This design comes from an exercise in tuning for small area, a short achievable clock period and few clock cycles on the open sky130 flow, not from production work. Function was checked by simulation only, so behaviour that the tests miss may differ from the original. Not every run is shown, and edits may drop behaviour that the tests do not exercise.

==> design/flow/design.v <==
module priority_encoder #(parameter [31:0] W = 16)(
    input wire [W-1:0] input_vec,
    output reg output_valid,
    output reg [$clog2(W)-1:0] output_index
);
  integer i;
  always @(*) begin
    output_valid = 0;  
    output_index = 0;  
    for (i = W-1; i >= 0; i = i - 1) begin
      if (input_vec[i]) begin
        output_valid = 1;
        output_index = i[$clog2(W)-1:0];
      end
    end
  end
endmodule
module match_req_route_table (
    input wire [4*20-1:0] offset,
    output wire [4*(3 + 1)-1:0] route_map
);
    wire [20-1:0] channel_lower_bound [(3 + 1)-1:0];
    wire [20-1:0] channel_upper_bound [(3 + 1)-1:0];
    assign channel_lower_bound[0] = 0;
    assign channel_upper_bound[0] = 2 ** 12 - 768;
    assign channel_lower_bound[1] = 0;
    assign channel_upper_bound[1] = 2 ** 15 - 768;  
    assign channel_lower_bound[2] = 0;
    assign channel_upper_bound[2] = 2 ** 16 - 768;  
    assign channel_lower_bound[3] = 2 ** 16 - 768;
    assign channel_upper_bound[3] = 2 ** 20 - 1;  
    genvar i, j;
    generate
        for(i = 0; i < 4; i = i + 1) begin: ROUTE_MAP_GEN
            for(j = 0; j < (3 + 1); j = j + 1) begin: CHANNEL_GEN
                assign route_map[i*(3 + 1) + j] = 
                {offset[(i)*(20) +: (20)]} >= channel_lower_bound[j] && 
                {offset[(i)*(20) +: (20)]} < channel_upper_bound[j];
            end
        end
    endgenerate
endmodule
module lazy_summary_pipeline (
    input wire clk,
    input wire i_match_done,
    input wire [6-1:0] i_match_head_ptr,
    input wire [6-1:0] i_seq_head_ptr,
    input wire i_delim,
    input wire [4-1:0] i_match_valid,
    input wire [4*((5 + 6 - 1)+1)-1:0] i_match_len,
    input wire [4*20-1:0] i_offset,
    output wire o_summary_done,
    output wire [6-1:0] o_seq_head_ptr,
    output wire [17-1:0] o_summary_ll,
    output wire [(((5 + 6 - 1)+1))-1:0] o_summary_ml,
    output wire [20-1:0] o_summary_offset,
    output wire o_summary_delim,
    output wire o_summary_eoj,
    output wire [(((5 + 6 - 1)+1))-1:0] o_summary_overlap_len,
    output wire o_move_to_next_job,
    output wire [6-1:0] o_move_forward
);
    localparam GAIN_BITS = ((5 + 6 - 1)+1) + 2;
    reg s0_match_done_reg;
    reg [6-1:0] s0_seq_head_ptr_reg;
    reg s0_delim_reg;
    reg [4-1:0] s0_match_valid_reg;
    reg [4*(6+1)-1:0] s0_ll_reg;
    reg [4*((5 + 6 - 1)+1)-1:0] s0_match_len_reg;
    reg [4*20-1:0] s0_offset_reg;
    reg [4*$clog2(20)-1:0] s0_offset_bits_reg;
    reg [4*GAIN_BITS-1:0] s0_gain_reg;
    wire [4 * $clog2(20)-1:0] reversed_offset_bits;
    wire [4 * $clog2(20)-1:0] s0_offset_bits;
    function  automatic  [20-1:0] reverse_offset (
        input [20-1:0] offset
    );
        integer i;
        for(i = 0; i < 20; i = i + 1) begin
        reverse_offset[i] = offset[20-1-i];
        end
    endfunction
    genvar g_i;
    generate
        for(g_i = 0; g_i < 4; g_i = g_i + 1) begin: OFFSET_BITS_GEN
        /*verilator lint_off PINCONNECTEMPTY*/
        priority_encoder #(20) offset_bits_enc (
            .input_vec(reverse_offset({i_offset[(g_i)*(20) +: (20)]})),
            .output_valid(),
            .output_index({reversed_offset_bits[(g_i)*($clog2(20)) +: ($clog2(20))]})
        );
        assign {s0_offset_bits[(g_i)*($clog2(20)) +: ($clog2(20))]} = 20 - {reversed_offset_bits[(g_i)*($clog2(20)) +: ($clog2(20))]};
        end
    endgenerate
    always @(posedge clk) begin
        s0_match_done_reg <= i_match_done;
        s0_seq_head_ptr_reg <= i_seq_head_ptr;
        s0_delim_reg <= i_delim;
        s0_match_valid_reg <= i_match_valid;
        s0_match_len_reg <= i_match_len;
        s0_offset_bits_reg <= s0_offset_bits;
        s0_offset_reg <= i_offset;
        for(integer i = 0; i < 4; i = i + 1) begin
            {s0_ll_reg[(i)*(6+1) +: (6+1)]} <= {{(6+1)-$bits(i_match_head_ptr){1'b0}}, (i_match_head_ptr)} - {{(6+1)-$bits(i_seq_head_ptr){1'b0}}, (i_seq_head_ptr)} + i[6+1-1:0];
            {s0_gain_reg[(i)*(GAIN_BITS) +: (GAIN_BITS)]} <= {{(GAIN_BITS)-$bits({{i_match_len[(i)*(((5 + 6 - 1)+1)) +: (((5 + 6 - 1)+1))]}, 2'b0}){1'b0}}, ({{i_match_len[(i)*(((5 + 6 - 1)+1)) +: (((5 + 6 - 1)+1))]}, 2'b0})}
            + (GAIN_BITS)'(4 * (4 - i) + 20 + 1);  
        end
    end
    reg s1_match_done_reg;
    reg [6-1:0] s1_seq_head_ptr_reg;
    reg s1_delim_reg;
    reg [4-1:0] s1_match_valid_reg;
    reg [4*(6+1)-1:0] s1_ll_reg;
    reg [4*((5 + 6 - 1)+1)-1:0] s1_match_len_reg;
    reg [4*20-1:0] s1_offset_reg;
    reg [4*((5 + 6 - 1)+1)-1:0] s1_move_forward_reg; 
    reg [4*GAIN_BITS-1:0] s1_gain_reg;
    always @(posedge clk) begin
        s1_match_done_reg <= s0_match_done_reg;
        s1_seq_head_ptr_reg <= s0_seq_head_ptr_reg;
        s1_delim_reg <= s0_delim_reg;
        s1_match_valid_reg <= s0_match_valid_reg;
        s1_match_len_reg <= s0_match_len_reg;
        s1_offset_reg <= s0_offset_reg;
        s1_ll_reg <= s0_ll_reg;
        for(integer i = 0; i < 4; i = i + 1) begin
            {s1_gain_reg[(i)*(GAIN_BITS) +: (GAIN_BITS)]} <= s0_match_valid_reg[i] ? ({s0_gain_reg[(i)*(GAIN_BITS) +: (GAIN_BITS)]}
            - {{(GAIN_BITS)-$bits({s0_offset_bits_reg[(i)*($clog2(20)) +: ($clog2(20))]}){1'b0}}, ({s0_offset_bits_reg[(i)*($clog2(20)) +: ($clog2(20))]})}) : 0;
            {s1_move_forward_reg[(i)*(((5 + 6 - 1)+1)) +: (((5 + 6 - 1)+1))]} <= {s0_match_len_reg[(i)*(((5 + 6 - 1)+1)) +: (((5 + 6 - 1)+1))]} + 
            {{(((5 + 6 - 1)+1))-$bits({s0_ll_reg[(i)*(6+1) +: (6+1)]}){1'b0}}, ({s0_ll_reg[(i)*(6+1) +: (6+1)]})}; 
        end
    end
    localparam BEST_LAYER = $clog2(4);
    reg best_match_done_reg[BEST_LAYER-1:0];
    reg [6-1:0] best_seq_head_ptr_reg[BEST_LAYER-1:0];
    reg best_delim_reg[BEST_LAYER-1:0];
    wire [GAIN_BITS-1:0] cand_gain [4-1:0];
    genvar g_c;
    generate
        for(g_c = 0; g_c < 4; g_c = g_c + 1) begin: CAND_GEN
            assign cand_gain[g_c] = {s1_gain_reg[(g_c)*(GAIN_BITS) +: (GAIN_BITS)]};
        end
    endgenerate
    wire l0_sel_a = !(cand_gain[0] > cand_gain[1]);          
    wire l0_sel_b = !(cand_gain[2] > cand_gain[3]);          
    wire [1:0] l0_idx_a = {1'b0, l0_sel_a};
    wire [1:0] l0_idx_b = {1'b1, l0_sel_b};
    wire l1_sel = !(cand_gain[l0_idx_a] > cand_gain[l0_idx_b]);
    wire [1:0] best_idx = l1_sel ? l0_idx_b : l0_idx_a;
    reg [6+1-1:0] best_ll_q;
    reg [((5 + 6 - 1)+1)-1:0] best_match_len_q;
    reg [20-1:0] best_offset_q;
    reg [((5 + 6 - 1)+1)-1:0] best_move_forward_q;
    always @(posedge clk) begin
        best_match_done_reg[0] <= s1_match_done_reg;
        best_seq_head_ptr_reg[0] <= s1_seq_head_ptr_reg;
        best_delim_reg[0] <= s1_delim_reg;
        for(integer layer = 1; layer < BEST_LAYER; layer = layer + 1) begin
            best_match_done_reg[layer] <= best_match_done_reg[layer-1];
            best_seq_head_ptr_reg[layer] <= best_seq_head_ptr_reg[layer-1];
            best_delim_reg[layer] <= best_delim_reg[layer-1];
        end
        best_ll_q <= {s1_ll_reg[(best_idx)*(6+1) +: (6+1)]};
        best_match_len_q <= {s1_match_len_reg[(best_idx)*(((5 + 6 - 1)+1)) +: (((5 + 6 - 1)+1))]};
        best_offset_q <= {s1_offset_reg[(best_idx)*(20) +: (20)]};
        best_move_forward_q <= {s1_move_forward_reg[(best_idx)*(((5 + 6 - 1)+1)) +: (((5 + 6 - 1)+1))]};
    end
    reg s3_match_done_reg;
    reg [6-1:0] s3_seq_head_ptr_reg;
    reg [6+1-1:0] s3_ll_reg;
    reg [((5 + 6 - 1)+1)-1:0] s3_ml_reg;
    reg [20-1:0] s3_offset_reg;
    reg s3_eoj_reg;
    reg [(((5 + 6 - 1)+1))-1:0] s3_overlap_len_reg;
    reg s3_move_to_next_job_reg;
    reg [6-1:0] s3_move_forward_reg;
    reg s3_delim_reg;
    wire signed [((5 + 6 - 1)+1)+1-1:0] s3_overlap_len;
    assign s3_overlap_len = best_move_forward_q + {{(((5 + 6 - 1)+1))-$bits(best_seq_head_ptr_reg[BEST_LAYER-1]){1'b0}}, (best_seq_head_ptr_reg[BEST_LAYER-1])} - (2**6);
    always @(posedge clk) begin
        s3_match_done_reg <= best_match_done_reg[BEST_LAYER-1];
        s3_seq_head_ptr_reg <= best_seq_head_ptr_reg[BEST_LAYER-1];
        s3_delim_reg <= best_delim_reg[BEST_LAYER-1];
        if (s3_overlap_len >= 0) begin
            if(best_delim_reg[BEST_LAYER-1]) begin
                s3_ll_reg <= (2**6) - {{(6+1)-$bits(best_seq_head_ptr_reg[BEST_LAYER-1]){1'b0}}, (best_seq_head_ptr_reg[BEST_LAYER-1])};
                s3_ml_reg <= '0;
                s3_offset_reg <= '0;
                s3_eoj_reg <= 1'b1;
                s3_overlap_len_reg <= '0;
                s3_move_to_next_job_reg <= 1'b1;
                s3_move_forward_reg <= '0;
            end else begin
                s3_ll_reg <= best_ll_q;
                s3_ml_reg <= best_match_len_q;  
                s3_offset_reg <= best_offset_q;  
                s3_eoj_reg <= 1'b1;
                s3_overlap_len_reg <= s3_overlap_len[(((5 + 6 - 1)+1))-1:0];
                s3_move_to_next_job_reg <= 1'b1;
                s3_move_forward_reg <= '0;
            end
        end else begin
            s3_ll_reg <= best_ll_q;  
            s3_ml_reg <= best_match_len_q;  
            s3_offset_reg <= best_offset_q;  
            s3_eoj_reg <= 1'b0;
            s3_overlap_len_reg <= '0;
            s3_move_to_next_job_reg <= 1'b0;
            s3_move_forward_reg <= best_move_forward_q[6-1:0];  
        end
    end
    assign o_summary_done = s3_match_done_reg;
    assign o_seq_head_ptr = s3_seq_head_ptr_reg;
    assign o_summary_ll = {{(17)-$bits(s3_ll_reg){1'b0}}, (s3_ll_reg)};
    assign o_summary_ml = s3_ml_reg;
    assign o_summary_offset = s3_offset_reg;
    assign o_summary_delim = s3_delim_reg;
    assign o_summary_eoj = s3_eoj_reg;
    assign o_summary_overlap_len = s3_overlap_len_reg;
    assign o_move_to_next_job = s3_move_to_next_job_reg;
    assign o_move_forward = s3_move_forward_reg;
endmodule
module job_pe #(parameter JOB_PE_IDX = 0) (
    input wire clk,
    input wire rst_n,
    input wire hash_batch_valid,
    input wire [23-1:0] hash_batch_head_addr,
    input wire [(2**4)-1:0] hash_batch_history_valid,
    input wire [(2**4)*23-1:0] hash_batch_history_addr,
    input wire [(2**4)*($clog2(13)+1)-1:0] hash_batch_meta_match_len,
    input wire [(2**4)-1:0] hash_batch_meta_match_can_ext,
    input wire hash_batch_delim,
    output wire hash_batch_ready,
    output reg seq_valid,
    output reg [17-1:0] seq_ll,
    output reg [(((5 + 6 - 1)+1))-1:0] seq_ml,
    output reg [20-1:0] seq_offset,
    output reg seq_eoj,
    output reg [(((5 + 6 - 1)+1))-1:0] seq_overlap_len,
    output reg seq_delim,
    input wire seq_ready,
    output wire match_req_group_valid,
    output wire [4*23-1:0] match_req_group_head_addr,
    output reg [4*23-1:0] match_req_group_history_addr,
    output reg [4*(3 + 1)-1:0] match_req_group_router_map,
    output reg [4-1:0] match_req_group_strb,
    input wire match_req_group_ready,
    input wire match_resp_group_valid,
    output wire match_resp_group_ready,
    input wire [4*((5 + 6 - 1)+1)-1:0] match_resp_group_match_len
);
  localparam LAZY_GAIN_BITS = ((5 + 6 - 1)+1) + 3;
  reg [23-1:0] job_head_addr_reg;
  reg job_delim_reg;
  reg [(2**6)-1:0] job_tbl_history_valid_reg;
  reg [(2**6)*23-1:0] job_tbl_history_addr_reg;
  reg [(2**6)*($clog2(13)+1)-1:0] job_tbl_meta_match_len_reg;
  reg [(2**6)-1:0] job_tbl_meta_match_can_ext_reg;
  reg [(2**6)*20-1:0] job_tbl_offset_reg;  
  localparam S_LOAD = 3'b001;
  localparam S_SEEK_MATCH_HEAD = 3'b010;
  localparam S_LAZY_MATCH_REQ = 3'b011;
  localparam S_LAZY_MATCH_RESP = 3'b100;
  localparam S_LAZY_SUMMARY = 3'b101;
  localparam S_LIT_TAIL = 3'b110;
  reg [2:0] state_reg;
  localparam LOAD_COUNT_LOG2 = 6 - 4;
  localparam MAX_LOAD_COUNT = 2 ** LOAD_COUNT_LOG2;
  reg [LOAD_COUNT_LOG2+1-1:0] load_counter_reg;
  wire [(2**4)*20-1:0] hash_batch_offset;
  wire [(2**4)*23-1:0] hash_batch_history_addr_meta_bias;
  genvar g_i;
  generate
    for(g_i = 0; g_i < (2**4); g_i = g_i + 1) begin: HASH_BATCH_OFFSET_GEN
      assign {hash_batch_offset[(g_i)*(20) +: (20)]} = hash_batch_history_valid[g_i] ? 
      20'(hash_batch_head_addr + g_i[23-1:0] - {hash_batch_history_addr[(g_i)*(23) +: (23)]}) : '0;  
      assign {hash_batch_history_addr_meta_bias[(g_i)*(23) +: (23)]} = {hash_batch_history_addr[(g_i)*(23) +: (23)]} + 13;
    end
  endgenerate
  assign hash_batch_ready = (state_reg == S_LOAD);
  always @(posedge clk) begin
    if (!rst_n) begin
      load_counter_reg <= '0;
    end else begin
      if ((state_reg == S_LOAD)) begin
        if(hash_batch_valid) begin
          if (load_counter_reg == 0) begin
            job_head_addr_reg <= hash_batch_head_addr;
          end else if (load_counter_reg == (MAX_LOAD_COUNT[LOAD_COUNT_LOG2+1-1:0] - 1)) begin
            job_delim_reg <= hash_batch_delim;
          end
          for (integer i = 0; i < MAX_LOAD_COUNT; i = i + 1) begin
            if (i[LOAD_COUNT_LOG2+1-1:0] == load_counter_reg) begin
              job_tbl_history_valid_reg[i * (2**4) +: (2**4)] <= hash_batch_history_valid;
              job_tbl_history_addr_reg[i * 23 * (2**4) +: 23 * (2**4)] <= hash_batch_history_addr_meta_bias;
              job_tbl_meta_match_len_reg[i * ($clog2(13)+1) * (2**4) +: ($clog2(13)+1) * (2**4)] <= hash_batch_meta_match_len;
              job_tbl_meta_match_can_ext_reg[i * (2**4) +: (2**4)] <= hash_batch_meta_match_can_ext;
              job_tbl_offset_reg[i * 20 * (2**4) +: 20 * (2**4)] <= hash_batch_offset;
            end
          end
          load_counter_reg <= load_counter_reg + 1;
        end
      end else begin
        load_counter_reg <= '0;
      end
    end
  end
  reg [6-1:0] seq_head_ptr_reg;
  reg [6-1:0] match_head_ptr_reg;
  reg [6+1-1:0] match_head_ptr_plus_reg[4-1:0];
  wire [6-1:0] match_head_ptr_plus_idx[4-1:0];
  generate
    for(g_i = 0; g_i < 4; g_i = g_i + 1) begin: MATCH_HEAD_PTR_PLUS_IDX_GEN
      assign match_head_ptr_plus_idx[g_i] = (6)'(match_head_ptr_plus_reg[g_i]);
    end
  endgenerate
  wire lazy_summary_done, lazy_summary_seq_eoj, lazy_summary_overlap_len, lazy_summary_seq_delim, move_to_next_job;
  wire [6-1:0] move_forward;
  wire [17-1:0] lazy_summary_seq_ll;
  wire [(((5 + 6 - 1)+1))-1:0] lazy_summary_seq_ml;
  wire [20-1:0] lazy_summary_seq_offset;
  wire [(((5 + 6 - 1)+1))-1:0] lazy_summary_seq_overlap_len;
  wire [6-1:0] lazy_summary_seq_head_ptr;
  always @(posedge clk) begin
    if (state_reg == S_LOAD) begin
      seq_head_ptr_reg   <= 0;
      match_head_ptr_reg <= 0;
      for(integer i = 0; i < 4; i = i + 1) begin
        match_head_ptr_plus_reg[i] <= (6+1)'(i);
      end
    end else if (state_reg == S_SEEK_MATCH_HEAD) begin
      if((match_head_ptr_reg < (2**6) - 8) && (job_tbl_history_valid_reg[match_head_ptr_reg +: 8] == 8'h00)) begin
        match_head_ptr_reg <= match_head_ptr_reg + 8;
        for(integer i = 0; i < 4; i = i + 1) begin
          match_head_ptr_plus_reg[i] <= match_head_ptr_plus_reg[i] + 8;
        end
      end else if ((match_head_ptr_reg < (2**6) - 4) && (job_tbl_history_valid_reg[match_head_ptr_reg +: 4] == 4'h0)) begin
        match_head_ptr_reg <= match_head_ptr_reg + 4;
        for(integer i = 0; i < 4; i = i + 1) begin
          match_head_ptr_plus_reg[i] <= match_head_ptr_plus_reg[i] + 4;
        end
      end else if ((match_head_ptr_reg < (2**6) - 1) && (job_tbl_history_valid_reg[match_head_ptr_reg] == 1'b0)) begin
        match_head_ptr_reg <= match_head_ptr_reg + 1;
        for(integer i = 0; i < 4; i = i + 1) begin
          match_head_ptr_plus_reg[i] <= match_head_ptr_plus_reg[i] + 1;
        end
      end
    end else if (state_reg == S_LAZY_SUMMARY) begin
      if (seq_valid && seq_ready) begin
        seq_head_ptr_reg <= seq_head_ptr_reg + move_forward;
        match_head_ptr_reg <= seq_head_ptr_reg + move_forward;
        for(integer i = 0; i < 4; i = i + 1) begin
          match_head_ptr_plus_reg[i] <= seq_head_ptr_reg + (6+1)'(i) + move_forward;
        end
      end
    end
  end
  reg [17-1:0] lit_tail_seq_ll_reg;
  always @(posedge clk) begin
    lit_tail_seq_ll_reg <= {{(17)-$bits((match_head_ptr_reg - seq_head_ptr_reg)){1'b0}}, ((match_head_ptr_reg - seq_head_ptr_reg))} + 1;
  end
  reg [4-1:0] lazy_tbl_valid_reg;
  reg [4-1:0] lazy_tbl_pending_reg;
  reg [4*6-1:0] lazy_tbl_idx_reg;
  reg [4*23-1:0] lazy_tbl_head_addr_reg;
  reg [4*23-1:0] lazy_tbl_history_addr_reg;
  reg [4*((5 + 6 - 1)+1)-1:0] lazy_tbl_match_len_reg;
  reg [4*20-1:0] lazy_tbl_offset_reg;
  always @(posedge clk) begin
    if(state_reg == S_SEEK_MATCH_HEAD && job_tbl_history_valid_reg[match_head_ptr_reg]) begin
      for(integer i = 0; i < 4; i = i + 1) begin
        if(match_head_ptr_plus_reg[i] < (2**6)) begin
          lazy_tbl_valid_reg[i] <= job_tbl_history_valid_reg[match_head_ptr_plus_idx[i]];
          if(i == 0) begin
            lazy_tbl_pending_reg[i] <= job_tbl_history_valid_reg[match_head_ptr_plus_idx[i]] && job_tbl_meta_match_can_ext_reg[match_head_ptr_plus_idx[i]];
          end else begin
            lazy_tbl_pending_reg[i] <= job_tbl_history_valid_reg[match_head_ptr_plus_idx[i]] 
            && job_tbl_meta_match_can_ext_reg[match_head_ptr_plus_idx[i]]
            && ({job_tbl_offset_reg[(match_head_ptr_plus_idx[i])*(20) +: (20)]} != {job_tbl_offset_reg[(match_head_ptr_plus_idx[i-1])*(20) +: (20)]});
          end
          {lazy_tbl_idx_reg[(i)*(6) +: (6)]} <= match_head_ptr_plus_idx[i];
          {lazy_tbl_head_addr_reg[(i)*(23) +: (23)]} <= job_head_addr_reg + {{(23)-$bits(match_head_ptr_plus_idx[i]){1'b0}}, (match_head_ptr_plus_idx[i])} + 13;
          {lazy_tbl_history_addr_reg[(i)*(23) +: (23)]} <= {job_tbl_history_addr_reg[(match_head_ptr_plus_idx[i])*(23) +: (23)]};
          {lazy_tbl_offset_reg[(i)*(20) +: (20)]} <= {job_tbl_offset_reg[(match_head_ptr_plus_idx[i])*(20) +: (20)]};
          {lazy_tbl_match_len_reg[(i)*(((5 + 6 - 1)+1)) +: (((5 + 6 - 1)+1))]} <= {{(((5 + 6 - 1)+1))-$bits({job_tbl_meta_match_len_reg[(match_head_ptr_plus_idx[i])*(($clog2(13)+1)) +: (($clog2(13)+1))]}){1'b0}}, ({job_tbl_meta_match_len_reg[(match_head_ptr_plus_idx[i])*(($clog2(13)+1)) +: (($clog2(13)+1))]})};
        end else begin
          lazy_tbl_valid_reg[i] <= 1'b0;
          lazy_tbl_pending_reg[i] <= 1'b0;
          {lazy_tbl_match_len_reg[(i)*(((5 + 6 - 1)+1)) +: (((5 + 6 - 1)+1))]} <= '0;
        end
      end
    end else if (state_reg == S_LAZY_MATCH_RESP && match_resp_group_valid) begin
      for(integer i = 0; i < 4; i = i + 1) begin
        if(lazy_tbl_pending_reg[i]) begin
          {lazy_tbl_match_len_reg[(i)*(((5 + 6 - 1)+1)) +: (((5 + 6 - 1)+1))]} <= {lazy_tbl_match_len_reg[(i)*(((5 + 6 - 1)+1)) +: (((5 + 6 - 1)+1))]} + {match_resp_group_match_len[(i)*(((5 + 6 - 1)+1)) +: (((5 + 6 - 1)+1))]};
        end
      end
    end
  end
  assign match_req_group_valid = (state_reg == S_LAZY_MATCH_REQ) && (|lazy_tbl_pending_reg);
  assign match_req_group_head_addr = lazy_tbl_head_addr_reg;
  assign match_req_group_history_addr = lazy_tbl_history_addr_reg;
  assign match_req_group_strb = lazy_tbl_pending_reg;
  match_req_route_table mrrt(
    .offset(lazy_tbl_offset_reg),
    .route_map(match_req_group_router_map)
  );
  assign match_resp_group_ready = state_reg == S_LAZY_MATCH_RESP;
  lazy_summary_pipeline lsp_inst(
    .clk(clk),
    .i_match_done((state_reg == S_LAZY_MATCH_REQ & (&(~lazy_tbl_pending_reg))) | state_reg == S_LAZY_SUMMARY ),
    .i_match_head_ptr(match_head_ptr_reg),
    .i_seq_head_ptr(seq_head_ptr_reg),
    .i_delim(job_delim_reg),
    .i_match_valid(lazy_tbl_valid_reg),
    .i_match_len(lazy_tbl_match_len_reg),
    .i_offset(lazy_tbl_offset_reg),
    .o_summary_done(lazy_summary_done),
    .o_seq_head_ptr(lazy_summary_seq_head_ptr),
    .o_summary_ll(lazy_summary_seq_ll),
    .o_summary_ml(lazy_summary_seq_ml),
    .o_summary_offset(lazy_summary_seq_offset),
    .o_summary_eoj(lazy_summary_seq_eoj),
    .o_summary_overlap_len(lazy_summary_seq_overlap_len),
    .o_summary_delim(lazy_summary_seq_delim),
    .o_move_to_next_job(move_to_next_job),
    .o_move_forward(move_forward)
  );
  always @(*) begin
    case(state_reg)
      S_LAZY_SUMMARY: begin
        seq_valid = lazy_summary_done && (lazy_summary_seq_head_ptr == seq_head_ptr_reg);
        seq_ll = lazy_summary_seq_ll;
        seq_ml = lazy_summary_seq_ml;
        seq_offset = lazy_summary_seq_offset;
        seq_eoj = lazy_summary_seq_eoj;
        seq_overlap_len = lazy_summary_seq_overlap_len;
        seq_delim = lazy_summary_seq_delim;
      end
      S_LIT_TAIL: begin
        seq_valid = 1'b1;
        seq_ll = lit_tail_seq_ll_reg;
        seq_ml = '0;
        seq_offset = '0;
        seq_eoj = 1'b1;
        seq_overlap_len = '0;
        seq_delim = job_delim_reg;
      end
      default:begin
        seq_valid = 1'b0;
        seq_ll = '0;
        seq_ml = '0;
        seq_offset = '0;
        seq_eoj = 1'b0;
        seq_overlap_len = '0;
        seq_delim = 1'b0;
      end
    endcase
  end
  always @(posedge clk) begin
    if (!rst_n) begin
      state_reg <= S_LOAD;
    end else begin
      case (state_reg)
        S_LOAD: begin
          if(hash_batch_valid && (load_counter_reg == (MAX_LOAD_COUNT[LOAD_COUNT_LOG2+1-1:0]-1))) begin
            state_reg <= S_SEEK_MATCH_HEAD;
          end
        end
        S_SEEK_MATCH_HEAD: begin
          if (job_tbl_history_valid_reg[match_head_ptr_reg]) begin
            state_reg <= S_LAZY_MATCH_REQ;
          end else if (match_head_ptr_reg == (2**6) - 1) begin
            state_reg <= S_LIT_TAIL;
          end
        end
        S_LAZY_MATCH_REQ: begin
          if (((|lazy_tbl_pending_reg) && match_req_group_ready)) begin
            state_reg <= S_LAZY_MATCH_RESP;
          end else if (~(|lazy_tbl_pending_reg)) begin
            state_reg <= S_LAZY_SUMMARY;
          end
        end
        S_LAZY_MATCH_RESP: begin
          if (match_resp_group_valid) begin
            state_reg <= S_LAZY_SUMMARY;
          end
        end
        S_LAZY_SUMMARY: begin
          if (seq_valid && seq_ready) begin
            if(move_to_next_job) begin
              state_reg <= S_LOAD;
            end else begin
              state_reg <= S_SEEK_MATCH_HEAD;
            end
          end
        end
        S_LIT_TAIL: begin
          if (seq_valid && seq_ready) begin
            state_reg <= S_LOAD;
          end
        end
        default: begin
          state_reg <= S_LOAD;
        end
      endcase
    end
  end
endmodule
==> design/flow/run.sh <==
#!/bin/bash
# synth_recipe.tcl (not shown) runs the flow's synth.tcl, then flattens the netlist and writes it again
# the make line also repeats each setting of config.mk as NAME=value (left out here)
make -C /OpenROAD-flow-scripts/flow DESIGN_CONFIG=/design/flow/config.mk WORK_HOME=/design/flow/orfs CLKGATE_MAP_FILE= SYNTH_SCRIPT=/design/flow/synth_recipe.tcl finish
==> design/flow/config.mk <==
export PLATFORM = sky130hd
export DESIGN_NAME = job_pe
export DESIGN_NICKNAME = job_pe
export VERILOG_FILES = /design/flow/design.v
export SDC_FILE = /design/flow/constraint.sdc
export NUM_CORES = 4
export LEC_CHECK = 0
export CAP_MARGIN = 40
export CORE_MARGIN = 2
export CORE_UTILIZATION = 40
export PLACE_DENSITY = 0.6
export SLEW_MARGIN = 20
==> design/flow/constraint.sdc <==
create_clock -name core_clock -period 10.0 [get_ports {clk}]
set_input_delay 2.0000 -clock core_clock [delete_from_list [all_inputs] [get_ports {clk}]]
set_output_delay 2.0000 -clock core_clock [all_outputs]
set_load 0.01 [all_outputs]
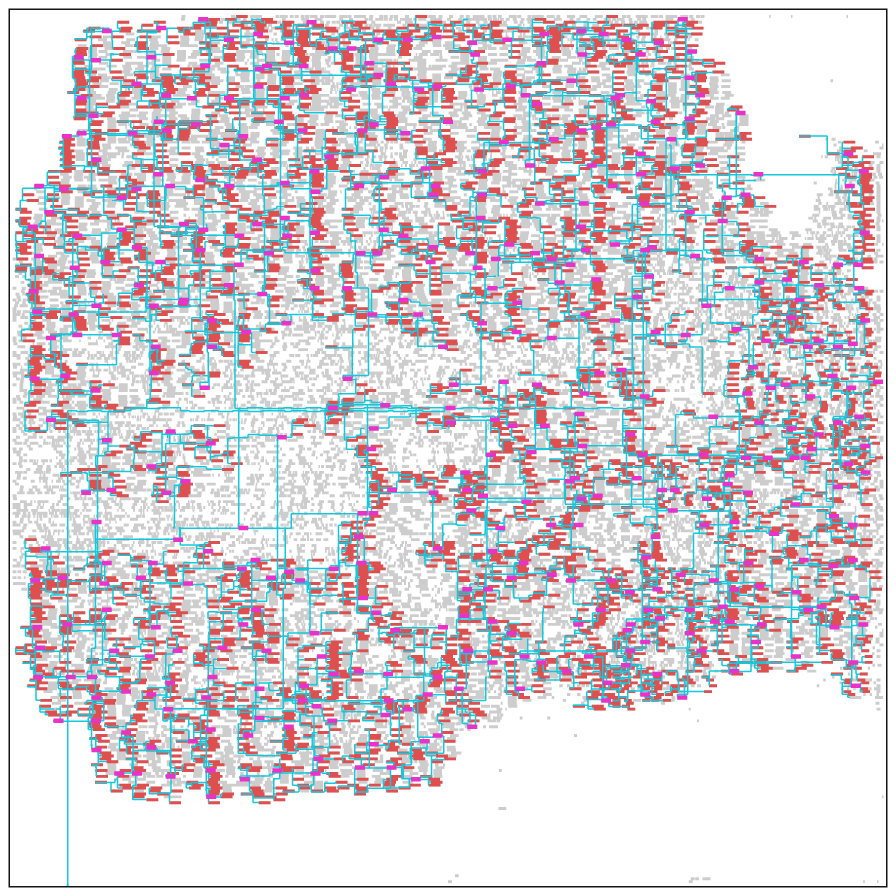
(run_1/clock_wires.png)
[flip-flops] red | count: 4,192
[clock-net drivers] magenta | count: 460
[clock wires] cyan | length: 56.7 mm
flops lie: widely spread
Clock Latency Late Sink: 1160 ps
Fin Clk Skew: 136.8 ps

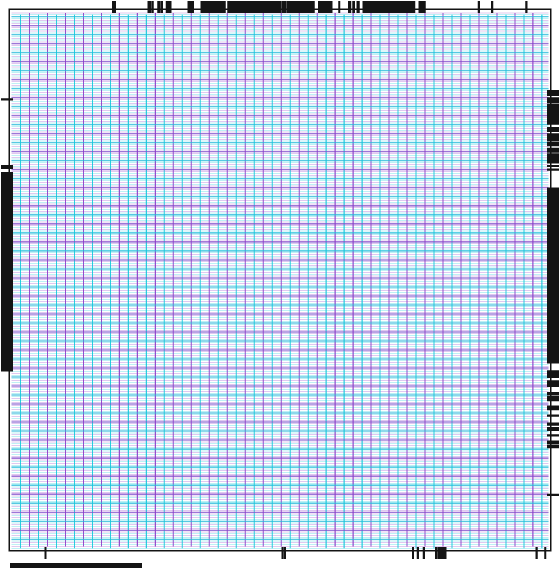
(run_1/floorplan.png)
Scale bar: 200 µm. Pins as bars on the die edge.
| net | colour |
|---|---|
| VSS | cyan |
| VDD | purple |
rows: 297
signal pins: 823
met4 straps: 59
met1 rails: 298
core area: 654,800 µm²
chip height: 815.2 µm
Die Wd: 815.2 µm

==> impl_metrics.tcl, run 1 <==
set metrics [dict create \
    grt_antenna_before_repair 246 \
    max_freq_mhz 137.5 \
    crit_path_end "job_tbl_offset_reg[439]" \
    via_per_inst 7.065 \
    maxCapViolations 0 \
    setup_slack_ps 2725 \
    fin_area_um2 302400 \
    crit_start "hash_batch_head_addr[1]" \
    n_fill_cell 56770 \
    grt_start_max_net_pins 129 \
    drc 0 \
    syn_to_final_growth_pct 14.90 \
    row_count 297 \
    setup_tns_ps 0 \
    postPlaceCellArea_um2 285000 \
    io_pins 823 \
    drtAntennaViolNets 0 \
    wl_um 1220000 \
    cp-start-kind "input port" \
    seq_area_frac_synth_pct 45.35 \
    cp.required_ps 10820 \
    drv_slew 0 \
    dr.pass1.iters 6 \
    ctsHoldBuffers 0 \
    status "timing/DRC/antenna clean" \
]
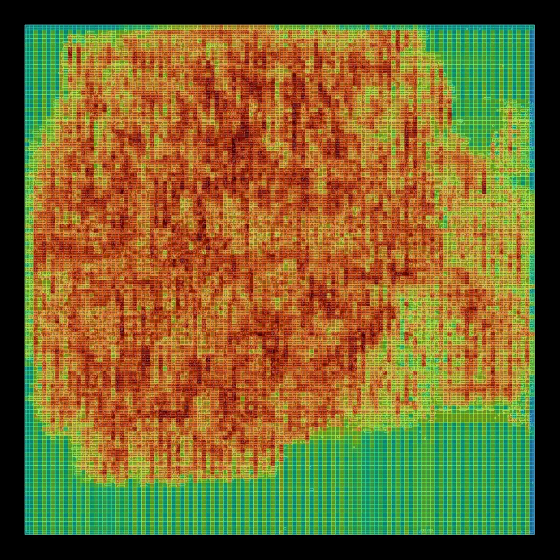
(run_1/congestion_map.png)
met3 Usage GRT: 16.40%
met1 usage: 45.75%

## run 1: cells in the mapped netlist (all sizes together), types with 38 or more instances
cell | count | area [µm²]
mux4 | 3810 | 85970
edfxtp | 3540 | 106300
ha | 816 | 10210
inv | 686 | 2575
dfxtp | 652 | 13050
buf | 649 | 4008
nand2 | 648 | 2432
xnor2 | 647 | 5667
nor2 | 577 | 2166
clkbuf | 536 | 2013
a21oi | 409 | 2051
mux2i | 401 | 4014
and2 | 339 | 2121
o21ai | 320 | 1605
nor3 | 262 | 1321
nand3 | 226 | 1149
xor2 | 211 | 1848
a22oi | 167 | 1254
nor2b | 149 | 932.1
a211oi | 111 | 838.3
a221oi | 99 | 867.1
nand4 | 99 | 619.3
and3 | 92 | 575.6
nand2b | 91 | 569.3
a21o | 90 | 675.7
a31oi | 88 | 550.5
o22ai | 82 | 513.0
a22o | 81 | 709.4
nor4 | 66 | 440.4
or3 | 61 | 381.6
o21bai | 48 | 360.4
fa | 41 | 820.8
o31ai | 41 | 312.8
a21boi | 40 | 300.3
o221ai | 38 | 345.3
## run 1: worst register-to-register path, stage by stage (launching register included)
cell and delay, ps:
dfxtp_4 880, buf_4 630, buf_4 730, mux4_2 660
mux4_2 500, a22oi_1 210, nand2_1 490, xor2_1 350
nor4_1 280, nand4_1 130, nor3_1 280, a31oi_1 260
## run 1: logic make-up (layout without fill, tap and decap cells)
kind of cell	count (synthesis)	count (layout)	share of synthesized area, %
xor gates and xnor gates	858	858	2.855
and+or+nand+nor	2735	2735	5.183
adders and majority gates	857	857	4.191
other	1	198	0.001425
buffers and inverters	1880	3238	3.284
DFF	4192	4192	45.35
muxes	4238	4238	34.30
AOI/OAI and AO/OA	1881	1881	4.835
## run 1: per-layer routing
layer | up-vias | track usage (%) | share of wire, %
met5 | - | 0.07835 | 0.060
met4 | 108 | 24.37 | 8.3
met3 | 3070 | 16.40 | 16
met2 | 16680 | 48.02 | 40
met1 | 98460 | 45.75 | 35
li1 | 71510 | - | -
## run 1: area by class of cell
type	instances	share of cell area, %
multi-input cells	10580	44.99
flip-flops and latches	4192	39.50
repair buffers	1671	5.568
clock buffers	544	4.049
well taps	8671	3.587
clock inverters	330	1.276
inverters	693	0.8717
diodes	188	0.1556
## Run 2: files that changed since run 1, shown whole
==> design/flow/design.v <==
module priority_encoder #(parameter [31:0] W = 16)(
    input wire [W-1:0] input_vec,
    output reg output_valid,
    output reg [$clog2(W)-1:0] output_index
);
  integer i;
  always @(*) begin
    output_valid = 0;  
    output_index = 0;  
    for (i = W-1; i >= 0; i = i - 1) begin
      if (input_vec[i]) begin
        output_valid = 1;
        output_index = i[$clog2(W)-1:0];
      end
    end
  end
endmodule
module match_req_route_table (
    input wire [4*20-1:0] offset,
    output wire [4*(3 + 1)-1:0] route_map
);
    wire [20-1:0] channel_lower_bound [(3 + 1)-1:0];
    wire [20-1:0] channel_upper_bound [(3 + 1)-1:0];
    assign channel_lower_bound[0] = 0;
    assign channel_upper_bound[0] = 2 ** 12 - 768;
    assign channel_lower_bound[1] = 0;
    assign channel_upper_bound[1] = 2 ** 15 - 768;  
    assign channel_lower_bound[2] = 0;
    assign channel_upper_bound[2] = 2 ** 16 - 768;  
    assign channel_lower_bound[3] = 2 ** 16 - 768;
    assign channel_upper_bound[3] = 2 ** 20 - 1;  
    genvar i, j;
    generate
        for(i = 0; i < 4; i = i + 1) begin: ROUTE_MAP_GEN
            for(j = 0; j < (3 + 1); j = j + 1) begin: CHANNEL_GEN
                assign route_map[i*(3 + 1) + j] = 
                {offset[(i)*(20) +: (20)]} >= channel_lower_bound[j] && 
                {offset[(i)*(20) +: (20)]} < channel_upper_bound[j];
            end
        end
    endgenerate
endmodule
module lazy_summary_pipeline (
    input wire clk,
    input wire i_match_done,
    input wire [6-1:0] i_match_head_ptr,
    input wire [6-1:0] i_seq_head_ptr,
    input wire i_delim,
    input wire [4-1:0] i_match_valid,
    input wire [4*((5 + 6 - 1)+1)-1:0] i_match_len,
    input wire [4*20-1:0] i_offset,
    output wire o_summary_done,
    output wire [6-1:0] o_seq_head_ptr,
    output wire [17-1:0] o_summary_ll,
    output wire [(((5 + 6 - 1)+1))-1:0] o_summary_ml,
    output wire [20-1:0] o_summary_offset,
    output wire o_summary_delim,
    output wire o_summary_eoj,
    output wire [(((5 + 6 - 1)+1))-1:0] o_summary_overlap_len,
    output wire o_move_to_next_job,
    output wire [6-1:0] o_move_forward
);
    localparam GAIN_BITS = ((5 + 6 - 1)+1) + 2;
    reg s0_match_done_reg;
    reg [6-1:0] s0_seq_head_ptr_reg;
    reg s0_delim_reg;
    reg [4-1:0] s0_match_valid_reg;
    reg [4*(6+1)-1:0] s0_ll_reg;
    reg [4*((5 + 6 - 1)+1)-1:0] s0_match_len_reg;
    reg [4*20-1:0] s0_offset_reg;
    reg [4*$clog2(20)-1:0] s0_offset_bits_reg;
    reg [4*GAIN_BITS-1:0] s0_gain_reg;
    wire [4 * $clog2(20)-1:0] reversed_offset_bits;
    wire [4 * $clog2(20)-1:0] s0_offset_bits;
    function  automatic  [20-1:0] reverse_offset (
        input [20-1:0] offset
    );
        integer i;
        for(i = 0; i < 20; i = i + 1) begin
        reverse_offset[i] = offset[20-1-i];
        end
    endfunction
    genvar g_i;
    generate
        for(g_i = 0; g_i < 4; g_i = g_i + 1) begin: OFFSET_BITS_GEN
        /*verilator lint_off PINCONNECTEMPTY*/
        priority_encoder #(20) offset_bits_enc (
            .input_vec(reverse_offset({i_offset[(g_i)*(20) +: (20)]})),
            .output_valid(),
            .output_index({reversed_offset_bits[(g_i)*($clog2(20)) +: ($clog2(20))]})
        );
        assign {s0_offset_bits[(g_i)*($clog2(20)) +: ($clog2(20))]} = 20 - {reversed_offset_bits[(g_i)*($clog2(20)) +: ($clog2(20))]};
        end
    endgenerate
    always @(posedge clk) begin
        s0_match_done_reg <= i_match_done;
        s0_seq_head_ptr_reg <= i_seq_head_ptr;
        s0_delim_reg <= i_delim;
        s0_match_valid_reg <= i_match_valid;
        s0_match_len_reg <= i_match_len;
        s0_offset_bits_reg <= s0_offset_bits;
        s0_offset_reg <= i_offset;
        for(integer i = 0; i < 4; i = i + 1) begin
            {s0_ll_reg[(i)*(6+1) +: (6+1)]} <= {{(6+1)-$bits(i_match_head_ptr){1'b0}}, (i_match_head_ptr)} - {{(6+1)-$bits(i_seq_head_ptr){1'b0}}, (i_seq_head_ptr)} + i[6+1-1:0];
            {s0_gain_reg[(i)*(GAIN_BITS) +: (GAIN_BITS)]} <= {{(GAIN_BITS)-$bits({{i_match_len[(i)*(((5 + 6 - 1)+1)) +: (((5 + 6 - 1)+1))]}, 2'b0}){1'b0}}, ({{i_match_len[(i)*(((5 + 6 - 1)+1)) +: (((5 + 6 - 1)+1))]}, 2'b0})}
            + (GAIN_BITS)'(4 * (4 - i) + 20 + 1);  
        end
    end
    reg s1_match_done_reg;
    reg [6-1:0] s1_seq_head_ptr_reg;
    reg s1_delim_reg;
    reg [4-1:0] s1_match_valid_reg;
    reg [4*(6+1)-1:0] s1_ll_reg;
    reg [4*((5 + 6 - 1)+1)-1:0] s1_match_len_reg;
    reg [4*20-1:0] s1_offset_reg;
    reg [4*((5 + 6 - 1)+1)-1:0] s1_move_forward_reg; 
    reg [4*GAIN_BITS-1:0] s1_gain_reg;
    always @(posedge clk) begin
        s1_match_done_reg <= s0_match_done_reg;
        s1_seq_head_ptr_reg <= s0_seq_head_ptr_reg;
        s1_delim_reg <= s0_delim_reg;
        s1_match_valid_reg <= s0_match_valid_reg;
        s1_match_len_reg <= s0_match_len_reg;
        s1_offset_reg <= s0_offset_reg;
        s1_ll_reg <= s0_ll_reg;
        for(integer i = 0; i < 4; i = i + 1) begin
            {s1_gain_reg[(i)*(GAIN_BITS) +: (GAIN_BITS)]} <= s0_match_valid_reg[i] ? ({s0_gain_reg[(i)*(GAIN_BITS) +: (GAIN_BITS)]}
            - {{(GAIN_BITS)-$bits({s0_offset_bits_reg[(i)*($clog2(20)) +: ($clog2(20))]}){1'b0}}, ({s0_offset_bits_reg[(i)*($clog2(20)) +: ($clog2(20))]})}) : 0;
            {s1_move_forward_reg[(i)*(((5 + 6 - 1)+1)) +: (((5 + 6 - 1)+1))]} <= {s0_match_len_reg[(i)*(((5 + 6 - 1)+1)) +: (((5 + 6 - 1)+1))]} + 
            {{(((5 + 6 - 1)+1))-$bits({s0_ll_reg[(i)*(6+1) +: (6+1)]}){1'b0}}, ({s0_ll_reg[(i)*(6+1) +: (6+1)]})}; 
        end
    end
    localparam BEST_LAYER = $clog2(4);
    reg best_match_done_reg[BEST_LAYER-1:0];
    reg [6-1:0] best_seq_head_ptr_reg[BEST_LAYER-1:0];
    reg best_delim_reg[BEST_LAYER-1:0];
    wire [GAIN_BITS-1:0] cand_gain [4-1:0];
    genvar g_c;
    generate
        for(g_c = 0; g_c < 4; g_c = g_c + 1) begin: CAND_GEN
            assign cand_gain[g_c] = {s1_gain_reg[(g_c)*(GAIN_BITS) +: (GAIN_BITS)]};
        end
    endgenerate
    wire l0_sel_a = !(cand_gain[0] > cand_gain[1]);          
    wire l0_sel_b = !(cand_gain[2] > cand_gain[3]);          
    wire [1:0] l0_idx_a = {1'b0, l0_sel_a};
    wire [1:0] l0_idx_b = {1'b1, l0_sel_b};
    wire l1_sel = !(cand_gain[l0_idx_a] > cand_gain[l0_idx_b]);
    wire [1:0] best_idx = l1_sel ? l0_idx_b : l0_idx_a;
    reg [6+1-1:0] best_ll_q;
    reg [((5 + 6 - 1)+1)-1:0] best_match_len_q;
    reg [20-1:0] best_offset_q;
    reg [((5 + 6 - 1)+1)-1:0] best_move_forward_q;
    always @(posedge clk) begin
        best_match_done_reg[0] <= s1_match_done_reg;
        best_seq_head_ptr_reg[0] <= s1_seq_head_ptr_reg;
        best_delim_reg[0] <= s1_delim_reg;
        for(integer layer = 1; layer < BEST_LAYER; layer = layer + 1) begin
            best_match_done_reg[layer] <= best_match_done_reg[layer-1];
            best_seq_head_ptr_reg[layer] <= best_seq_head_ptr_reg[layer-1];
            best_delim_reg[layer] <= best_delim_reg[layer-1];
        end
        best_ll_q <= {s1_ll_reg[(best_idx)*(6+1) +: (6+1)]};
        best_match_len_q <= {s1_match_len_reg[(best_idx)*(((5 + 6 - 1)+1)) +: (((5 + 6 - 1)+1))]};
        best_offset_q <= {s1_offset_reg[(best_idx)*(20) +: (20)]};
        best_move_forward_q <= {s1_move_forward_reg[(best_idx)*(((5 + 6 - 1)+1)) +: (((5 + 6 - 1)+1))]};
    end
    reg s3_match_done_reg;
    reg [6-1:0] s3_seq_head_ptr_reg;
    reg [6+1-1:0] s3_ll_reg;
    reg [((5 + 6 - 1)+1)-1:0] s3_ml_reg;
    reg [20-1:0] s3_offset_reg;
    reg s3_eoj_reg;
    reg [(((5 + 6 - 1)+1))-1:0] s3_overlap_len_reg;
    reg s3_move_to_next_job_reg;
    reg [6-1:0] s3_move_forward_reg;
    reg s3_delim_reg;
    wire signed [((5 + 6 - 1)+1)+1-1:0] s3_overlap_len;
    assign s3_overlap_len = best_move_forward_q + {{(((5 + 6 - 1)+1))-$bits(best_seq_head_ptr_reg[BEST_LAYER-1]){1'b0}}, (best_seq_head_ptr_reg[BEST_LAYER-1])} - (2**6);
    always @(posedge clk) begin
        s3_match_done_reg <= best_match_done_reg[BEST_LAYER-1];
        s3_seq_head_ptr_reg <= best_seq_head_ptr_reg[BEST_LAYER-1];
        s3_delim_reg <= best_delim_reg[BEST_LAYER-1];
        if (s3_overlap_len >= 0) begin
            if(best_delim_reg[BEST_LAYER-1]) begin
                s3_ll_reg <= (2**6) - {{(6+1)-$bits(best_seq_head_ptr_reg[BEST_LAYER-1]){1'b0}}, (best_seq_head_ptr_reg[BEST_LAYER-1])};
                s3_ml_reg <= '0;
                s3_offset_reg <= '0;
                s3_eoj_reg <= 1'b1;
                s3_overlap_len_reg <= '0;
                s3_move_to_next_job_reg <= 1'b1;
                s3_move_forward_reg <= '0;
            end else begin
                s3_ll_reg <= best_ll_q;
                s3_ml_reg <= best_match_len_q;  
                s3_offset_reg <= best_offset_q;  
                s3_eoj_reg <= 1'b1;
                s3_overlap_len_reg <= s3_overlap_len[(((5 + 6 - 1)+1))-1:0];
                s3_move_to_next_job_reg <= 1'b1;
                s3_move_forward_reg <= '0;
            end
        end else begin
            s3_ll_reg <= best_ll_q;  
            s3_ml_reg <= best_match_len_q;  
            s3_offset_reg <= best_offset_q;  
            s3_eoj_reg <= 1'b0;
            s3_overlap_len_reg <= '0;
            s3_move_to_next_job_reg <= 1'b0;
            s3_move_forward_reg <= best_move_forward_q[6-1:0];  
        end
    end
    assign o_summary_done = s3_match_done_reg;
    assign o_seq_head_ptr = s3_seq_head_ptr_reg;
    assign o_summary_ll = {{(17)-$bits(s3_ll_reg){1'b0}}, (s3_ll_reg)};
    assign o_summary_ml = s3_ml_reg;
    assign o_summary_offset = s3_offset_reg;
    assign o_summary_delim = s3_delim_reg;
    assign o_summary_eoj = s3_eoj_reg;
    assign o_summary_overlap_len = s3_overlap_len_reg;
    assign o_move_to_next_job = s3_move_to_next_job_reg;
    assign o_move_forward = s3_move_forward_reg;
endmodule
module job_pe #(parameter JOB_PE_IDX = 0) (
    input wire clk,
    input wire rst_n,
    input wire hash_batch_valid,
    input wire [23-1:0] hash_batch_head_addr,
    input wire [(2**4)-1:0] hash_batch_history_valid,
    input wire [(2**4)*23-1:0] hash_batch_history_addr,
    input wire [(2**4)*($clog2(13)+1)-1:0] hash_batch_meta_match_len,
    input wire [(2**4)-1:0] hash_batch_meta_match_can_ext,
    input wire hash_batch_delim,
    output wire hash_batch_ready,
    output reg seq_valid,
    output reg [17-1:0] seq_ll,
    output reg [(((5 + 6 - 1)+1))-1:0] seq_ml,
    output reg [20-1:0] seq_offset,
    output reg seq_eoj,
    output reg [(((5 + 6 - 1)+1))-1:0] seq_overlap_len,
    output reg seq_delim,
    input wire seq_ready,
    output wire match_req_group_valid,
    output wire [4*23-1:0] match_req_group_head_addr,
    output reg [4*23-1:0] match_req_group_history_addr,
    output reg [4*(3 + 1)-1:0] match_req_group_router_map,
    output reg [4-1:0] match_req_group_strb,
    input wire match_req_group_ready,
    input wire match_resp_group_valid,
    output wire match_resp_group_ready,
    input wire [4*((5 + 6 - 1)+1)-1:0] match_resp_group_match_len
);
  localparam AW = 23;
  localparam MW = ($clog2(13)+1);
  localparam LW = ((5 + 6 - 1)+1);
  localparam OW = 20;
  localparam NW = 16;             
  localparam EW = 3 + MW + OW + 3;  
  localparam F_V  = EW - 1;
  localparam F_VX = EW - 2;
  localparam F_PD = EW - 3;
  localparam F_M  = 3 + OW;       
  localparam F_D  = 3;            
  localparam F_AH = 0;            
  genvar g, h;
  reg [1:0] lc;         
  reg [1:0] njobs;      
  reg cur_id;           
  reg [AW-1:0] jhead [0:1];
  reg jdelim [0:1];
  reg [5:0] s;          
  localparam PH_A = 2'd0, PH_R = 2'd1, PH_B = 2'd2;
  reg [1:0] ph;
  wire cur_partial = (njobs == 2'd1) && (lc != 2'd0);
  wire have_cur = (njobs != 2'd0);
  wire cur_full = have_cur && !cur_partial;
  wire newest_is_cur = (njobs == 2'd0) || cur_partial;
  wire load_id = newest_is_cur ? cur_id : ~cur_id;
  wire nxt_loading = ((njobs == 2'd1) && (lc == 2'd0)) || ((njobs == 2'd2) && (lc != 2'd0));
  assign hash_batch_ready = newest_is_cur || (nxt_loading && (s[5:4] > lc));
  wire fire_b = hash_batch_valid && hash_batch_ready;
  wire [AW-1:0] cur_head = jhead[cur_id];
  wire cur_delim = jdelim[cur_id];
  reg [64*EW-1:0] tbl;
  wire [63:0] tv;
  generate
    for (g = 0; g < 64; g = g + 1) begin : TV_GEN
      assign tv[g] = tbl[g*EW + F_V];
    end
  endgenerate
  reg prev_v0;
  reg [OW-1:0] prev_d0;
  always @(*) begin
    case (lc)
      2'd1: begin prev_v0 = tbl[15*EW + F_V]; prev_d0 = tbl[15*EW + F_D +: OW]; end
      2'd2: begin prev_v0 = tbl[31*EW + F_V]; prev_d0 = tbl[31*EW + F_D +: OW]; end
      default: begin prev_v0 = tbl[47*EW + F_V]; prev_d0 = tbl[47*EW + F_D +: OW]; end
    endcase
  end
  wire [NW*EW-1:0] wdata;
  wire [NW*OW-1:0] wd;
  generate
    for (g = 0; g < NW; g = g + 1) begin : WR_GEN
      wire [AW-1:0] a = hash_batch_history_addr[g*AW +: AW];
      wire [AW-1:0] a13 = a + AW'(13);
      wire hv = hash_batch_history_valid[g];
      wire hx = hash_batch_meta_match_can_ext[g];
      wire [OW-1:0] d = hash_batch_head_addr[OW-1:0] + OW'(g) - a[OW-1:0];
      assign wd[g*OW +: OW] = d;
      wire pv;
      wire [OW-1:0] pdd;
      if (g == 0) begin : P0
        assign pv = prev_v0;
        assign pdd = prev_d0;
      end else begin : PN
        assign pv = hash_batch_history_valid[g-1];
        assign pdd = wd[(g-1)*OW +: OW];
      end
      wire same = pv ? (d == pdd) : (d == {OW{1'b0}});
      assign wdata[g*EW +: EW] = {hv, hv & hx, hv & hx & ~same,
                                  hash_batch_meta_match_len[g*MW +: MW], d, a13[AW-1:AW-3]};
    end
    for (g = 0; g < 4; g = g + 1) begin : SLOT_GEN
      always @(posedge clk) begin
        if (fire_b && (lc == g[1:0])) begin
          tbl[g*NW*EW +: NW*EW] <= wdata;
        end
      end
    end
  endgenerate
  wire [63:0] vm;
  generate
    for (g = 0; g < 64; g = g + 1) begin : VM_GEN
      assign vm[g] = tv[g] && (g[6:0] >= {1'b0, s});
    end
  endgenerate
  wire [63:0] pe_any [0:6];
  wire [383:0] pe_idx [0:6];
  assign pe_any[0] = vm;
  assign pe_idx[0] = 384'b0;
  generate
    for (g = 1; g <= 6; g = g + 1) begin : PE_LVL
      for (h = 0; h < (64 >> g); h = h + 1) begin : PE_NODE
        wire lo = pe_any[g-1][2*h];
        wire hi = pe_any[g-1][2*h+1];
        assign pe_any[g][h] = lo | hi;
        if (g == 1) begin : L1
          assign pe_idx[g][h*6 +: 6] = {5'b0, ~lo};
        end else begin : LN
          assign pe_idx[g][h*6 +: 6] = lo ? {{(7-g){1'b0}}, pe_idx[g-1][(2*h)*6 +: g-1]}
                                          : {{(7-g){1'b0}}, 1'b1, pe_idx[g-1][(2*h+1)*6 +: g-1]};
        end
      end
      for (h = (64 >> g); h < 64; h = h + 1) begin : PE_PAD
        assign pe_any[g][h] = 1'b0;
      end
      assign pe_idx[g][383:(64>>g)*6] = '0;
    end
  endgenerate
  wire found = pe_any[6][0];
  wire [5:0] pstar = pe_idx[6][5:0];
  reg pstar_ok;
  always @(*) begin
    case (lc)
      2'd1: pstar_ok = (pstar <= 6'd12);
      2'd2: pstar_ok = (pstar <= 6'd28);
      2'd3: pstar_ok = (pstar <= 6'd44);
      default: pstar_ok = 1'b0;
    endcase
  end
  wire [4*EW-1:0] bank_word;
  wire [3:0] bank_ovf;
  generate
    for (g = 0; g < 4; g = g + 1) begin : BANK_GEN
      wire [16*EW-1:0] rows;
      for (h = 0; h < 16; h = h + 1) begin : ROW_GEN
        assign rows[h*EW +: EW] = tbl[(4*h+g)*EW +: EW];
      end
      wire [4:0] rsel = {1'b0, pstar[5:2]} + ((g[1:0] < pstar[1:0]) ? 5'd1 : 5'd0);
      assign bank_word[g*EW +: EW] = rows[rsel[3:0]*EW +: EW];
      assign bank_ovf[g] = rsel[4];
    end
  endgenerate
  wire [4*EW-1:0] lane_word;
  wire [3:0] lane_in;
  generate
    for (g = 0; g < 4; g = g + 1) begin : LANE_GEN
      wire [1:0] bsel = pstar[1:0] + g[1:0];
      assign lane_word[g*EW +: EW] = bank_word[bsel*EW +: EW];
      assign lane_in[g] = ~bank_ovf[bsel];
    end
  endgenerate
  reg [3:0] l_v;
  reg [3:0] l_pend;
  reg l_anyp;
  reg [4*MW-1:0] l_m;
  reg [4*OW-1:0] l_off;
  reg [4*3-1:0] l_ah;
  reg [AW-1:0] l_head0;    
  reg [6:0] l_ll0;         
  wire [3:0] a_pend;
  generate
    for (g = 0; g < 4; g = g + 1) begin : APEND_GEN
      if (g == 0) begin : P0
        assign a_pend[g] = lane_word[g*EW + F_VX];
      end else begin : PN
        assign a_pend[g] = lane_in[g] & lane_word[g*EW + F_PD];
      end
    end
  endgenerate
  wire a_go = have_cur && (ph == PH_A) && (cur_full || (found && pstar_ok));
  wire a_step = a_go && found;
  wire out_busy = seq_valid;
  wire a_tail = a_go && !found && (!out_busy || seq_ready);
  always @(posedge clk) begin
    if (a_step) begin
      for (integer i = 0; i < 4; i = i + 1) begin
        l_v[i] <= lane_in[i] & lane_word[i*EW + F_V];
        l_m[i*MW +: MW] <= lane_in[i] ? lane_word[i*EW + F_M +: MW] : {MW{1'b0}};
        if (lane_in[i]) begin
          l_off[i*OW +: OW] <= lane_word[i*EW + F_V] ? lane_word[i*EW + F_D +: OW] : {OW{1'b0}};
          l_ah[i*3 +: 3] <= lane_word[i*EW + F_AH +: 3];
        end
      end
      l_pend <= a_pend;
      l_anyp <= |a_pend;
      l_head0 <= cur_head + {{(AW-6){1'b0}}, pstar} + AW'(13);
      l_ll0 <= {1'b0, pstar} - {1'b0, s};
    end
  end
  assign match_req_group_valid = (ph == PH_R);
  generate
    for (g = 0; g < 4; g = g + 1) begin : REQ_GEN
      wire [AW-1:0] hd = l_head0 + AW'(g);
      wire [OW-1:0] o = l_off[g*OW +: OW];
      wire [OW-1:0] hl = hd[OW-1:0] - o;
      assign match_req_group_head_addr[g*AW +: AW] = hd;
      always @(*) begin
        match_req_group_history_addr[g*AW +: AW] = {l_ah[g*3 +: 3], hl};
        match_req_group_router_map[g*4 + 0] = (o < OW'(3328));
        match_req_group_router_map[g*4 + 1] = (o < OW'(32000));
        match_req_group_router_map[g*4 + 2] = (o < OW'(64768));
        match_req_group_router_map[g*4 + 3] = (o >= OW'(64768)) && (o < OW'(20'hFFFFF));
      end
    end
  endgenerate
  always @(*) match_req_group_strb = l_pend;
  wire b_ok = (ph == PH_B) && !out_busy && cur_full;
  assign match_resp_group_ready = b_ok && l_anyp;
  wire b_commit = b_ok && (!l_anyp || match_resp_group_valid);
  wire [4*LW-1:0] len;
  wire [4*13-1:0] gain;
  wire [4*LW-1:0] mf;
  wire [4*7-1:0] ll;
  generate
    for (g = 0; g < 4; g = g + 1) begin : GAIN_GEN
      wire [LW-1:0] r = l_pend[g] ? match_resp_group_match_len[g*LW +: LW] : {LW{1'b0}};
      wire [OW-1:0] o = l_off[g*OW +: OW];
      reg [4:0] bits;
      always @(*) begin
        bits = 5'd20;
        for (integer k = 0; k < OW; k = k + 1) if (o[k]) bits = k[4:0] + 5'd1;
      end
      wire [12:0] gb = {6'b0, l_m[g*MW +: MW], 2'b00} + 13'(4 * (4 - g) + 21) - {8'b0, bits};
      wire [LW-1:0] gh = gb[12:2] + r;
      assign gain[g*13 +: 13] = l_v[g] ? {gh, gb[1:0]} : 13'd0;
      assign len[g*LW +: LW] = {{(LW-MW){1'b0}}, l_m[g*MW +: MW]} + r;
      assign ll[g*7 +: 7] = l_ll0 + 7'(g);
      assign mf[g*LW +: LW] = {{(LW-MW){1'b0}}, l_m[g*MW +: MW]} + r + {{(LW-7){1'b0}}, ll[g*7 +: 7]};
    end
  endgenerate
  wire [12:0] g0 = gain[0 +: 13], g1 = gain[13 +: 13], g2 = gain[26 +: 13], g3 = gain[39 +: 13];
  wire sel_a = !(g0 > g1);
  wire sel_b = !(g2 > g3);
  wire [12:0] ga = sel_a ? g1 : g0;
  wire [12:0] gbb = sel_b ? g3 : g2;
  wire sel_l1 = !(ga > gbb);
  wire [1:0] best = sel_l1 ? {1'b1, sel_b} : {1'b0, sel_a};
  wire [LW-1:0] mf_best = mf[best*LW +: LW];
  wire [LW-1:0] len_best = len[best*LW +: LW];
  wire [6:0] ll_best = ll[best*7 +: 7];
  wire [OW-1:0] off_best = l_off[best*OW +: OW];
  wire [11:0] t = {1'b0, mf_best} + {6'b0, s} - 12'd64;
  wire t_neg = t[11];
  wire job_end = a_tail || (b_commit && !t_neg);
  always @(posedge clk) begin
    if (!rst_n) begin
      seq_valid <= 1'b0;
    end else if (a_tail || b_commit) begin
      seq_valid <= 1'b1;
    end else if (seq_ready) begin
      seq_valid <= 1'b0;
    end
  end
  always @(posedge clk) begin
    if (a_tail || (b_commit && !t_neg && cur_delim)) begin
      seq_ll <= {{(17-7){1'b0}}, 7'd64 - {1'b0, s}};
      seq_ml <= '0;
      seq_offset <= '0;
      seq_eoj <= 1'b1;
      seq_overlap_len <= '0;
      seq_delim <= cur_delim;
    end else if (b_commit) begin
      seq_ll <= {{(17-7){1'b0}}, ll_best};
      seq_ml <= len_best;
      seq_offset <= off_best;
      seq_eoj <= !t_neg;
      seq_overlap_len <= t_neg ? {LW{1'b0}} : t[LW-1:0];
      seq_delim <= cur_delim;
    end
  end
  always @(posedge clk) begin
    if (fire_b) begin
      if (lc == 2'd0) jhead[load_id] <= hash_batch_head_addr;
      if (lc == 2'd3) jdelim[load_id] <= hash_batch_delim;
    end
  end
  always @(posedge clk) begin
    if (!rst_n) begin
      lc <= 2'd0;
      njobs <= 2'd0;
      cur_id <= 1'b0;
      s <= 6'd0;
      ph <= PH_A;
    end else begin
      if (fire_b) lc <= lc + 2'd1;
      njobs <= njobs + ((fire_b && lc == 2'd0) ? 2'd1 : 2'd0) - (job_end ? 2'd1 : 2'd0);
      if (job_end) begin
        cur_id <= ~cur_id;
        s <= 6'd0;
        ph <= PH_A;
      end else begin
        case (ph)
          PH_A: if (a_step) ph <= (|a_pend) ? PH_R : PH_B;
          PH_R: if (match_req_group_ready) ph <= PH_B;
          PH_B: if (b_commit) begin
                  ph <= PH_A;
                  s <= t[5:0];
                end
          default: ph <= PH_A;
        endcase
      end
    end
  end
endmodule
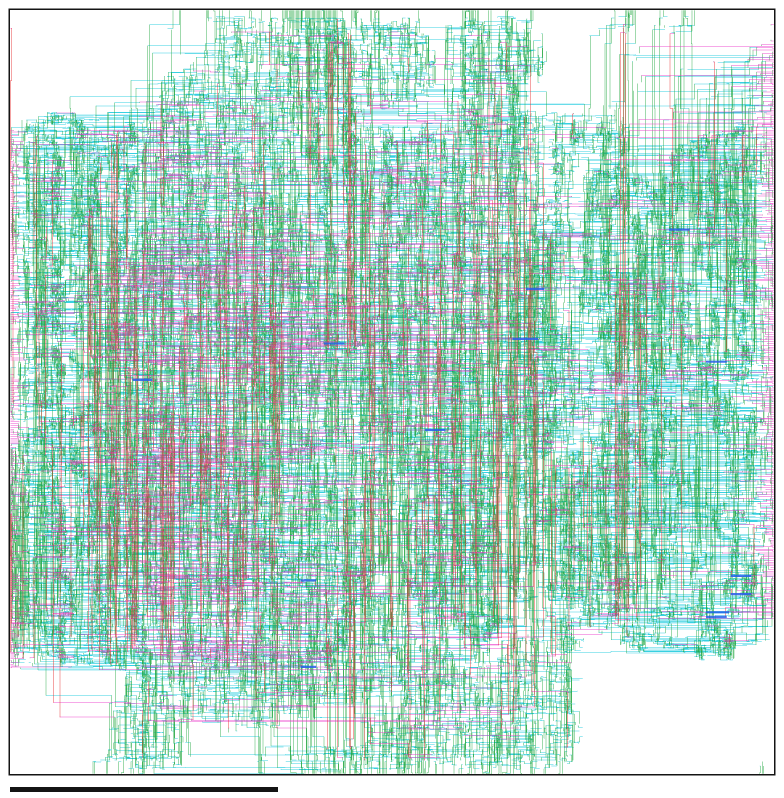
(run_2/layers.png)
Scale bar: 200 µm.
| layer | colour | wire length |
|---|---|---|
| M2 | green | 236 mm |
| M5 | blue | 175 µm |
| M4 | red | 36.1 mm |
| M1 | cyan | 204 mm |
| M3 | magenta | 58.4 mm |
Routed WL: 535,700 µm
Avg WL per Cell: 32.22 µm

==> impl_metrics.tcl, run 2 <==
set metrics [dict create \
    drv_slew 0 \
    status "timing/DRC/antenna clean" \
    synthTopCellsByArea "edfxtp_1 51%, ha_1 8.3%, mux4_2 6.7%" \
    drc 0 \
    crit_start "l_off[3]" \
    synth_top_area_share_pct 51.31 \
    grt_antenna_before_repair 67 \
    drtAntennaViolNets 0 \
    die_h_um 570.2 \
    yosysMostFrequentCell "edfxtp_1" \
    cp-start-kind "flip-flop" \
    seq_area_frac_synth_pct 52.21 \
    maxCapViolations 0 \
    yosys.area.top_type "edfxtp_1" \
    clk_latency_ps 930 \
    cp.required_ps 10720 \
    via_per_inst 5.938 \
    final_common_cell "edfxtp_1" \
    max_freq_mhz 103.5 \
    syn_to_final_growth_pct 21.76 \
    ctsHoldBuffers 0 \
    path_clk_slew_ps 70 \
    grt_start_max_net_pins 152 \
    dr.pass1.iters 9 \
    hold_path.class "flip-flop to flip-flop" \
    clock_sinks 2249 \
    arrival_ps 10380 \
    fin_worst_skew_ps 103.4 \
    synth_common_cells "2,191 x edfxtp_1, 1,259 x nand2_1, 853 x ha_1, 674 x inv_1, 650 x nor2_1" \
    async_reset_ff_share_pct 0 \
    io_pins 823 \
]
Testbench counts for the RTL of run 2, summed over its fixed seeds: cycles 34,226.
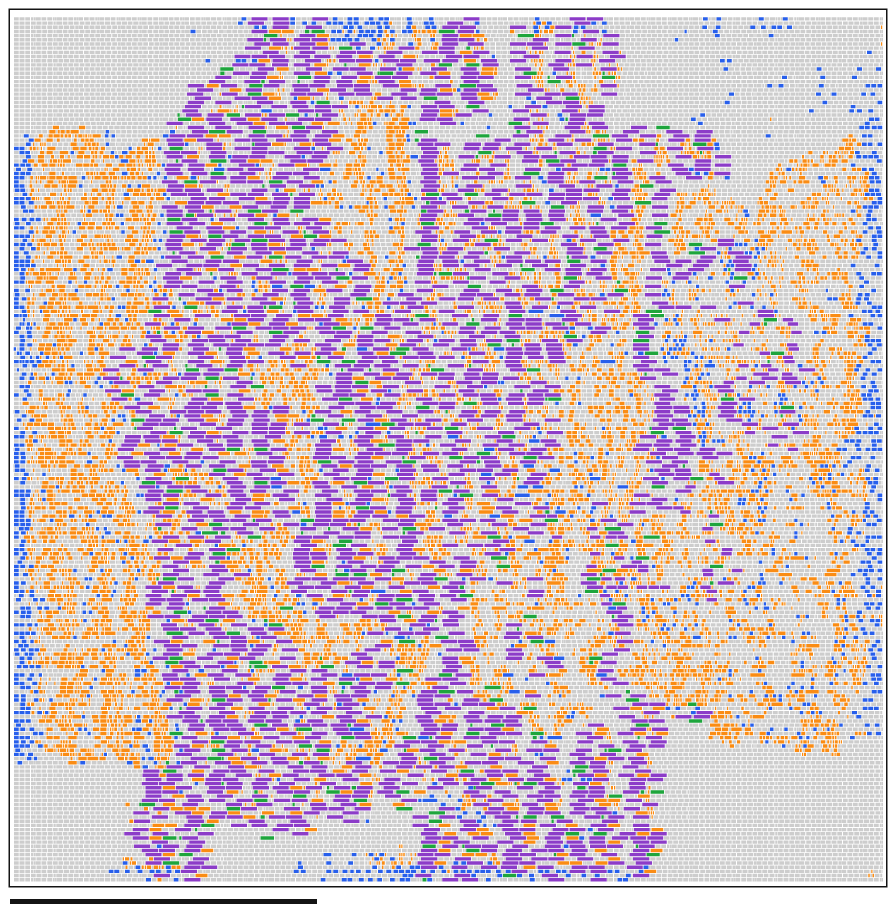
(run_2/class_map.png)
Scale bar: 200 µm. Fill, decap, tap and diode cells in grey.
| class | colour | cells |
|---|---|---|
| remaining buffers and delay cells | blue | 1,662 |
| clock drivers and dummy loads | green | 418 |
| remaining logic cells | orange | 8,094 |
| registers | purple | 2,249 |
post-route cell area: 156,100 µm²
Core Util, Final: 49.01%
core area: 318,600 µm²
row count: 207
fraction of area in registers: 42.88%

## run 2: cell families (layout without fill, tap and decap cells)
logic type	after synthesis	count (layout)	synth area share, %
xor gates and xnor gates	924	924	6.360
AOI/OAI and AO/OA	1699	1699	8.720
muxes	611	611	8.506
adders and majority gates	892	892	8.932
buffers and inverters	1092	2762	3.386
and+or+nand+nor	3274	3276	11.88
other	1	34	0.002924
DFF	2249	2249	52.21
## run 2: layout make-up
type | count | area [µm²]
fill | 28030 | 162400
sequential | 2249 | 66960
multi-input combinational | 7412 | 58560
timing repair buffer | 1662 | 15200
clock buffer | 265 | 5887
tap | 4180 | 5230
inverter | 682 | 2582
clock inverter | 153 | 1657
antenna | 24 | 60.06
## run 2: repair_timing
| action | in CTS | in global routing |
|---|---|---|
| buffers inserted | 2 | 30 |
| pin swaps | 0 | 82 |
| cloned | 0 | 3 |
| gates resized for setup | 18 | 117 |
| endpoints found under the setup margin | 50 | 62 |
## run 2: per-layer routing
| layer | GRT usage, % | wire (µm) |
|---|---|---|
| met5 | 0 | 174 |
| met3 | 7.794 | 58440 |
| met2 | 49.75 | 236400 |
| met4 | 18.25 | 36120 |
| met1 | 41.36 | 204500 |
## run 2: worst min path at each step
| stage | startpoint | slack, ps | end | cells after the start |
|---|---|---|---|---|
| 2_1_floorplan | lc[1] | 470 | lc[1] | 2 |
| 3_3_place_gp | seq_offset[10] | 470 | seq_offset[10] | 2 |
| 3_5_place_dp | seq_offset[10] | 490 | seq_offset[10] | 2 |
| 4_1_cts | lc[1] | 510 | lc[1] | 2 |
| 5_1_grt | seq_offset[19] | 530 | seq_offset[19] | 2 |
| 6_report | lc[1] | 510 | lc[1] | 2 |
## run 2: through the flow
step	setup slack [ps]	std cells	cell area [µm²]	setup TNS [ps]
detailed placement	-561.8	16140	147600	-21080
finish	342.4	16630	156100	0
global placement	-665.5	16020	146300	-25950
global route	-203.2	16610	156100	-524.8
floorplan	-2613	10750	128300	-1320210
CTS	37.19	16560	155200	0
## Run 3: large edit since run 2, in outline
design/flow/design.v: 544 -> 875 lines; modules unchanged: 3
  jp_load: new, 64 lines
  jp_seek: new, 110 lines
  jp_lane: new, 40 lines
  jp_gain: new, 43 lines
  jp_req: new, 52 lines
  jp_b: new, 108 lines
  job_pe: edited, 322 -> 236 lines
==> module jp_b as of run 3 <==
module jp_b (
    input wire [4*((5 + 6 - 1)+1)-1:0] resp,
    input wire [3:0] lv,
    input wire [3:0] lpend,
    input wire lanyp,
    input wire [4*($clog2(13)+1)-1:0] lm,
    input wire [4*20-1:0] loff,
    input wire [4*9-1:0] gq,
    input wire [4*9-1:0] gcomb,
    input wire [5:0] lp,
    input wire [5:0] s,
    input wire force_fin,
    input wire fin_if_end,
    output wire [(7 + ((5 + 6 - 1)+1) + 20 + 1 + ((5 + 6 - 1)+1) + 6)-1:0] rec_best,
    output wire tpos_best
);
  function automatic [24:0] padd(input [23:0] a, input [23:0] b, input ci); 
    reg [23:0] p, gg, pp; 
    integer i, d; 
    begin 
      p = a ^ b; 
      gg = a & b; 
      pp = p; 
      gg[0] = gg[0] | (p[0] & ci); 
      for (d = 1; d < 24; d = d * 2) begin 
        for (i = 23; i >= d; i = i - 1) begin 
          gg[i] = gg[i] | (pp[i] & gg[i-d]); 
          pp[i] = pp[i] & pp[i-d]; 
        end 
      end 
      padd = {gg[23], p ^ {gg[22:0], ci}}; 
    end 
  endfunction 
  function automatic [47:0] csa(input [23:0] a, input [23:0] b, input [23:0] c); 
    begin 
      csa = {((a & b) | (a & c) | (b & c)) << 1, a ^ b ^ c}; 
    end 
  endfunction
  localparam LW = ((5 + 6 - 1)+1);
  localparam MW = ($clog2(13)+1);
  localparam OW = 20;
  localparam RW = (7 + ((5 + 6 - 1)+1) + 20 + 1 + ((5 + 6 - 1)+1) + 6);
  genvar g;
  wire [4*RW-1:0] rec;       
  wire [3:0] tpos;
  wire [3:0] gz;             
  wire [4*12-1:0] rx;        
  wire [24:0] lls = padd({18'b0, lp}, {18'h3ffff, ~s}, 1'b1);       
  generate
    for (g = 0; g < 4; g = g + 1) begin : LB_GEN
      wire [LW-1:0] r = lpend[g] ? resp[g*LW +: LW] : {LW{1'b0}};
      wire [OW-1:0] o = loff[g*OW +: OW];
      wire [MW-1:0] m = lm[g*MW +: MW];
      wire [8:0] G = gq[g*9 +: 9];
      wire [24:0] gh = padd({17'b0, G[8:2]}, {13'b0, r}, 1'b0);
      assign gz[g] = (G[1:0] == 2'b00) && gh[LW] && (gh[LW-1:0] == {LW{1'b0}});
      assign rx[g*12 +: 12] = {gh[LW], r};
      wire [6:0] ll = lls[6:0] + 7'(g);
      wire [24:0] ks = padd({19'b0, m}, {17'b0, ll}, 1'b0);
      wire [6:0] K = ks[6:0];                                        
      wire [24:0] lens = padd({19'b0, m}, {13'b0, r}, 1'b0);
      wire [24:0] mfs = padd({17'b0, K}, {13'b0, r}, 1'b0);
      wire [LW-1:0] mf = mfs[LW-1:0];
      wire [24:0] t6 = padd({18'b0, mf[5:0]}, {18'b0, s}, 1'b0);
      assign tpos[g] = (|mf[LW-1:6]) | t6[6];
      wire [LW-1:0] ovl = t6[LW-1:0] + {mf[LW-1:6], 6'b0} - LW'(64);
      wire [5:0] sn = t6[5:0];
      wire fin = force_fin || (tpos[g] && fin_if_end);
      assign rec[g*RW +: RW] = fin ? {7'd64 - {1'b0, s}, {LW{1'b0}}, {OW{1'b0}}, 1'b1, {LW{1'b0}}, sn}
                                   : {ll, lens[LW-1:0], o, tpos[g], tpos[g] ? ovl : {LW{1'b0}}, sn};
    end
  endgenerate
  function automatic cmp_req(input vi, input vj, input zi, input [11:0] ri, input [11:0] rj,
                             input [8:0] gi, input [8:0] gj);
    reg [24:0] dg;
    reg [47:0] c3;
    reg [24:0] z;
    begin
      dg = padd({15'b0, gi}, {15'h7fff, ~gj}, 1'b1);    
      c3 = csa({{10{ri[11]}}, ri, 2'b00}, ~{{10{rj[11]}}, rj, 2'b00}, dg[23:0]);
      z = padd(c3[23:0], c3[47:24], 1'b0);
      cmp_req = vi && (vj ? !z[15] : !zi);
    end
  endfunction
  function automatic cmp_nr(input vi, input vj, input [8:0] gi, input [8:0] gj);
    reg [24:0] z;
    begin
      z = padd({15'b0, gj}, {15'b0, ~gi}, 1'b1);       
      cmp_nr = vi && (!vj || !z[9]);
    end
  endfunction
  wire [11:0] r0 = rx[0 +: 12], r1 = rx[12 +: 12], r2 = rx[24 +: 12], r3 = rx[36 +: 12];
  wire [8:0] q0 = gq[0 +: 9], q1 = gq[9 +: 9], q2 = gq[18 +: 9], q3 = gq[27 +: 9];
  wire [8:0] n0 = gcomb[0 +: 9], n1 = gcomb[9 +: 9], n2 = gcomb[18 +: 9], n3 = gcomb[27 +: 9];
  wire c01 = lanyp ? cmp_req(lv[0], lv[1], gz[0], r0, r1, q0, q1) : cmp_nr(lv[0], lv[1], n0, n1);
  wire c23 = lanyp ? cmp_req(lv[2], lv[3], gz[2], r2, r3, q2, q3) : cmp_nr(lv[2], lv[3], n2, n3);
  wire c02 = lanyp ? cmp_req(lv[0], lv[2], gz[0], r0, r2, q0, q2) : cmp_nr(lv[0], lv[2], n0, n2);
  wire c03 = lanyp ? cmp_req(lv[0], lv[3], gz[0], r0, r3, q0, q3) : cmp_nr(lv[0], lv[3], n0, n3);
  wire c12 = lanyp ? cmp_req(lv[1], lv[2], gz[1], r1, r2, q1, q2) : cmp_nr(lv[1], lv[2], n1, n2);
  wire c13 = lanyp ? cmp_req(lv[1], lv[3], gz[1], r1, r3, q1, q3) : cmp_nr(lv[1], lv[3], n1, n3);
  wire a_gt_b = c01 ? (c23 ? c02 : c03) : (c23 ? c12 : c13);
  wire [RW-1:0] rec_a = c01 ? rec[0 +: RW] : rec[RW +: RW];
  wire [RW-1:0] rec_b = c23 ? rec[2*RW +: RW] : rec[3*RW +: RW];
  assign rec_best = a_gt_b ? rec_a : rec_b;
  wire tpos_a = c01 ? tpos[0] : tpos[1];
  wire tpos_b = c23 ? tpos[2] : tpos[3];
  assign tpos_best = a_gt_b ? tpos_a : tpos_b;
endmodule
==> module jp_load as of run 3 <==
module jp_load (
    input wire [20-1:0] hb,
    input wire [(2**4)-1:0] hv_in,
    input wire [(2**4)*23-1:0] ha_in,
    input wire [(2**4)*($clog2(13)+1)-1:0] hm_in,
    input wire [(2**4)-1:0] hx_in,
    input wire prev_v0,
    input wire [20-1:0] prev_d0,
    output wire [(2**4)*(3 + ($clog2(13)+1) + 20 + 3)-1:0] wdata
);
  function automatic [24:0] padd(input [23:0] a, input [23:0] b, input ci); 
    reg [23:0] p, gg, pp; 
    integer i, d; 
    begin 
      p = a ^ b; 
      gg = a & b; 
      pp = p; 
      gg[0] = gg[0] | (p[0] & ci); 
      for (d = 1; d < 24; d = d * 2) begin 
        for (i = 23; i >= d; i = i - 1) begin 
          gg[i] = gg[i] | (pp[i] & gg[i-d]); 
          pp[i] = pp[i] & pp[i-d]; 
        end 
      end 
      padd = {gg[23], p ^ {gg[22:0], ci}}; 
    end 
  endfunction 
  function automatic [47:0] csa(input [23:0] a, input [23:0] b, input [23:0] c); 
    begin 
      csa = {((a & b) | (a & c) | (b & c)) << 1, a ^ b ^ c}; 
    end 
  endfunction
  localparam AW = 23;
  localparam MW = ($clog2(13)+1);
  localparam OW = 20;
  localparam EW = (3 + ($clog2(13)+1) + 20 + 3);
  genvar g;
  wire [16*OW-1:0] dall;
  generate
    for (g = 0; g < 16; g = g + 1) begin : WR_GEN
      wire [AW-1:0] a = ha_in[g*AW +: AW];
      wire hv = hv_in[g];
      wire hx = hx_in[g];
      wire [47:0] dcs = csa({4'b0, hb}, {4'b0, ~a[OW-1:0]}, 24'(g + 1));
      wire [24:0] ds = padd(dcs[23:0], dcs[47:24], 1'b0);
      wire [OW-1:0] d = ds[OW-1:0];
      assign dall[g*OW +: OW] = d;
      wire c13 = (&a[OW-1:4]) & (a[3:0] >= 4'd3);
      wire [2:0] ah = a[AW-1:OW] + {2'b0, c13};
      wire pv;
      wire [OW-1:0] pd;     
      if (g == 0) begin : P0
        assign pv = prev_v0;
        assign pd = prev_d0;
      end else begin : PN
        assign pv = hv_in[g-1];
        assign pd = dall[(g-1)*OW +: OW];
      end
      wire same = pv ? (d == pd) : (d == {OW{1'b0}});
      assign wdata[g*EW +: EW] = {hv, hv & hx, hv & hx & ~same,
                                  hm_in[g*MW +: MW], d, ah};
    end
  endgenerate
endmodule
==> module jp_seek as of run 3 <==
module jp_seek (
    input wire [64*(3 + ($clog2(13)+1) + 20 + 3)-1:0] tbl,
    input wire [5:0] s,
    input wire [1:0] lc,
    input wire [23-1:0] cur_h13,
    output wire [4*(3 + ($clog2(13)+1) + 20 + 3)-1:0] bank_word,
    output wire [3:0] bank_ovf,
    output reg [5:0] pstar,
    output wire found,
    output wire pstar_ok,
    output wire lanyp_a,
    output wire [23-1:0] hq_sum
);
  function automatic [24:0] padd(input [23:0] a, input [23:0] b, input ci); 
    reg [23:0] p, gg, pp; 
    integer i, d; 
    begin 
      p = a ^ b; 
      gg = a & b; 
      pp = p; 
      gg[0] = gg[0] | (p[0] & ci); 
      for (d = 1; d < 24; d = d * 2) begin 
        for (i = 23; i >= d; i = i - 1) begin 
          gg[i] = gg[i] | (pp[i] & gg[i-d]); 
          pp[i] = pp[i] & pp[i-d]; 
        end 
      end 
      padd = {gg[23], p ^ {gg[22:0], ci}}; 
    end 
  endfunction 
  function automatic [47:0] csa(input [23:0] a, input [23:0] b, input [23:0] c); 
    begin 
      csa = {((a & b) | (a & c) | (b & c)) << 1, a ^ b ^ c}; 
    end 
  endfunction
  localparam AW = 23;
  localparam EW = (3 + ($clog2(13)+1) + 20 + 3);
  localparam F_V  = EW - 1;
  localparam F_VX = EW - 2;
  localparam F_PD = EW - 3;
  genvar g, h;
  function automatic [7:0] thermo8(input [2:0] x);
    integer k;
    begin
      for (k = 0; k < 8; k = k + 1) thermo8[k] = (k >= x);
    end
  endfunction
  wire [7:0] th_h = thermo8(s[5:3]);
  wire [7:0] th_l = thermo8(s[2:0]);
  wire [7:0] eq_h = th_h & ~{th_h[6:0], 1'b0};
  wire [63:0] vm;
  generate
    for (g = 0; g < 64; g = g + 1) begin : VM_GEN
      assign vm[g] = tbl[g*EW + F_V] & ((th_h[g/8] & ~eq_h[g/8]) | (eq_h[g/8] & th_l[g%8]));
    end
  endgenerate
  reg [63:0] po;
  always @(*) begin
    po = vm;
    for (integer d = 1; d < 64; d = d * 2)
      for (integer i = 63; i >= d; i = i - 1)
        po[i] = po[i] | po[i-d];
  end
  wire [63:0] fh = vm & ~{po[62:0], 1'b0};
  assign found = po[63];
  always @(*) begin
    for (integer b = 0; b < 6; b = b + 1) begin
      pstar[b] = 1'b0;
      for (integer k = 0; k < 64; k = k + 1)
        if (k[b]) pstar[b] = pstar[b] | fh[k];
    end
  end
  wire ok1 = |fh[12:0];
  wire ok2 = |fh[28:0];
  wire ok3 = |fh[44:0];
  assign pstar_ok = (lc == 2'd1) ? ok1 : (lc == 2'd2) ? ok2 : (lc == 2'd3) ? ok3 : 1'b0;
  generate
    for (g = 0; g < 4; g = g + 1) begin : BANK_GEN
      wire [15:0] rs;
      for (h = 0; h < 16; h = h + 1) begin : RS_GEN
        assign rs[h] = fh[4*h+g] | ((4*h+g-1 >= 0) ? fh[(4*h+g-1 >= 0) ? 4*h+g-1 : 0] : 1'b0)
                     | ((4*h+g-2 >= 0) ? fh[(4*h+g-2 >= 0) ? 4*h+g-2 : 0] : 1'b0)
                     | ((4*h+g-3 >= 0) ? fh[(4*h+g-3 >= 0) ? 4*h+g-3 : 0] : 1'b0);
      end
      reg [EW-1:0] wsel;
      always @(*) begin
        wsel = {EW{1'b0}};
        for (integer r = 0; r < 16; r = r + 1)
          wsel = wsel | ({EW{rs[r]}} & tbl[(4*r+g)*EW +: EW]);
      end
      assign bank_word[g*EW +: EW] = wsel;
      assign bank_ovf[g] = (g < 1 ? fh[61] : 1'b0) | (g < 2 ? fh[62] : 1'b0) | (g < 3 ? fh[63] : 1'b0);
    end
  endgenerate
  wire [3:0] apend;
  generate
    for (g = 0; g < 4; g = g + 1) begin : APEND_GEN
      wire [1:0] bs = pstar[1:0] + g[1:0];
      wire [EW-1:0] w = bank_word[bs*EW +: EW];
      if (g == 0) begin : P0
        assign apend[g] = w[F_VX];
      end else begin : PN
        assign apend[g] = ~bank_ovf[bs] & w[F_PD];
      end
    end
  endgenerate
  assign lanyp_a = |apend;
  wire [24:0] hqs = padd({1'b0, cur_h13}, {18'b0, pstar}, 1'b0);
  assign hq_sum = hqs[AW-1:0];
endmodule
==> module jp_gain as of run 3 <==
module jp_gain (
    input wire [4*($clog2(13)+1)-1:0] lm,
    input wire [4*20-1:0] loff,
    output wire [4*9-1:0] gcomb
);
  function automatic [24:0] padd(input [23:0] a, input [23:0] b, input ci); 
    reg [23:0] p, gg, pp; 
    integer i, d; 
    begin 
      p = a ^ b; 
      gg = a & b; 
      pp = p; 
      gg[0] = gg[0] | (p[0] & ci); 
      for (d = 1; d < 24; d = d * 2) begin 
        for (i = 23; i >= d; i = i - 1) begin 
          gg[i] = gg[i] | (pp[i] & gg[i-d]); 
          pp[i] = pp[i] & pp[i-d]; 
        end 
      end 
      padd = {gg[23], p ^ {gg[22:0], ci}}; 
    end 
  endfunction 
  function automatic [47:0] csa(input [23:0] a, input [23:0] b, input [23:0] c); 
    begin 
      csa = {((a & b) | (a & c) | (b & c)) << 1, a ^ b ^ c}; 
    end 
  endfunction
  localparam MW = ($clog2(13)+1);
  localparam OW = 20;
  genvar g;
  generate
    for (g = 0; g < 4; g = g + 1) begin : G_GEN
      wire [OW-1:0] o = loff[g*OW +: OW];
      reg [4:0] bits;
      always @(*) begin
        bits = 5'd20;
        for (integer k = 0; k < OW; k = k + 1) if (o[k]) bits = k[4:0] + 5'd1;
      end
      wire [24:0] gs = padd({17'b0, lm[g*MW +: MW], 2'b00}, {15'b0, 9'(4 * (4 - g) + 21)} + {15'b0, 4'hf, ~bits}, 1'b1);
      assign gcomb[g*9 +: 9] = gs[8:0];
    end
  endgenerate
endmodule
==> module jp_lane as of run 3 <==
module jp_lane (
    input wire [4*(3 + ($clog2(13)+1) + 20 + 3)-1:0] bw,
    input wire [3:0] bovf,
    input wire [1:0] lp_lo,
    input wire [4*20-1:0] lo_off,
    output wire [3:0] lv,
    output wire [3:0] lpend,
    output wire [4*($clog2(13)+1)-1:0] lm,
    output wire [4*20-1:0] loff,
    output wire [4*20-1:0] ld,
    output wire [4*3-1:0] lah
);
  localparam MW = ($clog2(13)+1);
  localparam OW = 20;
  localparam EW = (3 + ($clog2(13)+1) + 20 + 3);
  localparam F_V  = EW - 1;
  localparam F_VX = EW - 2;
  localparam F_PD = EW - 3;
  localparam F_M  = 3 + OW;
  localparam F_D  = 3;
  localparam F_AH = 0;
  genvar g;
  generate
    for (g = 0; g < 4; g = g + 1) begin : LANE_GEN
      wire [1:0] bs = lp_lo + g[1:0];
      wire [EW-1:0] w = bw[bs*EW +: EW];
      wire lin = ~bovf[bs];
      assign lv[g] = lin & w[F_V];
      if (g == 0) begin : P0
        assign lpend[g] = w[F_VX];
      end else begin : PN
        assign lpend[g] = lin & w[F_PD];
      end
      assign lm[g*MW +: MW] = lin ? w[F_M +: MW] : {MW{1'b0}};
      assign loff[g*OW +: OW] = lin ? (w[F_V] ? w[F_D +: OW] : {OW{1'b0}}) : lo_off[g*OW +: OW];
      assign ld[g*OW +: OW] = w[F_D +: OW];
      assign lah[g*3 +: 3] = w[F_AH +: 3];
    end
  endgenerate
endmodule
--- a/design/flow/config.mk
+++ b/design/flow/config.mk
@@ -10,3 +10,5 @@
 export CORE_UTILIZATION = 40
 export PLACE_DENSITY = 0.6
+export SETUP_SLACK_MARGIN = 3.5
 export SLEW_MARGIN = 20
+export SYNTH_HIERARCHICAL = 1
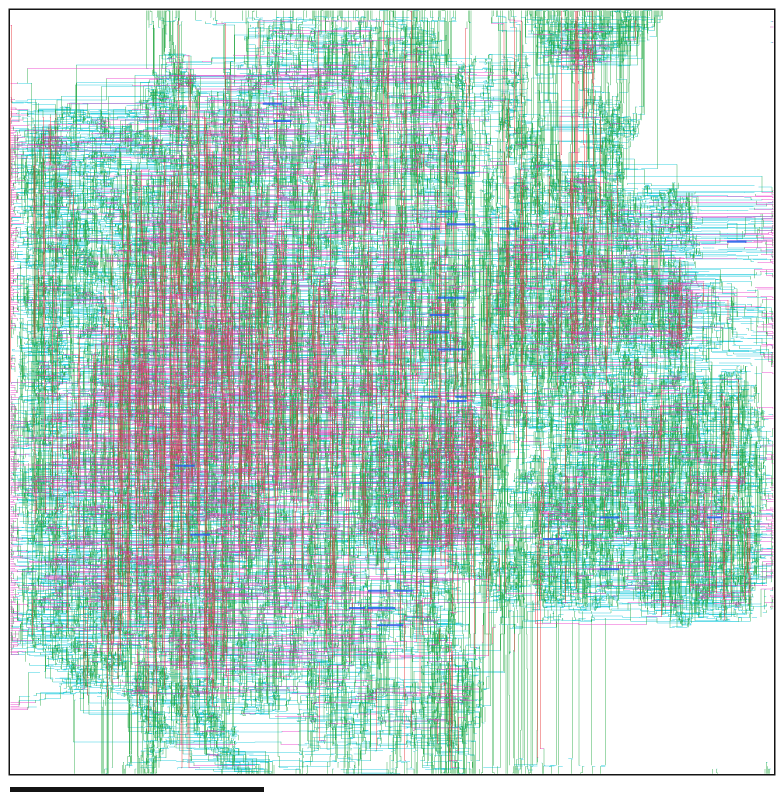
(run_3/layers.png)
Scale bar: 200 µm.
| layer | colour | wire length |
|---|---|---|
| M5 | blue | 391 µm |
| M3 | magenta | 79.4 mm |
| M1 | cyan | 232 mm |
| M2 | green | 270 mm |
| M4 | red | 46.1 mm |
routed vias: 116,200
Routed WL: 627,900 µm

==> impl_metrics.tcl, run 3 <==
set metrics [dict create \
    status "timing/DRC/antenna clean" \
    syn_to_final_growth_pct 22.67 \
    synthTopCellsByArea "edfxtp_1 50%, ha_1 10%, xnor2_1 3.5%" \
    grt_use_met3_pct 10.13 \
    n_fill_cell 31520 \
    ctsHoldBuffers 0 \
    drv_slew 0 \
    clk_latency_ps 950 \
    die_h_um 602.6 \
    cp-start-kind "flip-flop" \
    maxCapViolations 0 \
    drtAntennaViolNets 0 \
    synth_common_cells "2,363 x edfxtp_1, 1,162 x ha_1, 959 x inv_1, 635 x nand2_1, 572 x xnor2_1" \
    drc 0 \
    hold_path.class "flip-flop to flip-flop" \
    design.core.area_um2 356200 \
    yosys.area.top_type "edfxtp_1" \
    cp.required_ps 10820 \
    top_usage_layer "met2" \
    routed-wl-met2_um 269700 \
    io_pins 823 \
    grt_start_max_net_pins 158 \
    whs_path_depth 2 \
    met3_length_um 79390 \
    final_common_cell "edfxtp_1" \
    grt_antenna_before_repair 100 \
    highest_layer "met5" \
    finalNonFillerCells 18590 \
    yosysMostFrequentCell "edfxtp_1" \
    grt_util_met2_pct 50.02 \
]
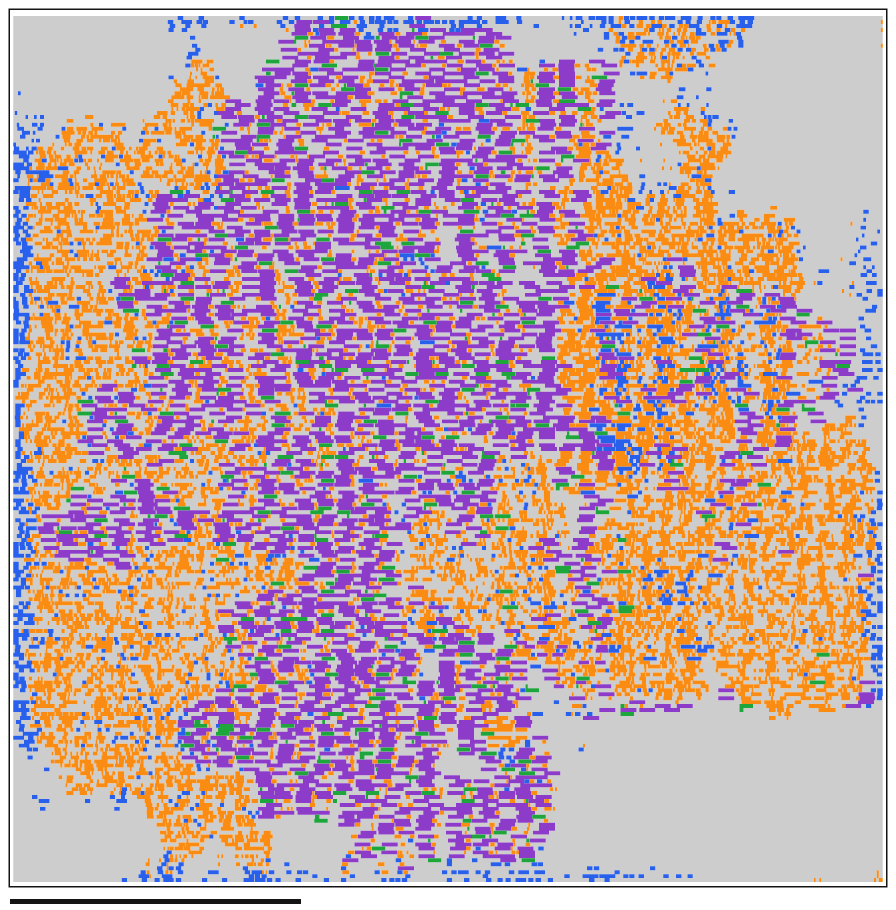
(run_3/class_map.png)
Scale bar: 200 µm. Fill, decap, tap and diode cells in grey.
| class | colour | cells |
|---|---|---|
| clock drivers and dummy loads | green | 470 |
| registers | purple | 2,379 |
| remaining logic cells | orange | 9,244 |
| remaining buffers and delay cells | blue | 1,702 |
row count: 219
Core Util, Final: 49.36%
fraction of area in registers: 40.55%

==> run 3: changes by cell type in the layout (fill, tap and decap cells not counted), moves of 77 or more <==
cell,before,now
mux4_2,381,68
mux2i_1,207,94
a311oi_1,90,13
nand3_1,445,368
edfxtp_1,2191,2363
ha_1,833,1105
a221oi_1,10,140
fa_1,32,124
a222oi_1,2,299
nand4_1,155,277
nand2_1,1253,620
nor2_1,634,502
a22oi_1,23,295
inv_1,660,907
==> run 3: worst paths after layout <==
kind	startpoint	endpoint
setup reg to reg	lp[1]	njobs[1]
hold / removal	cur_id	flip-flop
hold reg to reg	cur_id	flip-flop
setup / recovery	lp[1]	njobs[1]
==> run 3: per-stage QoR <==
step	setup TNS, ps	area (µm²)	worst slack, ps	utilization, %
finish	0	175800	2234	49.36
floorplan	-201700	143500	-135.6	-
detailed placement	0	160300	497.8	45.00
global placement	0	159200	461.8	44.68
CTS	0	172700	2371	48.49
global route	0	175800	2028	49.34
==> run 3: cell families after synthesis <==
kind of cell               share of synthesized area, %
DFF                                               49.73
other                                          0.007856
adders and majority gates                         11.95
buffers and inverters                             4.637
AOI/OAI and AO/OA                                 14.50
and+or+nand+nor                                   10.30
muxes                                             3.013
xor gates and xnor gates                          5.859
==> run 3: what timing repair did <==
item                                   4_1_cts  5_1_grt
endpoints found under the hold margin        0        0
setup endpoints to repair                  206      206
gates cloned                                22        5
buffers inserted                           145      119
resized for setup                          579      512
pin swaps                                  103      123
==> run 3: cell type report <==
type | instances | area, µm² | share of cell area, %
Sequential cell | 2379 | 71290 | 40.55
Multi-Input combinational cell | 8280 | 69980 | 39.80
Timing Repair Buffer | 1702 | 16330 | 9.289
Clock buffer | 311 | 6942 | 3.948
Tap cell | 4751 | 5944 | 3.381
Inverter | 963 | 3660 | 2.082
Clock inverter | 159 | 1550 | 0.8817
Antenna cell | 46 | 115.1 | 0.06547
Timing Repair inverter | 1 | 5.005 | 0.002847
==> run_3/clock_wires.png <==
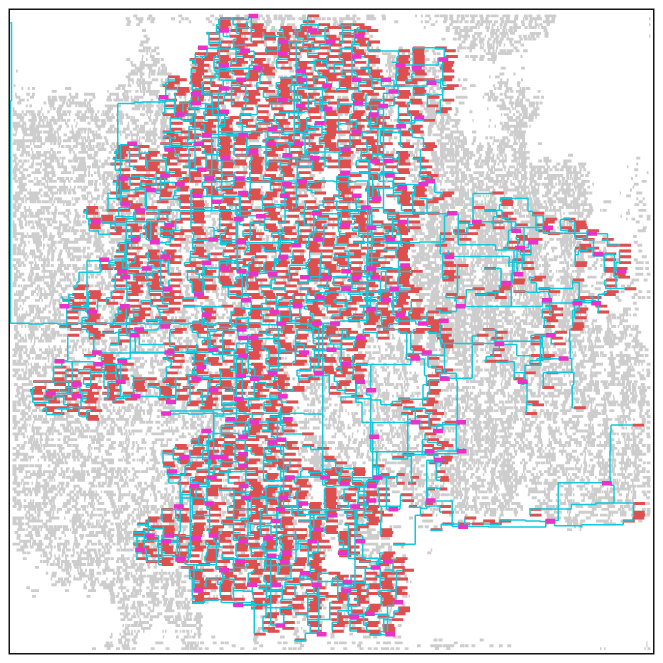

## Run 4: what changed since run 3
--- a/design/flow/design.v
+++ b/design/flow/design.v
@@ -530,20 +530,17 @@
   endgenerate
 endmodule
 module jp_b (
-    input wire [4*((5 + 6 - 1)+1)-1:0] resp,
+    input wire [4*((5 + 6 - 1)+1)-1:0] rr,      
     input wire [3:0] lv,
-    input wire [3:0] lpend,
     input wire lanyp,
     input wire [4*($clog2(13)+1)-1:0] lm,
-    input wire [4*20-1:0] loff,
     input wire [4*9-1:0] gq,
     input wire [4*9-1:0] gcomb,
     input wire [5:0] lp,
     input wire [5:0] s,
-    input wire force_fin,
-    input wire fin_if_end,
-    output wire [(7 + ((5 + 6 - 1)+1) + 20 + 1 + ((5 + 6 - 1)+1) + 6)-1:0] rec_best,
-    output wire tpos_best
+    output wire [1:0] best,
+    output wire tpos_best,
+    output wire [5:0] sn_best
 );
   function automatic [24:0] padd(input [23:0] a, input [23:0] b, input ci); 
     reg [23:0] p, gg, pp; 
@@ -569,36 +566,28 @@
   endfunction
   localparam LW = ((5 + 6 - 1)+1);
   localparam MW = ($clog2(13)+1);
-  localparam OW = 20;
-  localparam RW = (7 + ((5 + 6 - 1)+1) + 20 + 1 + ((5 + 6 - 1)+1) + 6);
   genvar g;
-  wire [4*RW-1:0] rec;       
   wire [3:0] tpos;
+  wire [4*6-1:0] sn;
   wire [3:0] gz;             
   wire [4*12-1:0] rx;        
   wire [24:0] lls = padd({18'b0, lp}, {18'h3ffff, ~s}, 1'b1);       
   generate
     for (g = 0; g < 4; g = g + 1) begin : LB_GEN
-      wire [LW-1:0] r = lpend[g] ? resp[g*LW +: LW] : {LW{1'b0}};
-      wire [OW-1:0] o = loff[g*OW +: OW];
+      wire [LW-1:0] r = rr[g*LW +: LW];
       wire [MW-1:0] m = lm[g*MW +: MW];
       wire [8:0] G = gq[g*9 +: 9];
-      wire [24:0] gh = padd({17'b0, G[8:2]}, {13'b0, r}, 1'b0);
-      assign gz[g] = (G[1:0] == 2'b00) && gh[LW] && (gh[LW-1:0] == {LW{1'b0}});
-      assign rx[g*12 +: 12] = {gh[LW], r};
+      wire [24:0] c6 = padd({18'b0, r[5:0]}, {18'b0, G[7:2]}, 1'b0);
+      wire hi1 = &r[LW-1:6];
+      assign gz[g] = (G[1:0] == 2'b00) && hi1 && c6[6] && (c6[5:0] == 6'd0);
+      assign rx[g*12 +: 12] = {hi1 & c6[6], r};
       wire [6:0] ll = lls[6:0] + 7'(g);
       wire [24:0] ks = padd({19'b0, m}, {17'b0, ll}, 1'b0);
-      wire [6:0] K = ks[6:0];                                        
-      wire [24:0] lens = padd({19'b0, m}, {13'b0, r}, 1'b0);
-      wire [24:0] mfs = padd({17'b0, K}, {13'b0, r}, 1'b0);
+      wire [24:0] mfs = padd({17'b0, ks[6:0]}, {13'b0, r}, 1'b0);    
       wire [LW-1:0] mf = mfs[LW-1:0];
       wire [24:0] t6 = padd({18'b0, mf[5:0]}, {18'b0, s}, 1'b0);
-      assign tpos[g] = (|mf[LW-1:6]) | t6[6];
-      wire [LW-1:0] ovl = t6[LW-1:0] + {mf[LW-1:6], 6'b0} - LW'(64);
-      wire [5:0] sn = t6[5:0];
-      wire fin = force_fin || (tpos[g] && fin_if_end);
-      assign rec[g*RW +: RW] = fin ? {7'd64 - {1'b0, s}, {LW{1'b0}}, {OW{1'b0}}, 1'b1, {LW{1'b0}}, sn}
-                                   : {ll, lens[LW-1:0], o, tpos[g], tpos[g] ? ovl : {LW{1'b0}}, sn};
+      assign tpos[g] = (|mf[LW-1:6]) | t6[6];                         
+      assign sn[g*6 +: 6] = t6[5:0];
     end
   endgenerate
   function automatic cmp_req(input vi, input vj, input zi, input [11:0] ri, input [11:0] rj,
@@ -606,11 +595,15 @@
     reg [24:0] dg;
     reg [47:0] c3;
     reg [24:0] z;
+    reg c;
     begin
       dg = padd({15'b0, gi}, {15'h7fff, ~gj}, 1'b1);    
-      c3 = csa({{10{ri[11]}}, ri, 2'b00}, ~{{10{rj[11]}}, rj, 2'b00}, dg[23:0]);
+      c3 = csa({11'b0, ri[10:0], 2'b00}, ~{11'b0, rj[10:0], 2'b00}, dg[23:0]);
       z = padd(c3[23:0], c3[47:24], 1'b0);
-      cmp_req = vi && (vj ? !z[15] : !zi);
+      if (ri[11] == rj[11]) c = !z[15];
+      else if (ri[11]) c = !z[15] && (z[14] || z[13]);
+      else c = !z[15] || (z[15:13] == 3'b111);
+      cmp_req = vi && (vj ? c : !zi);
     end
   endfunction
   function automatic cmp_nr(input vi, input vj, input [8:0] gi, input [8:0] gj);
@@ -630,12 +623,68 @@
   wire c12 = lanyp ? cmp_req(lv[1], lv[2], gz[1], r1, r2, q1, q2) : cmp_nr(lv[1], lv[2], n1, n2);
   wire c13 = lanyp ? cmp_req(lv[1], lv[3], gz[1], r1, r3, q1, q3) : cmp_nr(lv[1], lv[3], n1, n3);
   wire a_gt_b = c01 ? (c23 ? c02 : c03) : (c23 ? c12 : c13);
-  wire [RW-1:0] rec_a = c01 ? rec[0 +: RW] : rec[RW +: RW];
-  wire [RW-1:0] rec_b = c23 ? rec[2*RW +: RW] : rec[3*RW +: RW];
-  assign rec_best = a_gt_b ? rec_a : rec_b;
+  assign best = a_gt_b ? {1'b0, !c01} : {1'b1, !c23};
   wire tpos_a = c01 ? tpos[0] : tpos[1];
   wire tpos_b = c23 ? tpos[2] : tpos[3];
   assign tpos_best = a_gt_b ? tpos_a : tpos_b;
+  wire [5:0] sn_a = c01 ? sn[0 +: 6] : sn[6 +: 6];
+  wire [5:0] sn_b = c23 ? sn[12 +: 6] : sn[18 +: 6];
+  assign sn_best = a_gt_b ? sn_a : sn_b;
+endmodule
+module jp_rec (
+    input wire [1:0] best,
+    input wire [4*((5 + 6 - 1)+1)-1:0] rr,
+    input wire [4*($clog2(13)+1)-1:0] lm,
+    input wire [4*20-1:0] loff,
+    input wire [5:0] lp,
+    input wire [5:0] s,
+    input wire tpos,
+    input wire fin,
+    output wire [6:0] o_ll,
+    output wire [((5 + 6 - 1)+1)-1:0] o_ml,
+    output wire [20-1:0] o_off,
+    output wire o_eoj,
+    output wire [((5 + 6 - 1)+1)-1:0] o_ovl
+);
+  function automatic [24:0] padd(input [23:0] a, input [23:0] b, input ci); 
+    reg [23:0] p, gg, pp; 
+    integer i, d; 
+    begin 
+      p = a ^ b; 
+      gg = a & b; 
+      pp = p; 
+      gg[0] = gg[0] | (p[0] & ci); 
+      for (d = 1; d < 24; d = d * 2) begin 
+        for (i = 23; i >= d; i = i - 1) begin 
+          gg[i] = gg[i] | (pp[i] & gg[i-d]); 
+          pp[i] = pp[i] & pp[i-d]; 
+        end 
+      end 
+      padd = {gg[23], p ^ {gg[22:0], ci}}; 
+    end 
+  endfunction 
+  function automatic [47:0] csa(input [23:0] a, input [23:0] b, input [23:0] c); 
+    begin 
+      csa = {((a & b) | (a & c) | (b & c)) << 1, a ^ b ^ c}; 
+    end 
+  endfunction
+  localparam LW = ((5 + 6 - 1)+1);
+  localparam MW = ($clog2(13)+1);
+  localparam OW = 20;
+  wire [LW-1:0] r = rr[best*LW +: LW];
+  wire [MW-1:0] m = lm[best*MW +: MW];
+  wire [OW-1:0] o = loff[best*OW +: OW];
+  wire [24:0] lls = padd({18'b0, lp}, {18'h3ffff, ~s}, 1'b1);
+  wire [6:0] ll = lls[6:0] + {5'b0, best};
+  wire [24:0] lens = padd({19'b0, m}, {13'b0, r}, 1'b0);
+  wire [24:0] ks = padd({19'b0, m}, {17'b0, ll}, 1'b0);
+  wire [24:0] mfs = padd({17'b0, ks[6:0]}, {13'b0, r}, 1'b0);
+  wire [24:0] ovs = padd({13'b0, mfs[LW-1:0]}, {13'b0, 5'b11111, s}, 1'b0);
+  assign o_ll = fin ? 7'd64 - {1'b0, s} : ll;
+  assign o_ml = fin ? {LW{1'b0}} : lens[LW-1:0];
+  assign o_off = fin ? {OW{1'b0}} : o;
+  assign o_eoj = fin | tpos;
+  assign o_ovl = (fin || !tpos) ? {LW{1'b0}} : ovs[LW-1:0];
 endmodule
 module job_pe #(parameter JOB_PE_IDX = 0) (
     input wire clk,
@@ -739,21 +788,24 @@
   reg [5:0] lp;           
   reg [AW-1:0] lhq;       
   always @(posedge clk) begin
-    if (ph == PH_A) begin
+    if (ph == PH_A && !e_block) begin
       bw <= bank_word;
       bovf <= bank_ovf;
       lp <= pstar;
       lhq <= hq_sum;
     end
   end
-  wire a_go = have_cur && (ph == PH_A) && (cur_full || (found && pstar_ok));
-  wire a_step = a_go && found;
   reg sv_q;        
   reg rec_wait;    
   reg [6:0] alt_ll;
   always @(*) seq_valid = sv_q && !rec_wait;
-  wire out_busy = sv_q;
-  wire a_tail = a_go && !found && (!out_busy || seq_ready);
+  wire out_free = !sv_q || (seq_valid && seq_ready);
+  reg e_v;
+  wire e_write = e_v && out_free;
+  wire e_block = e_v && !out_free;    
+  wire a_go = have_cur && (ph == PH_A) && !e_block && (cur_full || (found && pstar_ok));
+  wire a_step = a_go && found;
+  wire a_tail = a_go && !found && !e_v && out_free;
   reg [4*OW-1:0] lo_off;    
   wire [3:0] lv, lpend;
   wire [4*MW-1:0] lm;
@@ -780,45 +832,84 @@
   end
   reg [4*9-1:0] gq;
   always @(posedge clk) begin
-    if (ph == PH_R) gq <= gcomb;
+    if (ph == PH_R) begin
+      gq <= gcomb;
+    end
   end
-  wire b_ok = (ph == PH_B) && !out_busy;
+  wire b_ok = (ph == PH_B) && !e_v;
   assign match_resp_group_ready = b_ok && lanyp;
   wire b_commit = b_ok && (!lanyp || match_resp_group_valid);
   wire delim_arrive = fire_b && (lc == 2'd3) && cur_partial;
   wire eff_full = cur_full || delim_arrive;
   wire eff_delim = cur_full ? cur_delim : hash_batch_delim;
-  wire [RW-1:0] rec_best;
+  wire [4*LW-1:0] rr;
+  generate
+    for (g = 0; g < 4; g = g + 1) begin : RR_GEN
+      assign rr[g*LW +: LW] = lpend[g] ? match_resp_group_match_len[g*LW +: LW] : {LW{1'b0}};
+    end
+  endgenerate
+  wire [1:0] best;
   wire tpos_best;
+  wire [5:0] sn_best;
   jp_b u_b (
-    .resp(match_resp_group_match_len), .lv(lv), .lpend(lpend), .lanyp(lanyp),
-    .lm(lm), .loff(loff), .gq(gq), .gcomb(gcomb), .lp(lp), .s(s),
-    .force_fin(ph == PH_A), .fin_if_end(eff_full && eff_delim),
-    .rec_best(rec_best), .tpos_best(tpos_best)
+    .rr(rr), .lv(lv), .lanyp(lanyp), .lm(lm), .gq(gq), .gcomb(gcomb),
+    .lp(lp), .s(s), .best(best), .tpos_best(tpos_best), .sn_best(sn_best)
+  );
+  reg [1:0] e_best;
+  reg [4*LW-1:0] e_r;
+  reg [5:0] e_s;
+  reg e_tpos, e_known, e_delim;
+  always @(posedge clk) begin
+    if (b_commit) begin
+      e_best <= best;
+      e_r <= rr;
+      e_s <= s;
+      e_tpos <= tpos_best;
+      e_known <= eff_full;
+      e_delim <= eff_delim;
+    end else if (e_v && !e_known && delim_arrive) begin
+      e_known <= 1'b1;
+      e_delim <= hash_batch_delim;
+    end
+  end
+  wire d_known = e_known || delim_arrive;
+  wire d_val = e_known ? e_delim : hash_batch_delim;
+  wire [6:0] r_ll;
+  wire [LW-1:0] r_ml, r_ovl;
+  wire [OW-1:0] r_off;
+  wire r_eoj;
+  jp_rec u_rec (
+    .best(e_best), .rr(e_r), .lm(lm), .loff(loff), .lp(lp), .s(e_s),
+    .tpos(e_tpos), .fin(e_tpos && d_known && d_val),
+    .o_ll(r_ll), .o_ml(r_ml), .o_off(r_off), .o_eoj(r_eoj), .o_ovl(r_ovl)
   );
-  wire [5:0] sn_best = rec_best[5:0];
   wire w_end = (ph == PH_W) && delim_arrive;
   wire job_end = a_tail || (b_commit && tpos_best && eff_full) || w_end;
-  wire emit = a_tail || b_commit;
   always @(posedge clk) begin
     if (!rst_n) begin
       sv_q <= 1'b0;
       rec_wait <= 1'b0;
+      e_v <= 1'b0;
     end else begin
-      if (emit) begin
+      if (e_write || a_tail) begin
         sv_q <= 1'b1;
       end else if (seq_valid && seq_ready) begin
         sv_q <= 1'b0;
       end
-      if (b_commit) begin
-        rec_wait <= !eff_full;
+      if (e_write) begin
+        rec_wait <= !d_known;
       end else if (delim_arrive) begin
         rec_wait <= 1'b0;
       end
+      if (b_commit) begin
+        e_v <= 1'b1;
+      end else if (e_write) begin
+        e_v <= 1'b0;
+      end
     end
   end
   always @(posedge clk) begin
-    if (b_commit) alt_ll <= 7'd64 - {1'b0, s};
+    if (e_write) alt_ll <= 7'd64 - {1'b0, e_s};
     if (b_commit) lo_off <= loff;
   end
   always @(posedge clk) begin
@@ -830,13 +921,20 @@
         seq_offset <= '0;
         seq_overlap_len <= '0;
       end
-    end else if (emit) begin
-      seq_ll <= {{(17-7){1'b0}}, rec_best[RW-1 -: 7]};
-      seq_ml <= rec_best[RW-8 -: LW];
-      seq_offset <= rec_best[RW-8-LW -: OW];
-      seq_eoj <= rec_best[RW-8-LW-OW];
-      seq_overlap_len <= rec_best[6 +: LW];
-      seq_delim <= eff_delim;
+    end else if (a_tail) begin
+      seq_ll <= {{(17-7){1'b0}}, 7'd64 - {1'b0, s}};
+      seq_ml <= '0;
+      seq_offset <= '0;
+      seq_eoj <= 1'b1;
+      seq_overlap_len <= '0;
+      seq_delim <= cur_delim;
+    end else if (e_write) begin
+      seq_ll <= {{(17-7){1'b0}}, r_ll};
+      seq_ml <= r_ml;
+      seq_offset <= r_off;
+      seq_eoj <= r_eoj;
+      seq_overlap_len <= r_ovl;
+      seq_delim <= d_val;
     end
   end
   always @(posedge clk) begin
@@ -845,6 +943,24 @@
       if (lc == 2'd3) jdelim[load_id] <= hash_batch_delim;
     end
   end
+  wire inc_j = fire_b && (lc == 2'd0);
+  wire [1:0] nj_keep = inc_j ? njobs + 2'd1 : njobs;
+  wire [1:0] nj_dec = inc_j ? njobs : njobs - 2'd1;
+  wire early_end = a_tail || w_end;                  
+  wire b_end_if = b_commit && eff_full;              
+  wire [1:0] nj_t0 = early_end ? nj_dec : nj_keep;
+  wire [1:0] nj_t1 = (early_end || b_end_if) ? nj_dec : nj_keep;
+  reg [1:0] ph_n0;                                   
+  always @(*) begin
+    ph_n0 = ph;
+    if (early_end) ph_n0 = PH_A;
+    else case (ph)
+      PH_A: if (a_step) ph_n0 = lanyp_a ? PH_R : PH_B;
+      PH_R: if (match_req_group_ready) ph_n0 = PH_B;
+      default: ;
+    endcase
+  end
+  wire [5:0] s_n0 = early_end ? 6'd0 : s;
   always @(posedge clk) begin
     if (!rst_n) begin
       lc <= 2'd0;
@@ -854,21 +970,14 @@
       ph <= PH_A;
     end else begin
       if (fire_b) lc <= lc + 2'd1;
-      njobs <= njobs + ((fire_b && lc == 2'd0) ? 2'd1 : 2'd0) - (job_end ? 2'd1 : 2'd0);
-      if (job_end) begin
-        cur_id <= ~cur_id;
-        s <= 6'd0;
-        ph <= PH_A;
+      njobs <= tpos_best ? nj_t1 : nj_t0;
+      cur_id <= cur_id ^ (early_end || (b_end_if && tpos_best));
+      if (b_commit) begin
+        ph <= (tpos_best && !eff_full) ? PH_W : PH_A;
+        s <= sn_best & {6{!(tpos_best && eff_full)}};
       end else begin
-        case (ph)
-          PH_A: if (a_step) ph <= lanyp_a ? PH_R : PH_B;
-          PH_R: if (match_req_group_ready) ph <= PH_B;
-          PH_B: if (b_commit) begin
-                  ph <= tpos_best ? PH_W : PH_A;
-                  s <= sn_best;
-                end
-          default: ;
-        endcase
+        ph <= ph_n0;
+        s <= s_n0;
       end
     end
   end
--- a/design/flow/config.mk
+++ b/design/flow/config.mk
@@ -9,6 +9,6 @@
 export CORE_MARGIN = 2
 export CORE_UTILIZATION = 40
 export PLACE_DENSITY = 0.6
-export SETUP_SLACK_MARGIN = 3.5
+export SETUP_SLACK_MARGIN = 4
 export SLEW_MARGIN = 20
 export SYNTH_HIERARCHICAL = 1
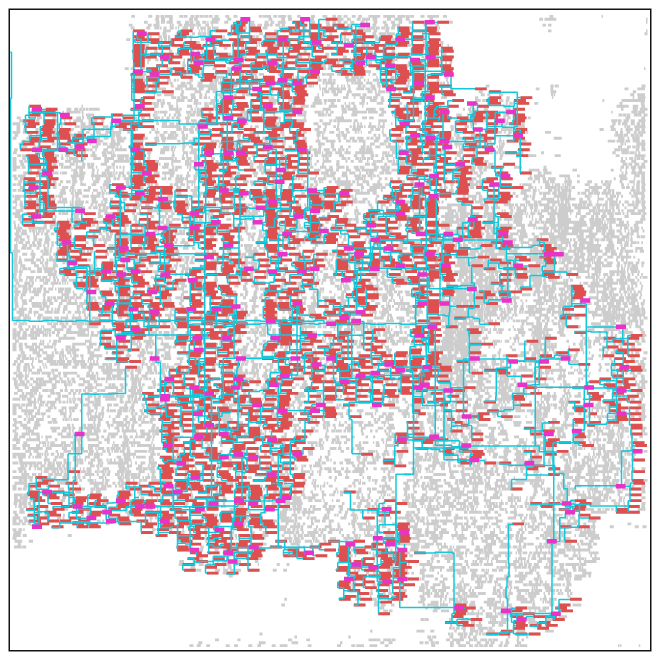
(run_4/clock_wires.png)
[clock wires] cyan | length: 30.3 mm
[clock-net drivers] magenta | count: 273
[flip-flops] red | count: 2,435
routed clock nets: 274
Fin Clk Skew: 106.4 ps
Clock Latency Late Sink: 960 ps

==> impl_metrics.tcl, run 4 <==
set metrics [dict create \
    status "timing/DRC/antenna clean" \
    fin_area_um2 176400 \
    syn_to_final_growth_pct 24.00 \
    postPlaceCellArea_um2 158700 \
    drc 0 \
    dr.pass1.iters 10 \
    hold_path.class "flip-flop to flip-flop" \
    setup_slack_ps 2445 \
    via_per_inst 6.233 \
    final_util_pct 49.93 \
    dp_worst_setup_slack_ps 1164 \
    final_common_cell "edfxtp_1" \
    regArea_um2 72970 \
    n_fill_cell 31140 \
    io_pins 823 \
    cp-start-kind "flip-flop" \
    seq_area_frac_synth_pct 51.28 \
    setup_tns_ps 0 \
    die_h_um 600.3 \
    grt_start_max_net_pins 154 \
    yosysMostFrequentCell "edfxtp_1" \
    clock_sinks 2435 \
    synthTopCellsByArea "edfxtp_1 51%, ha_1 10%, xnor2_1 3.5%" \
    multi_input_area_um2 67790 \
    row_count 218 \
    arrival_ps 8370 \
    yosys.area.top_type "edfxtp_1" \
    wl_um 630300 \
    ctsHoldBuffers 0 \
    dp.cells 17460 \
    design.core.area_um2 353200 \
    synth_top_area_share_pct 51.04 \
    finalNonFillerCells 18450 \
    grt_antenna_before_repair 112 \
    synth_common_cells "2,418 x edfxtp_1, 1,140 x ha_1, 926 x inv_1, 607 x nand2_1, 600 x a21oi_1" \
    drv_slew 0 \
    drtAntennaViolNets 0 \
    async_reset_ff_share_pct 0 \
    cp.required_ps 10810 \
    maxCapViolations 0 \
]
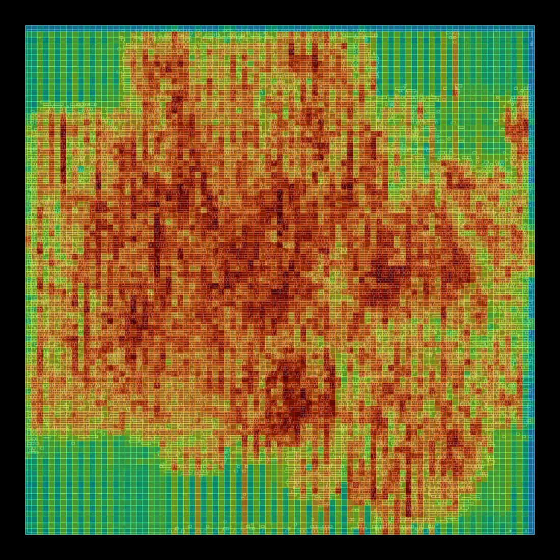
(run_4/congestion_map.png)
Avg WL per Cell: 34.16 µm
met2 Track Usage GR: 50.66%

-- run 4: what timing repair did --
item                       in CTS  in global routing
setup endpoints to repair     386                190
setup buffers                 208                171
gates cloned                   22                  7
resized for setup             915                475
pin swaps                     126                155
-- run 4: final timing paths --
kind,cells past startpoint,slack (ps),start,to
max,34,2440,lp[0],njobs[1]
max reg2reg,34,2440,lp[0],njobs[1]
min,2,530,tbl[1738],bw[2]
min reg2reg,2,530,tbl[1738],bw[2]
-- run 4: logic make-up after synthesis --
logic type / synth area share (%)
multiplexers: 2.883
flip-flops: 51.28
AO/OA/AOI/OAI: 13.58
XOR/XNOR: 5.917
AND/OR/NAND/NOR: 10.24
adder cells (fa/ha/maj): 11.65
buffers and inverters: 4.449
other: 0.007916
-- run 4: routing by layer --
layer	global-route usage [%]	up-vias	part of all wire, %
met1	41.94	56480	37
met5	0	-	0.047
li1	-	48820	-
met2	50.66	7972	43
met4	22.63	44	7.9
met3	9.061	1717	12
-- run 4: area by class of cell --
type                    instances  share of cell area [%]
diodes                         79                  0.1121
clock buffers                 330                   4.060
clock inverters               161                  0.9449
inverters                     931                   2.017
multi-input cells            7991                   38.43
flip-flops and latches       2435                   41.37
well taps                    4730                   3.355
repair buffers               1796                   9.704
-- run 4: worst reg2reg max path: cells and delay by family, from the launching register on --
kind,cells,cell delay [ps]
flip-flops,1,440
multiplexers,3,670
AO/OA/AOI/OAI,12,2740
XOR/XNOR,2,380
adder cells (fa/ha/maj),2,540
buffers and inverters,8,1160
AND/OR/NAND/NOR,7,1510
-- run 4: Yosys stat by module (local to each module, per instance) --
module   copies in the design  area, µm²  flip-flops and latches
jp_b                        1      11520                       0
jp_rec                      1       2818                       0
jp_req                      1       6645                       0
jp_seek                     1      13810                       0
jp_gain                     1       2063                       0
jp_load                     1      25020                       0
job_pe                      1      75850                    2435
jp_lane                     1       4528                       0
==> run_4/class_map.png <==
Scale bar: 200 µm. Fill, decap, tap and diode cells in grey.
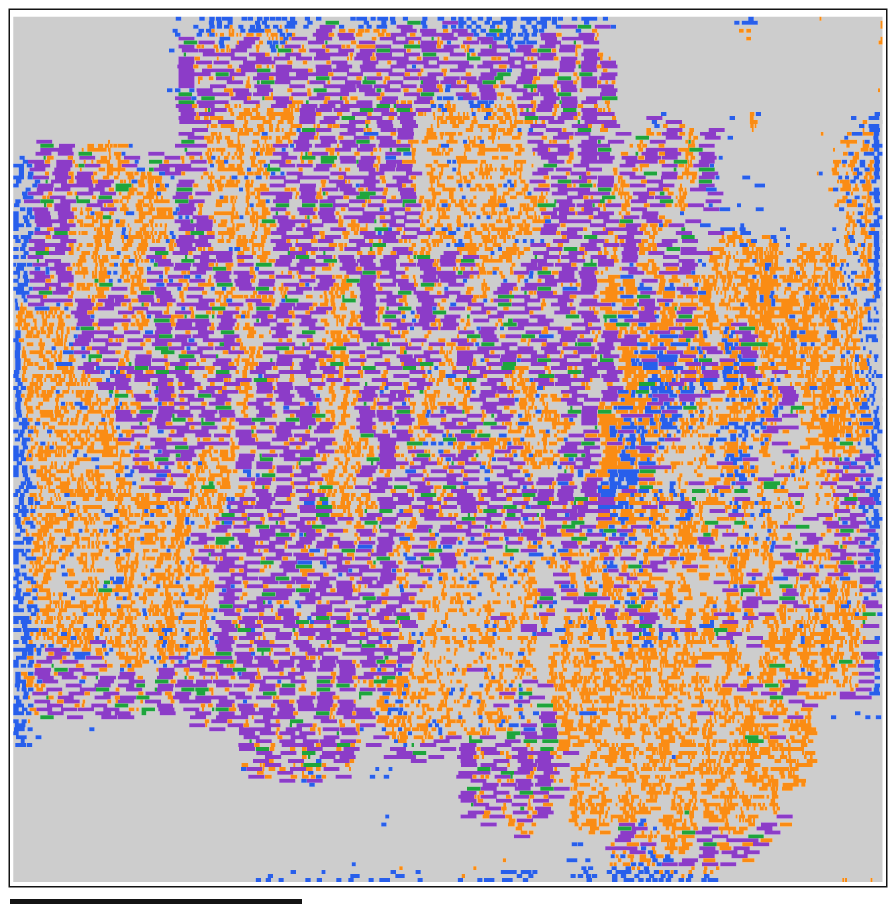

## Run 5: large edit since run 4, in outline
design/flow/design.v: 984 -> 1085 lines; modules unchanged: 6
  jp_seek: edited, 110 -> 118 lines
  jp_lane: edited, 40 -> 43 lines
  jp_gain: edited, 43 -> 38 lines
  jp_dg: new, 41 lines
  jp_cmp: new, 74 lines
  jp_lend: new, 48 lines
  jp_b: edited, 102 -> 30 lines
  job_pe: edited, 296 -> 300 lines
==> module jp_dg as of run 5 <==
module jp_dg (
    input wire [4*9-1:0] gq,
    output wire [6*16-1:0] dg      
);
  function automatic [24:0] padd(input [23:0] a, input [23:0] b, input ci); 
    reg [23:0] p, gg, pp; 
    integer i, d; 
    begin 
      p = a ^ b; 
      gg = a & b; 
      pp = p; 
      gg[0] = gg[0] | (p[0] & ci); 
      for (d = 1; d < 24; d = d * 2) begin 
        for (i = 23; i >= d; i = i - 1) begin 
          gg[i] = gg[i] | (pp[i] & gg[i-d]); 
          pp[i] = pp[i] & pp[i-d]; 
        end 
      end 
      padd = {gg[23], p ^ {gg[22:0], ci}}; 
    end 
  endfunction 
  function automatic [47:0] csa(input [23:0] a, input [23:0] b, input [23:0] c); 
    begin 
      csa = {((a & b) | (a & c) | (b & c)) << 1, a ^ b ^ c}; 
    end 
  endfunction
  function automatic [15:0] dif(input [8:0] gi, input [8:0] gj);
    reg [24:0] d;
    begin
      d = padd({15'b0, gi}, {15'h7fff, ~gj}, 1'b1);
      dif = d[15:0];
    end
  endfunction
  wire [8:0] q0 = gq[0 +: 9], q1 = gq[9 +: 9], q2 = gq[18 +: 9], q3 = gq[27 +: 9];
  assign dg[0*16 +: 16] = dif(q0, q1);
  assign dg[1*16 +: 16] = dif(q2, q3);
  assign dg[2*16 +: 16] = dif(q0, q2);
  assign dg[3*16 +: 16] = dif(q0, q3);
  assign dg[4*16 +: 16] = dif(q1, q2);
  assign dg[5*16 +: 16] = dif(q1, q3);
endmodule
==> module jp_lend as of run 5 <==
module jp_lend (
    input wire [4*((5 + 6 - 1)+1)-1:0] rr,
    input wire [4*($clog2(13)+1)-1:0] lm,
    input wire [5:0] lp,
    input wire [5:0] s,
    output wire [3:0] tpos,
    output wire [4*6-1:0] sn
);
  function automatic [24:0] padd(input [23:0] a, input [23:0] b, input ci); 
    reg [23:0] p, gg, pp; 
    integer i, d; 
    begin 
      p = a ^ b; 
      gg = a & b; 
      pp = p; 
      gg[0] = gg[0] | (p[0] & ci); 
      for (d = 1; d < 24; d = d * 2) begin 
        for (i = 23; i >= d; i = i - 1) begin 
          gg[i] = gg[i] | (pp[i] & gg[i-d]); 
          pp[i] = pp[i] & pp[i-d]; 
        end 
      end 
      padd = {gg[23], p ^ {gg[22:0], ci}}; 
    end 
  endfunction 
  function automatic [47:0] csa(input [23:0] a, input [23:0] b, input [23:0] c); 
    begin 
      csa = {((a & b) | (a & c) | (b & c)) << 1, a ^ b ^ c}; 
    end 
  endfunction
  localparam LW = ((5 + 6 - 1)+1);
  localparam MW = ($clog2(13)+1);
  genvar g;
  wire [24:0] lls = padd({18'b0, lp}, {18'h3ffff, ~s}, 1'b1);       
  generate
    for (g = 0; g < 4; g = g + 1) begin : LB_GEN
      wire [LW-1:0] r = rr[g*LW +: LW];
      wire [MW-1:0] m = lm[g*MW +: MW];
      wire [6:0] ll = lls[6:0] + 7'(g);
      wire [24:0] ks = padd({19'b0, m}, {17'b0, ll}, 1'b0);
      wire [24:0] mfs = padd({17'b0, ks[6:0]}, {13'b0, r}, 1'b0);    
      wire [LW-1:0] mf = mfs[LW-1:0];
      wire [24:0] t6 = padd({18'b0, mf[5:0]}, {18'b0, s}, 1'b0);
      assign tpos[g] = (|mf[LW-1:6]) | t6[6];                         
      assign sn[g*6 +: 6] = t6[5:0];
    end
  endgenerate
endmodule
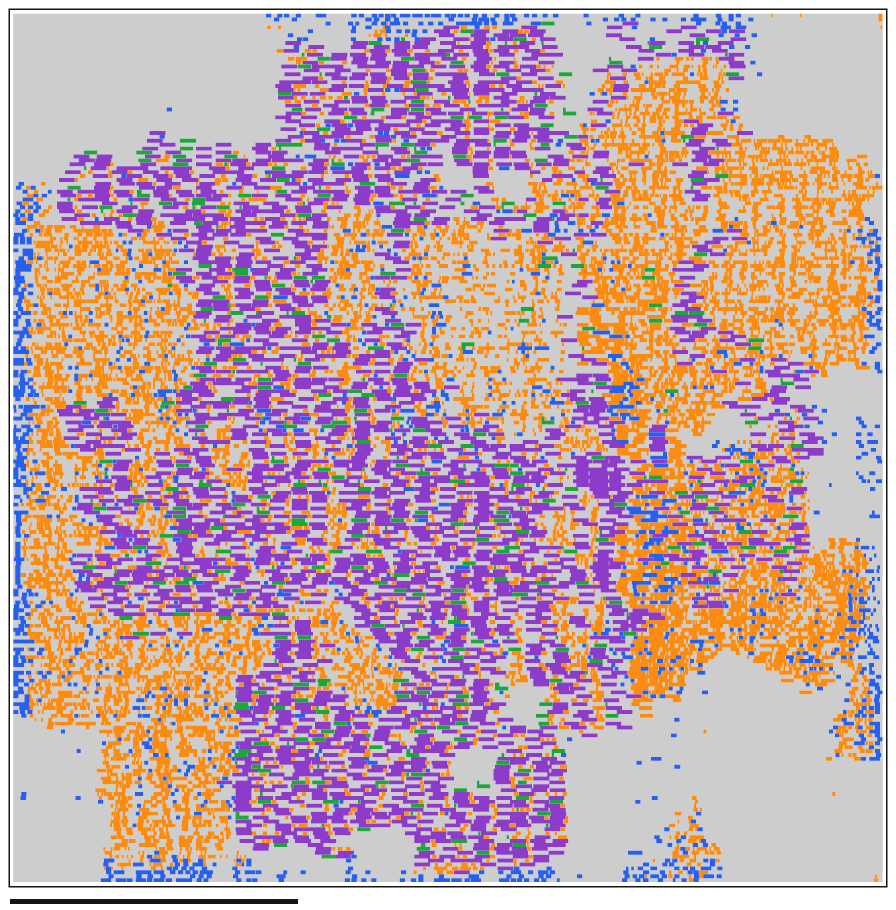
(run_5/class_map.png)
Scale bar: 200 µm. Fill, decap, tap and diode cells in grey.
| class | colour | cells |
|---|---|---|
| clock drivers and dummy loads | green | 478 |
| remaining buffers and delay cells | blue | 1,710 |
| remaining logic cells | orange | 9,348 |
| registers | purple | 2,455 |
Core Util, Final: 49.26%
core area: 365,000 µm²
fraction of area in registers: 40.92%

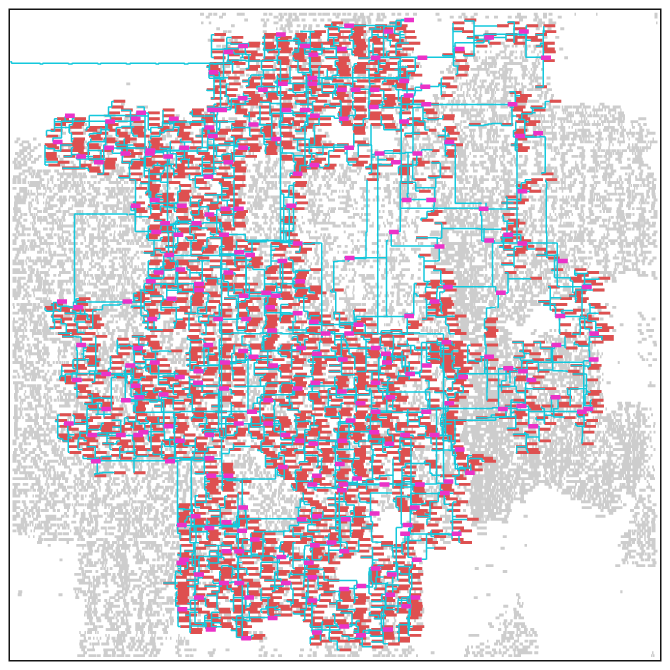
(run_5/clock_wires.png)
[flip-flops] red | count: 2,455
[clock wires] cyan | length: 30.7 mm
[clock-net drivers] magenta | count: 264
routed clock nets: 265
Clock Latency Late Sink: 970 ps
Fin Clk Skew: 83.44 ps

==> impl_metrics.tcl, run 5 <==
set metrics [dict create \
    wl_per_cell_um 33.63 \
    h-tree-depth 5 \
    ctsHoldBuffers 0 \
    row_count 222 \
    dp_worst_setup_slack_ps 1845 \
    place_congestion 0.9900 \
    grt_start_max_net_pins 161 \
    arrival_ps 4690 \
    fin_area_um2 179800 \
    cp.required_ps 8000 \
    drv_slew 0 \
    synthTopCellsByArea "edfxtp_1 50%, ha_1 9.7%, xnor2_1 3.5%" \
    grt_antenna_before_repair 82 \
    yosysMostFrequentCell "edfxtp_1" \
    wl_um 634200 \
    io_pins 823 \
    postPlaceCellArea_um2 163100 \
    setup_slack_ps 3311 \
    slew-limit-headroom_pct 16.36 \
    final_common_cell "edfxtp_1" \
    die_h_um 609.1 \
    syn_to_final_growth_pct 22.74 \
    finalNonFillerCells 18860 \
    die_w_um 609.1 \
    async_reset_ff_share_pct 0 \
    path_clk_slew_ps 60 \
    syn_area_um2 146500 \
    drc 0 \
    drtAntennaViolNets 0 \
    status "timing/DRC/antenna clean" \
    synth_top_area_share_pct 49.98 \
    cp-start-kind "flip-flop" \
    via_per_inst 6.241 \
    hold_path.class "flip-flop to flip-flop" \
    yosys.area.top_type "edfxtp_1" \
    vias 117700 \
    dp.cells 17980 \
    dr.pass1.iters 11 \
    max_freq_mhz 149.5 \
    start_util_pct 40.13 \
]
-- run 5: final timing paths --
check	start	endpoint	slack, ps	cells past startpoint
hold reg to reg	tbl[1366]	bw[2]	520	2
setup reg to reg	lp[1]	s[5]	3520	26
hold / removal	tbl[1366]	bw[2]	520	2
setup / recovery	lp[1]	match_req_group_history_addr[88]	3310	17
-- run 5: timing repair --
action / 4_1_cts / 5_1_grt
setup endpoints to repair: 395 / 194
pin swaps: 159 / 183
resized for setup: 938 / 368
cloned: 19 / 3
setup buffers: 208 / 114
-- run 5: worst max-delay path: cells and delay by family, from the launching register on --
family	cells	cell delay, ps
mux	2	520
buf+inv	8	1200
compound gates	4	770
simple gates	1	170
fa+ha+maj	2	660
flops	1	440
-- run 5: metal layers --
layer	vias up	track usage [%]	wire length [µm]
met5	-	0.09040	397
met4	26	18.53	42740
met3	1591	9.561	78870
met2	7945	50.38	278200
met1	58130	41.55	233900
li1	50000	-	-
-- run 5: cell families after synthesis --
logic type | Yosys count | synth area share, %
and+or+nand+nor | 3038 | 10.90
AOI/OAI and AO/OA | 2765 | 13.86
DFF | 2455 | 50.21
buffers and inverters | 1625 | 4.905
adders and majority gates | 1257 | 11.32
xor gates and xnor gates | 955 | 5.778
muxes | 238 | 3.012
other | 3 | 0.007687
-- run 5: layout make-up --
class,instances,area (µm²)
Inverter,1080,4089
Antenna cell,50,125.1
Clock buffer,316,6929
Clock inverter,162,1738
Fill cell,32370,185200
Sequential cell,2455,73570
Tap cell,4816,6026
Timing Repair Buffer,1710,16490
Multi-Input combinational cell,8268,70810
-- run 5: Yosys stat by module, one instance, submodules excluded --
module | times used | flip-flops and latches | area, µm² | cells inside
jp_dg | 1 | 0 | 2512 | 350
jp_rec | 1 | 0 | 2818 | 318
jp_lane | 1 | 0 | 5047 | 523
jp_seek | 1 | 0 | 16500 | 2506
jp_load | 1 | 0 | 24820 | 3275
job_pe | 1 | 2455 | 76470 | 2910
jp_b | 1 | 0 | 277.8 | 28
jp_lend | 1 | 0 | 3505 | 441
jp_req | 1 | 0 | 6790 | 971
jp_cmp | 1 | 0 | 6471 | 846
jp_gain | 1 | 0 | 1254 | 168

-- re-timing with driven ports --
In the flow no input, the clock included, has a driving cell. The finished layouts below were timed again as built, in two steps.
Step 1: set_driving_cell puts a clkbuf_16 on clk and a buf_2 on each other input, an assumption about the parent block.
Step 2, shift: input delay + t, output delay - t, t = (earliest + latest rising clock arrival at the registers) / 2. This alone moves slack from input paths to output paths.
Slacks: ideal / step 1 / step 2; pairs: ideal / step 1.
run	shift t [ns]	setup WS [ns]	hold WS [ns]	worst slew at a driven data input, ns
run 1	1.252	2.725 / 2.858 / 1.607	0.302 / 0.302 / 0.302	0.39
run 2	1.002	0.342 / 0.342 / -0.165	0.507 / 0.507 / 0.507	0.29
run 3	1.027	2.234 / 2.234 / 1.456	0.501 / 0.501 / 0.501	0.17
run 4	1.023	2.445 / 2.445 / 2.301	0.531 / 0.531 / 0.531	0.31
run 5	1.044	3.311 / 3.196 / 2.638	0.521 / 0.521 / 0.521	0.21
Met with ideal ports but missed after step 2: setup timing in run 2. For run 1, which loses most, drivers alone change the setup slack by +0.133 ns; drivers and shift together by -1.118 ns.
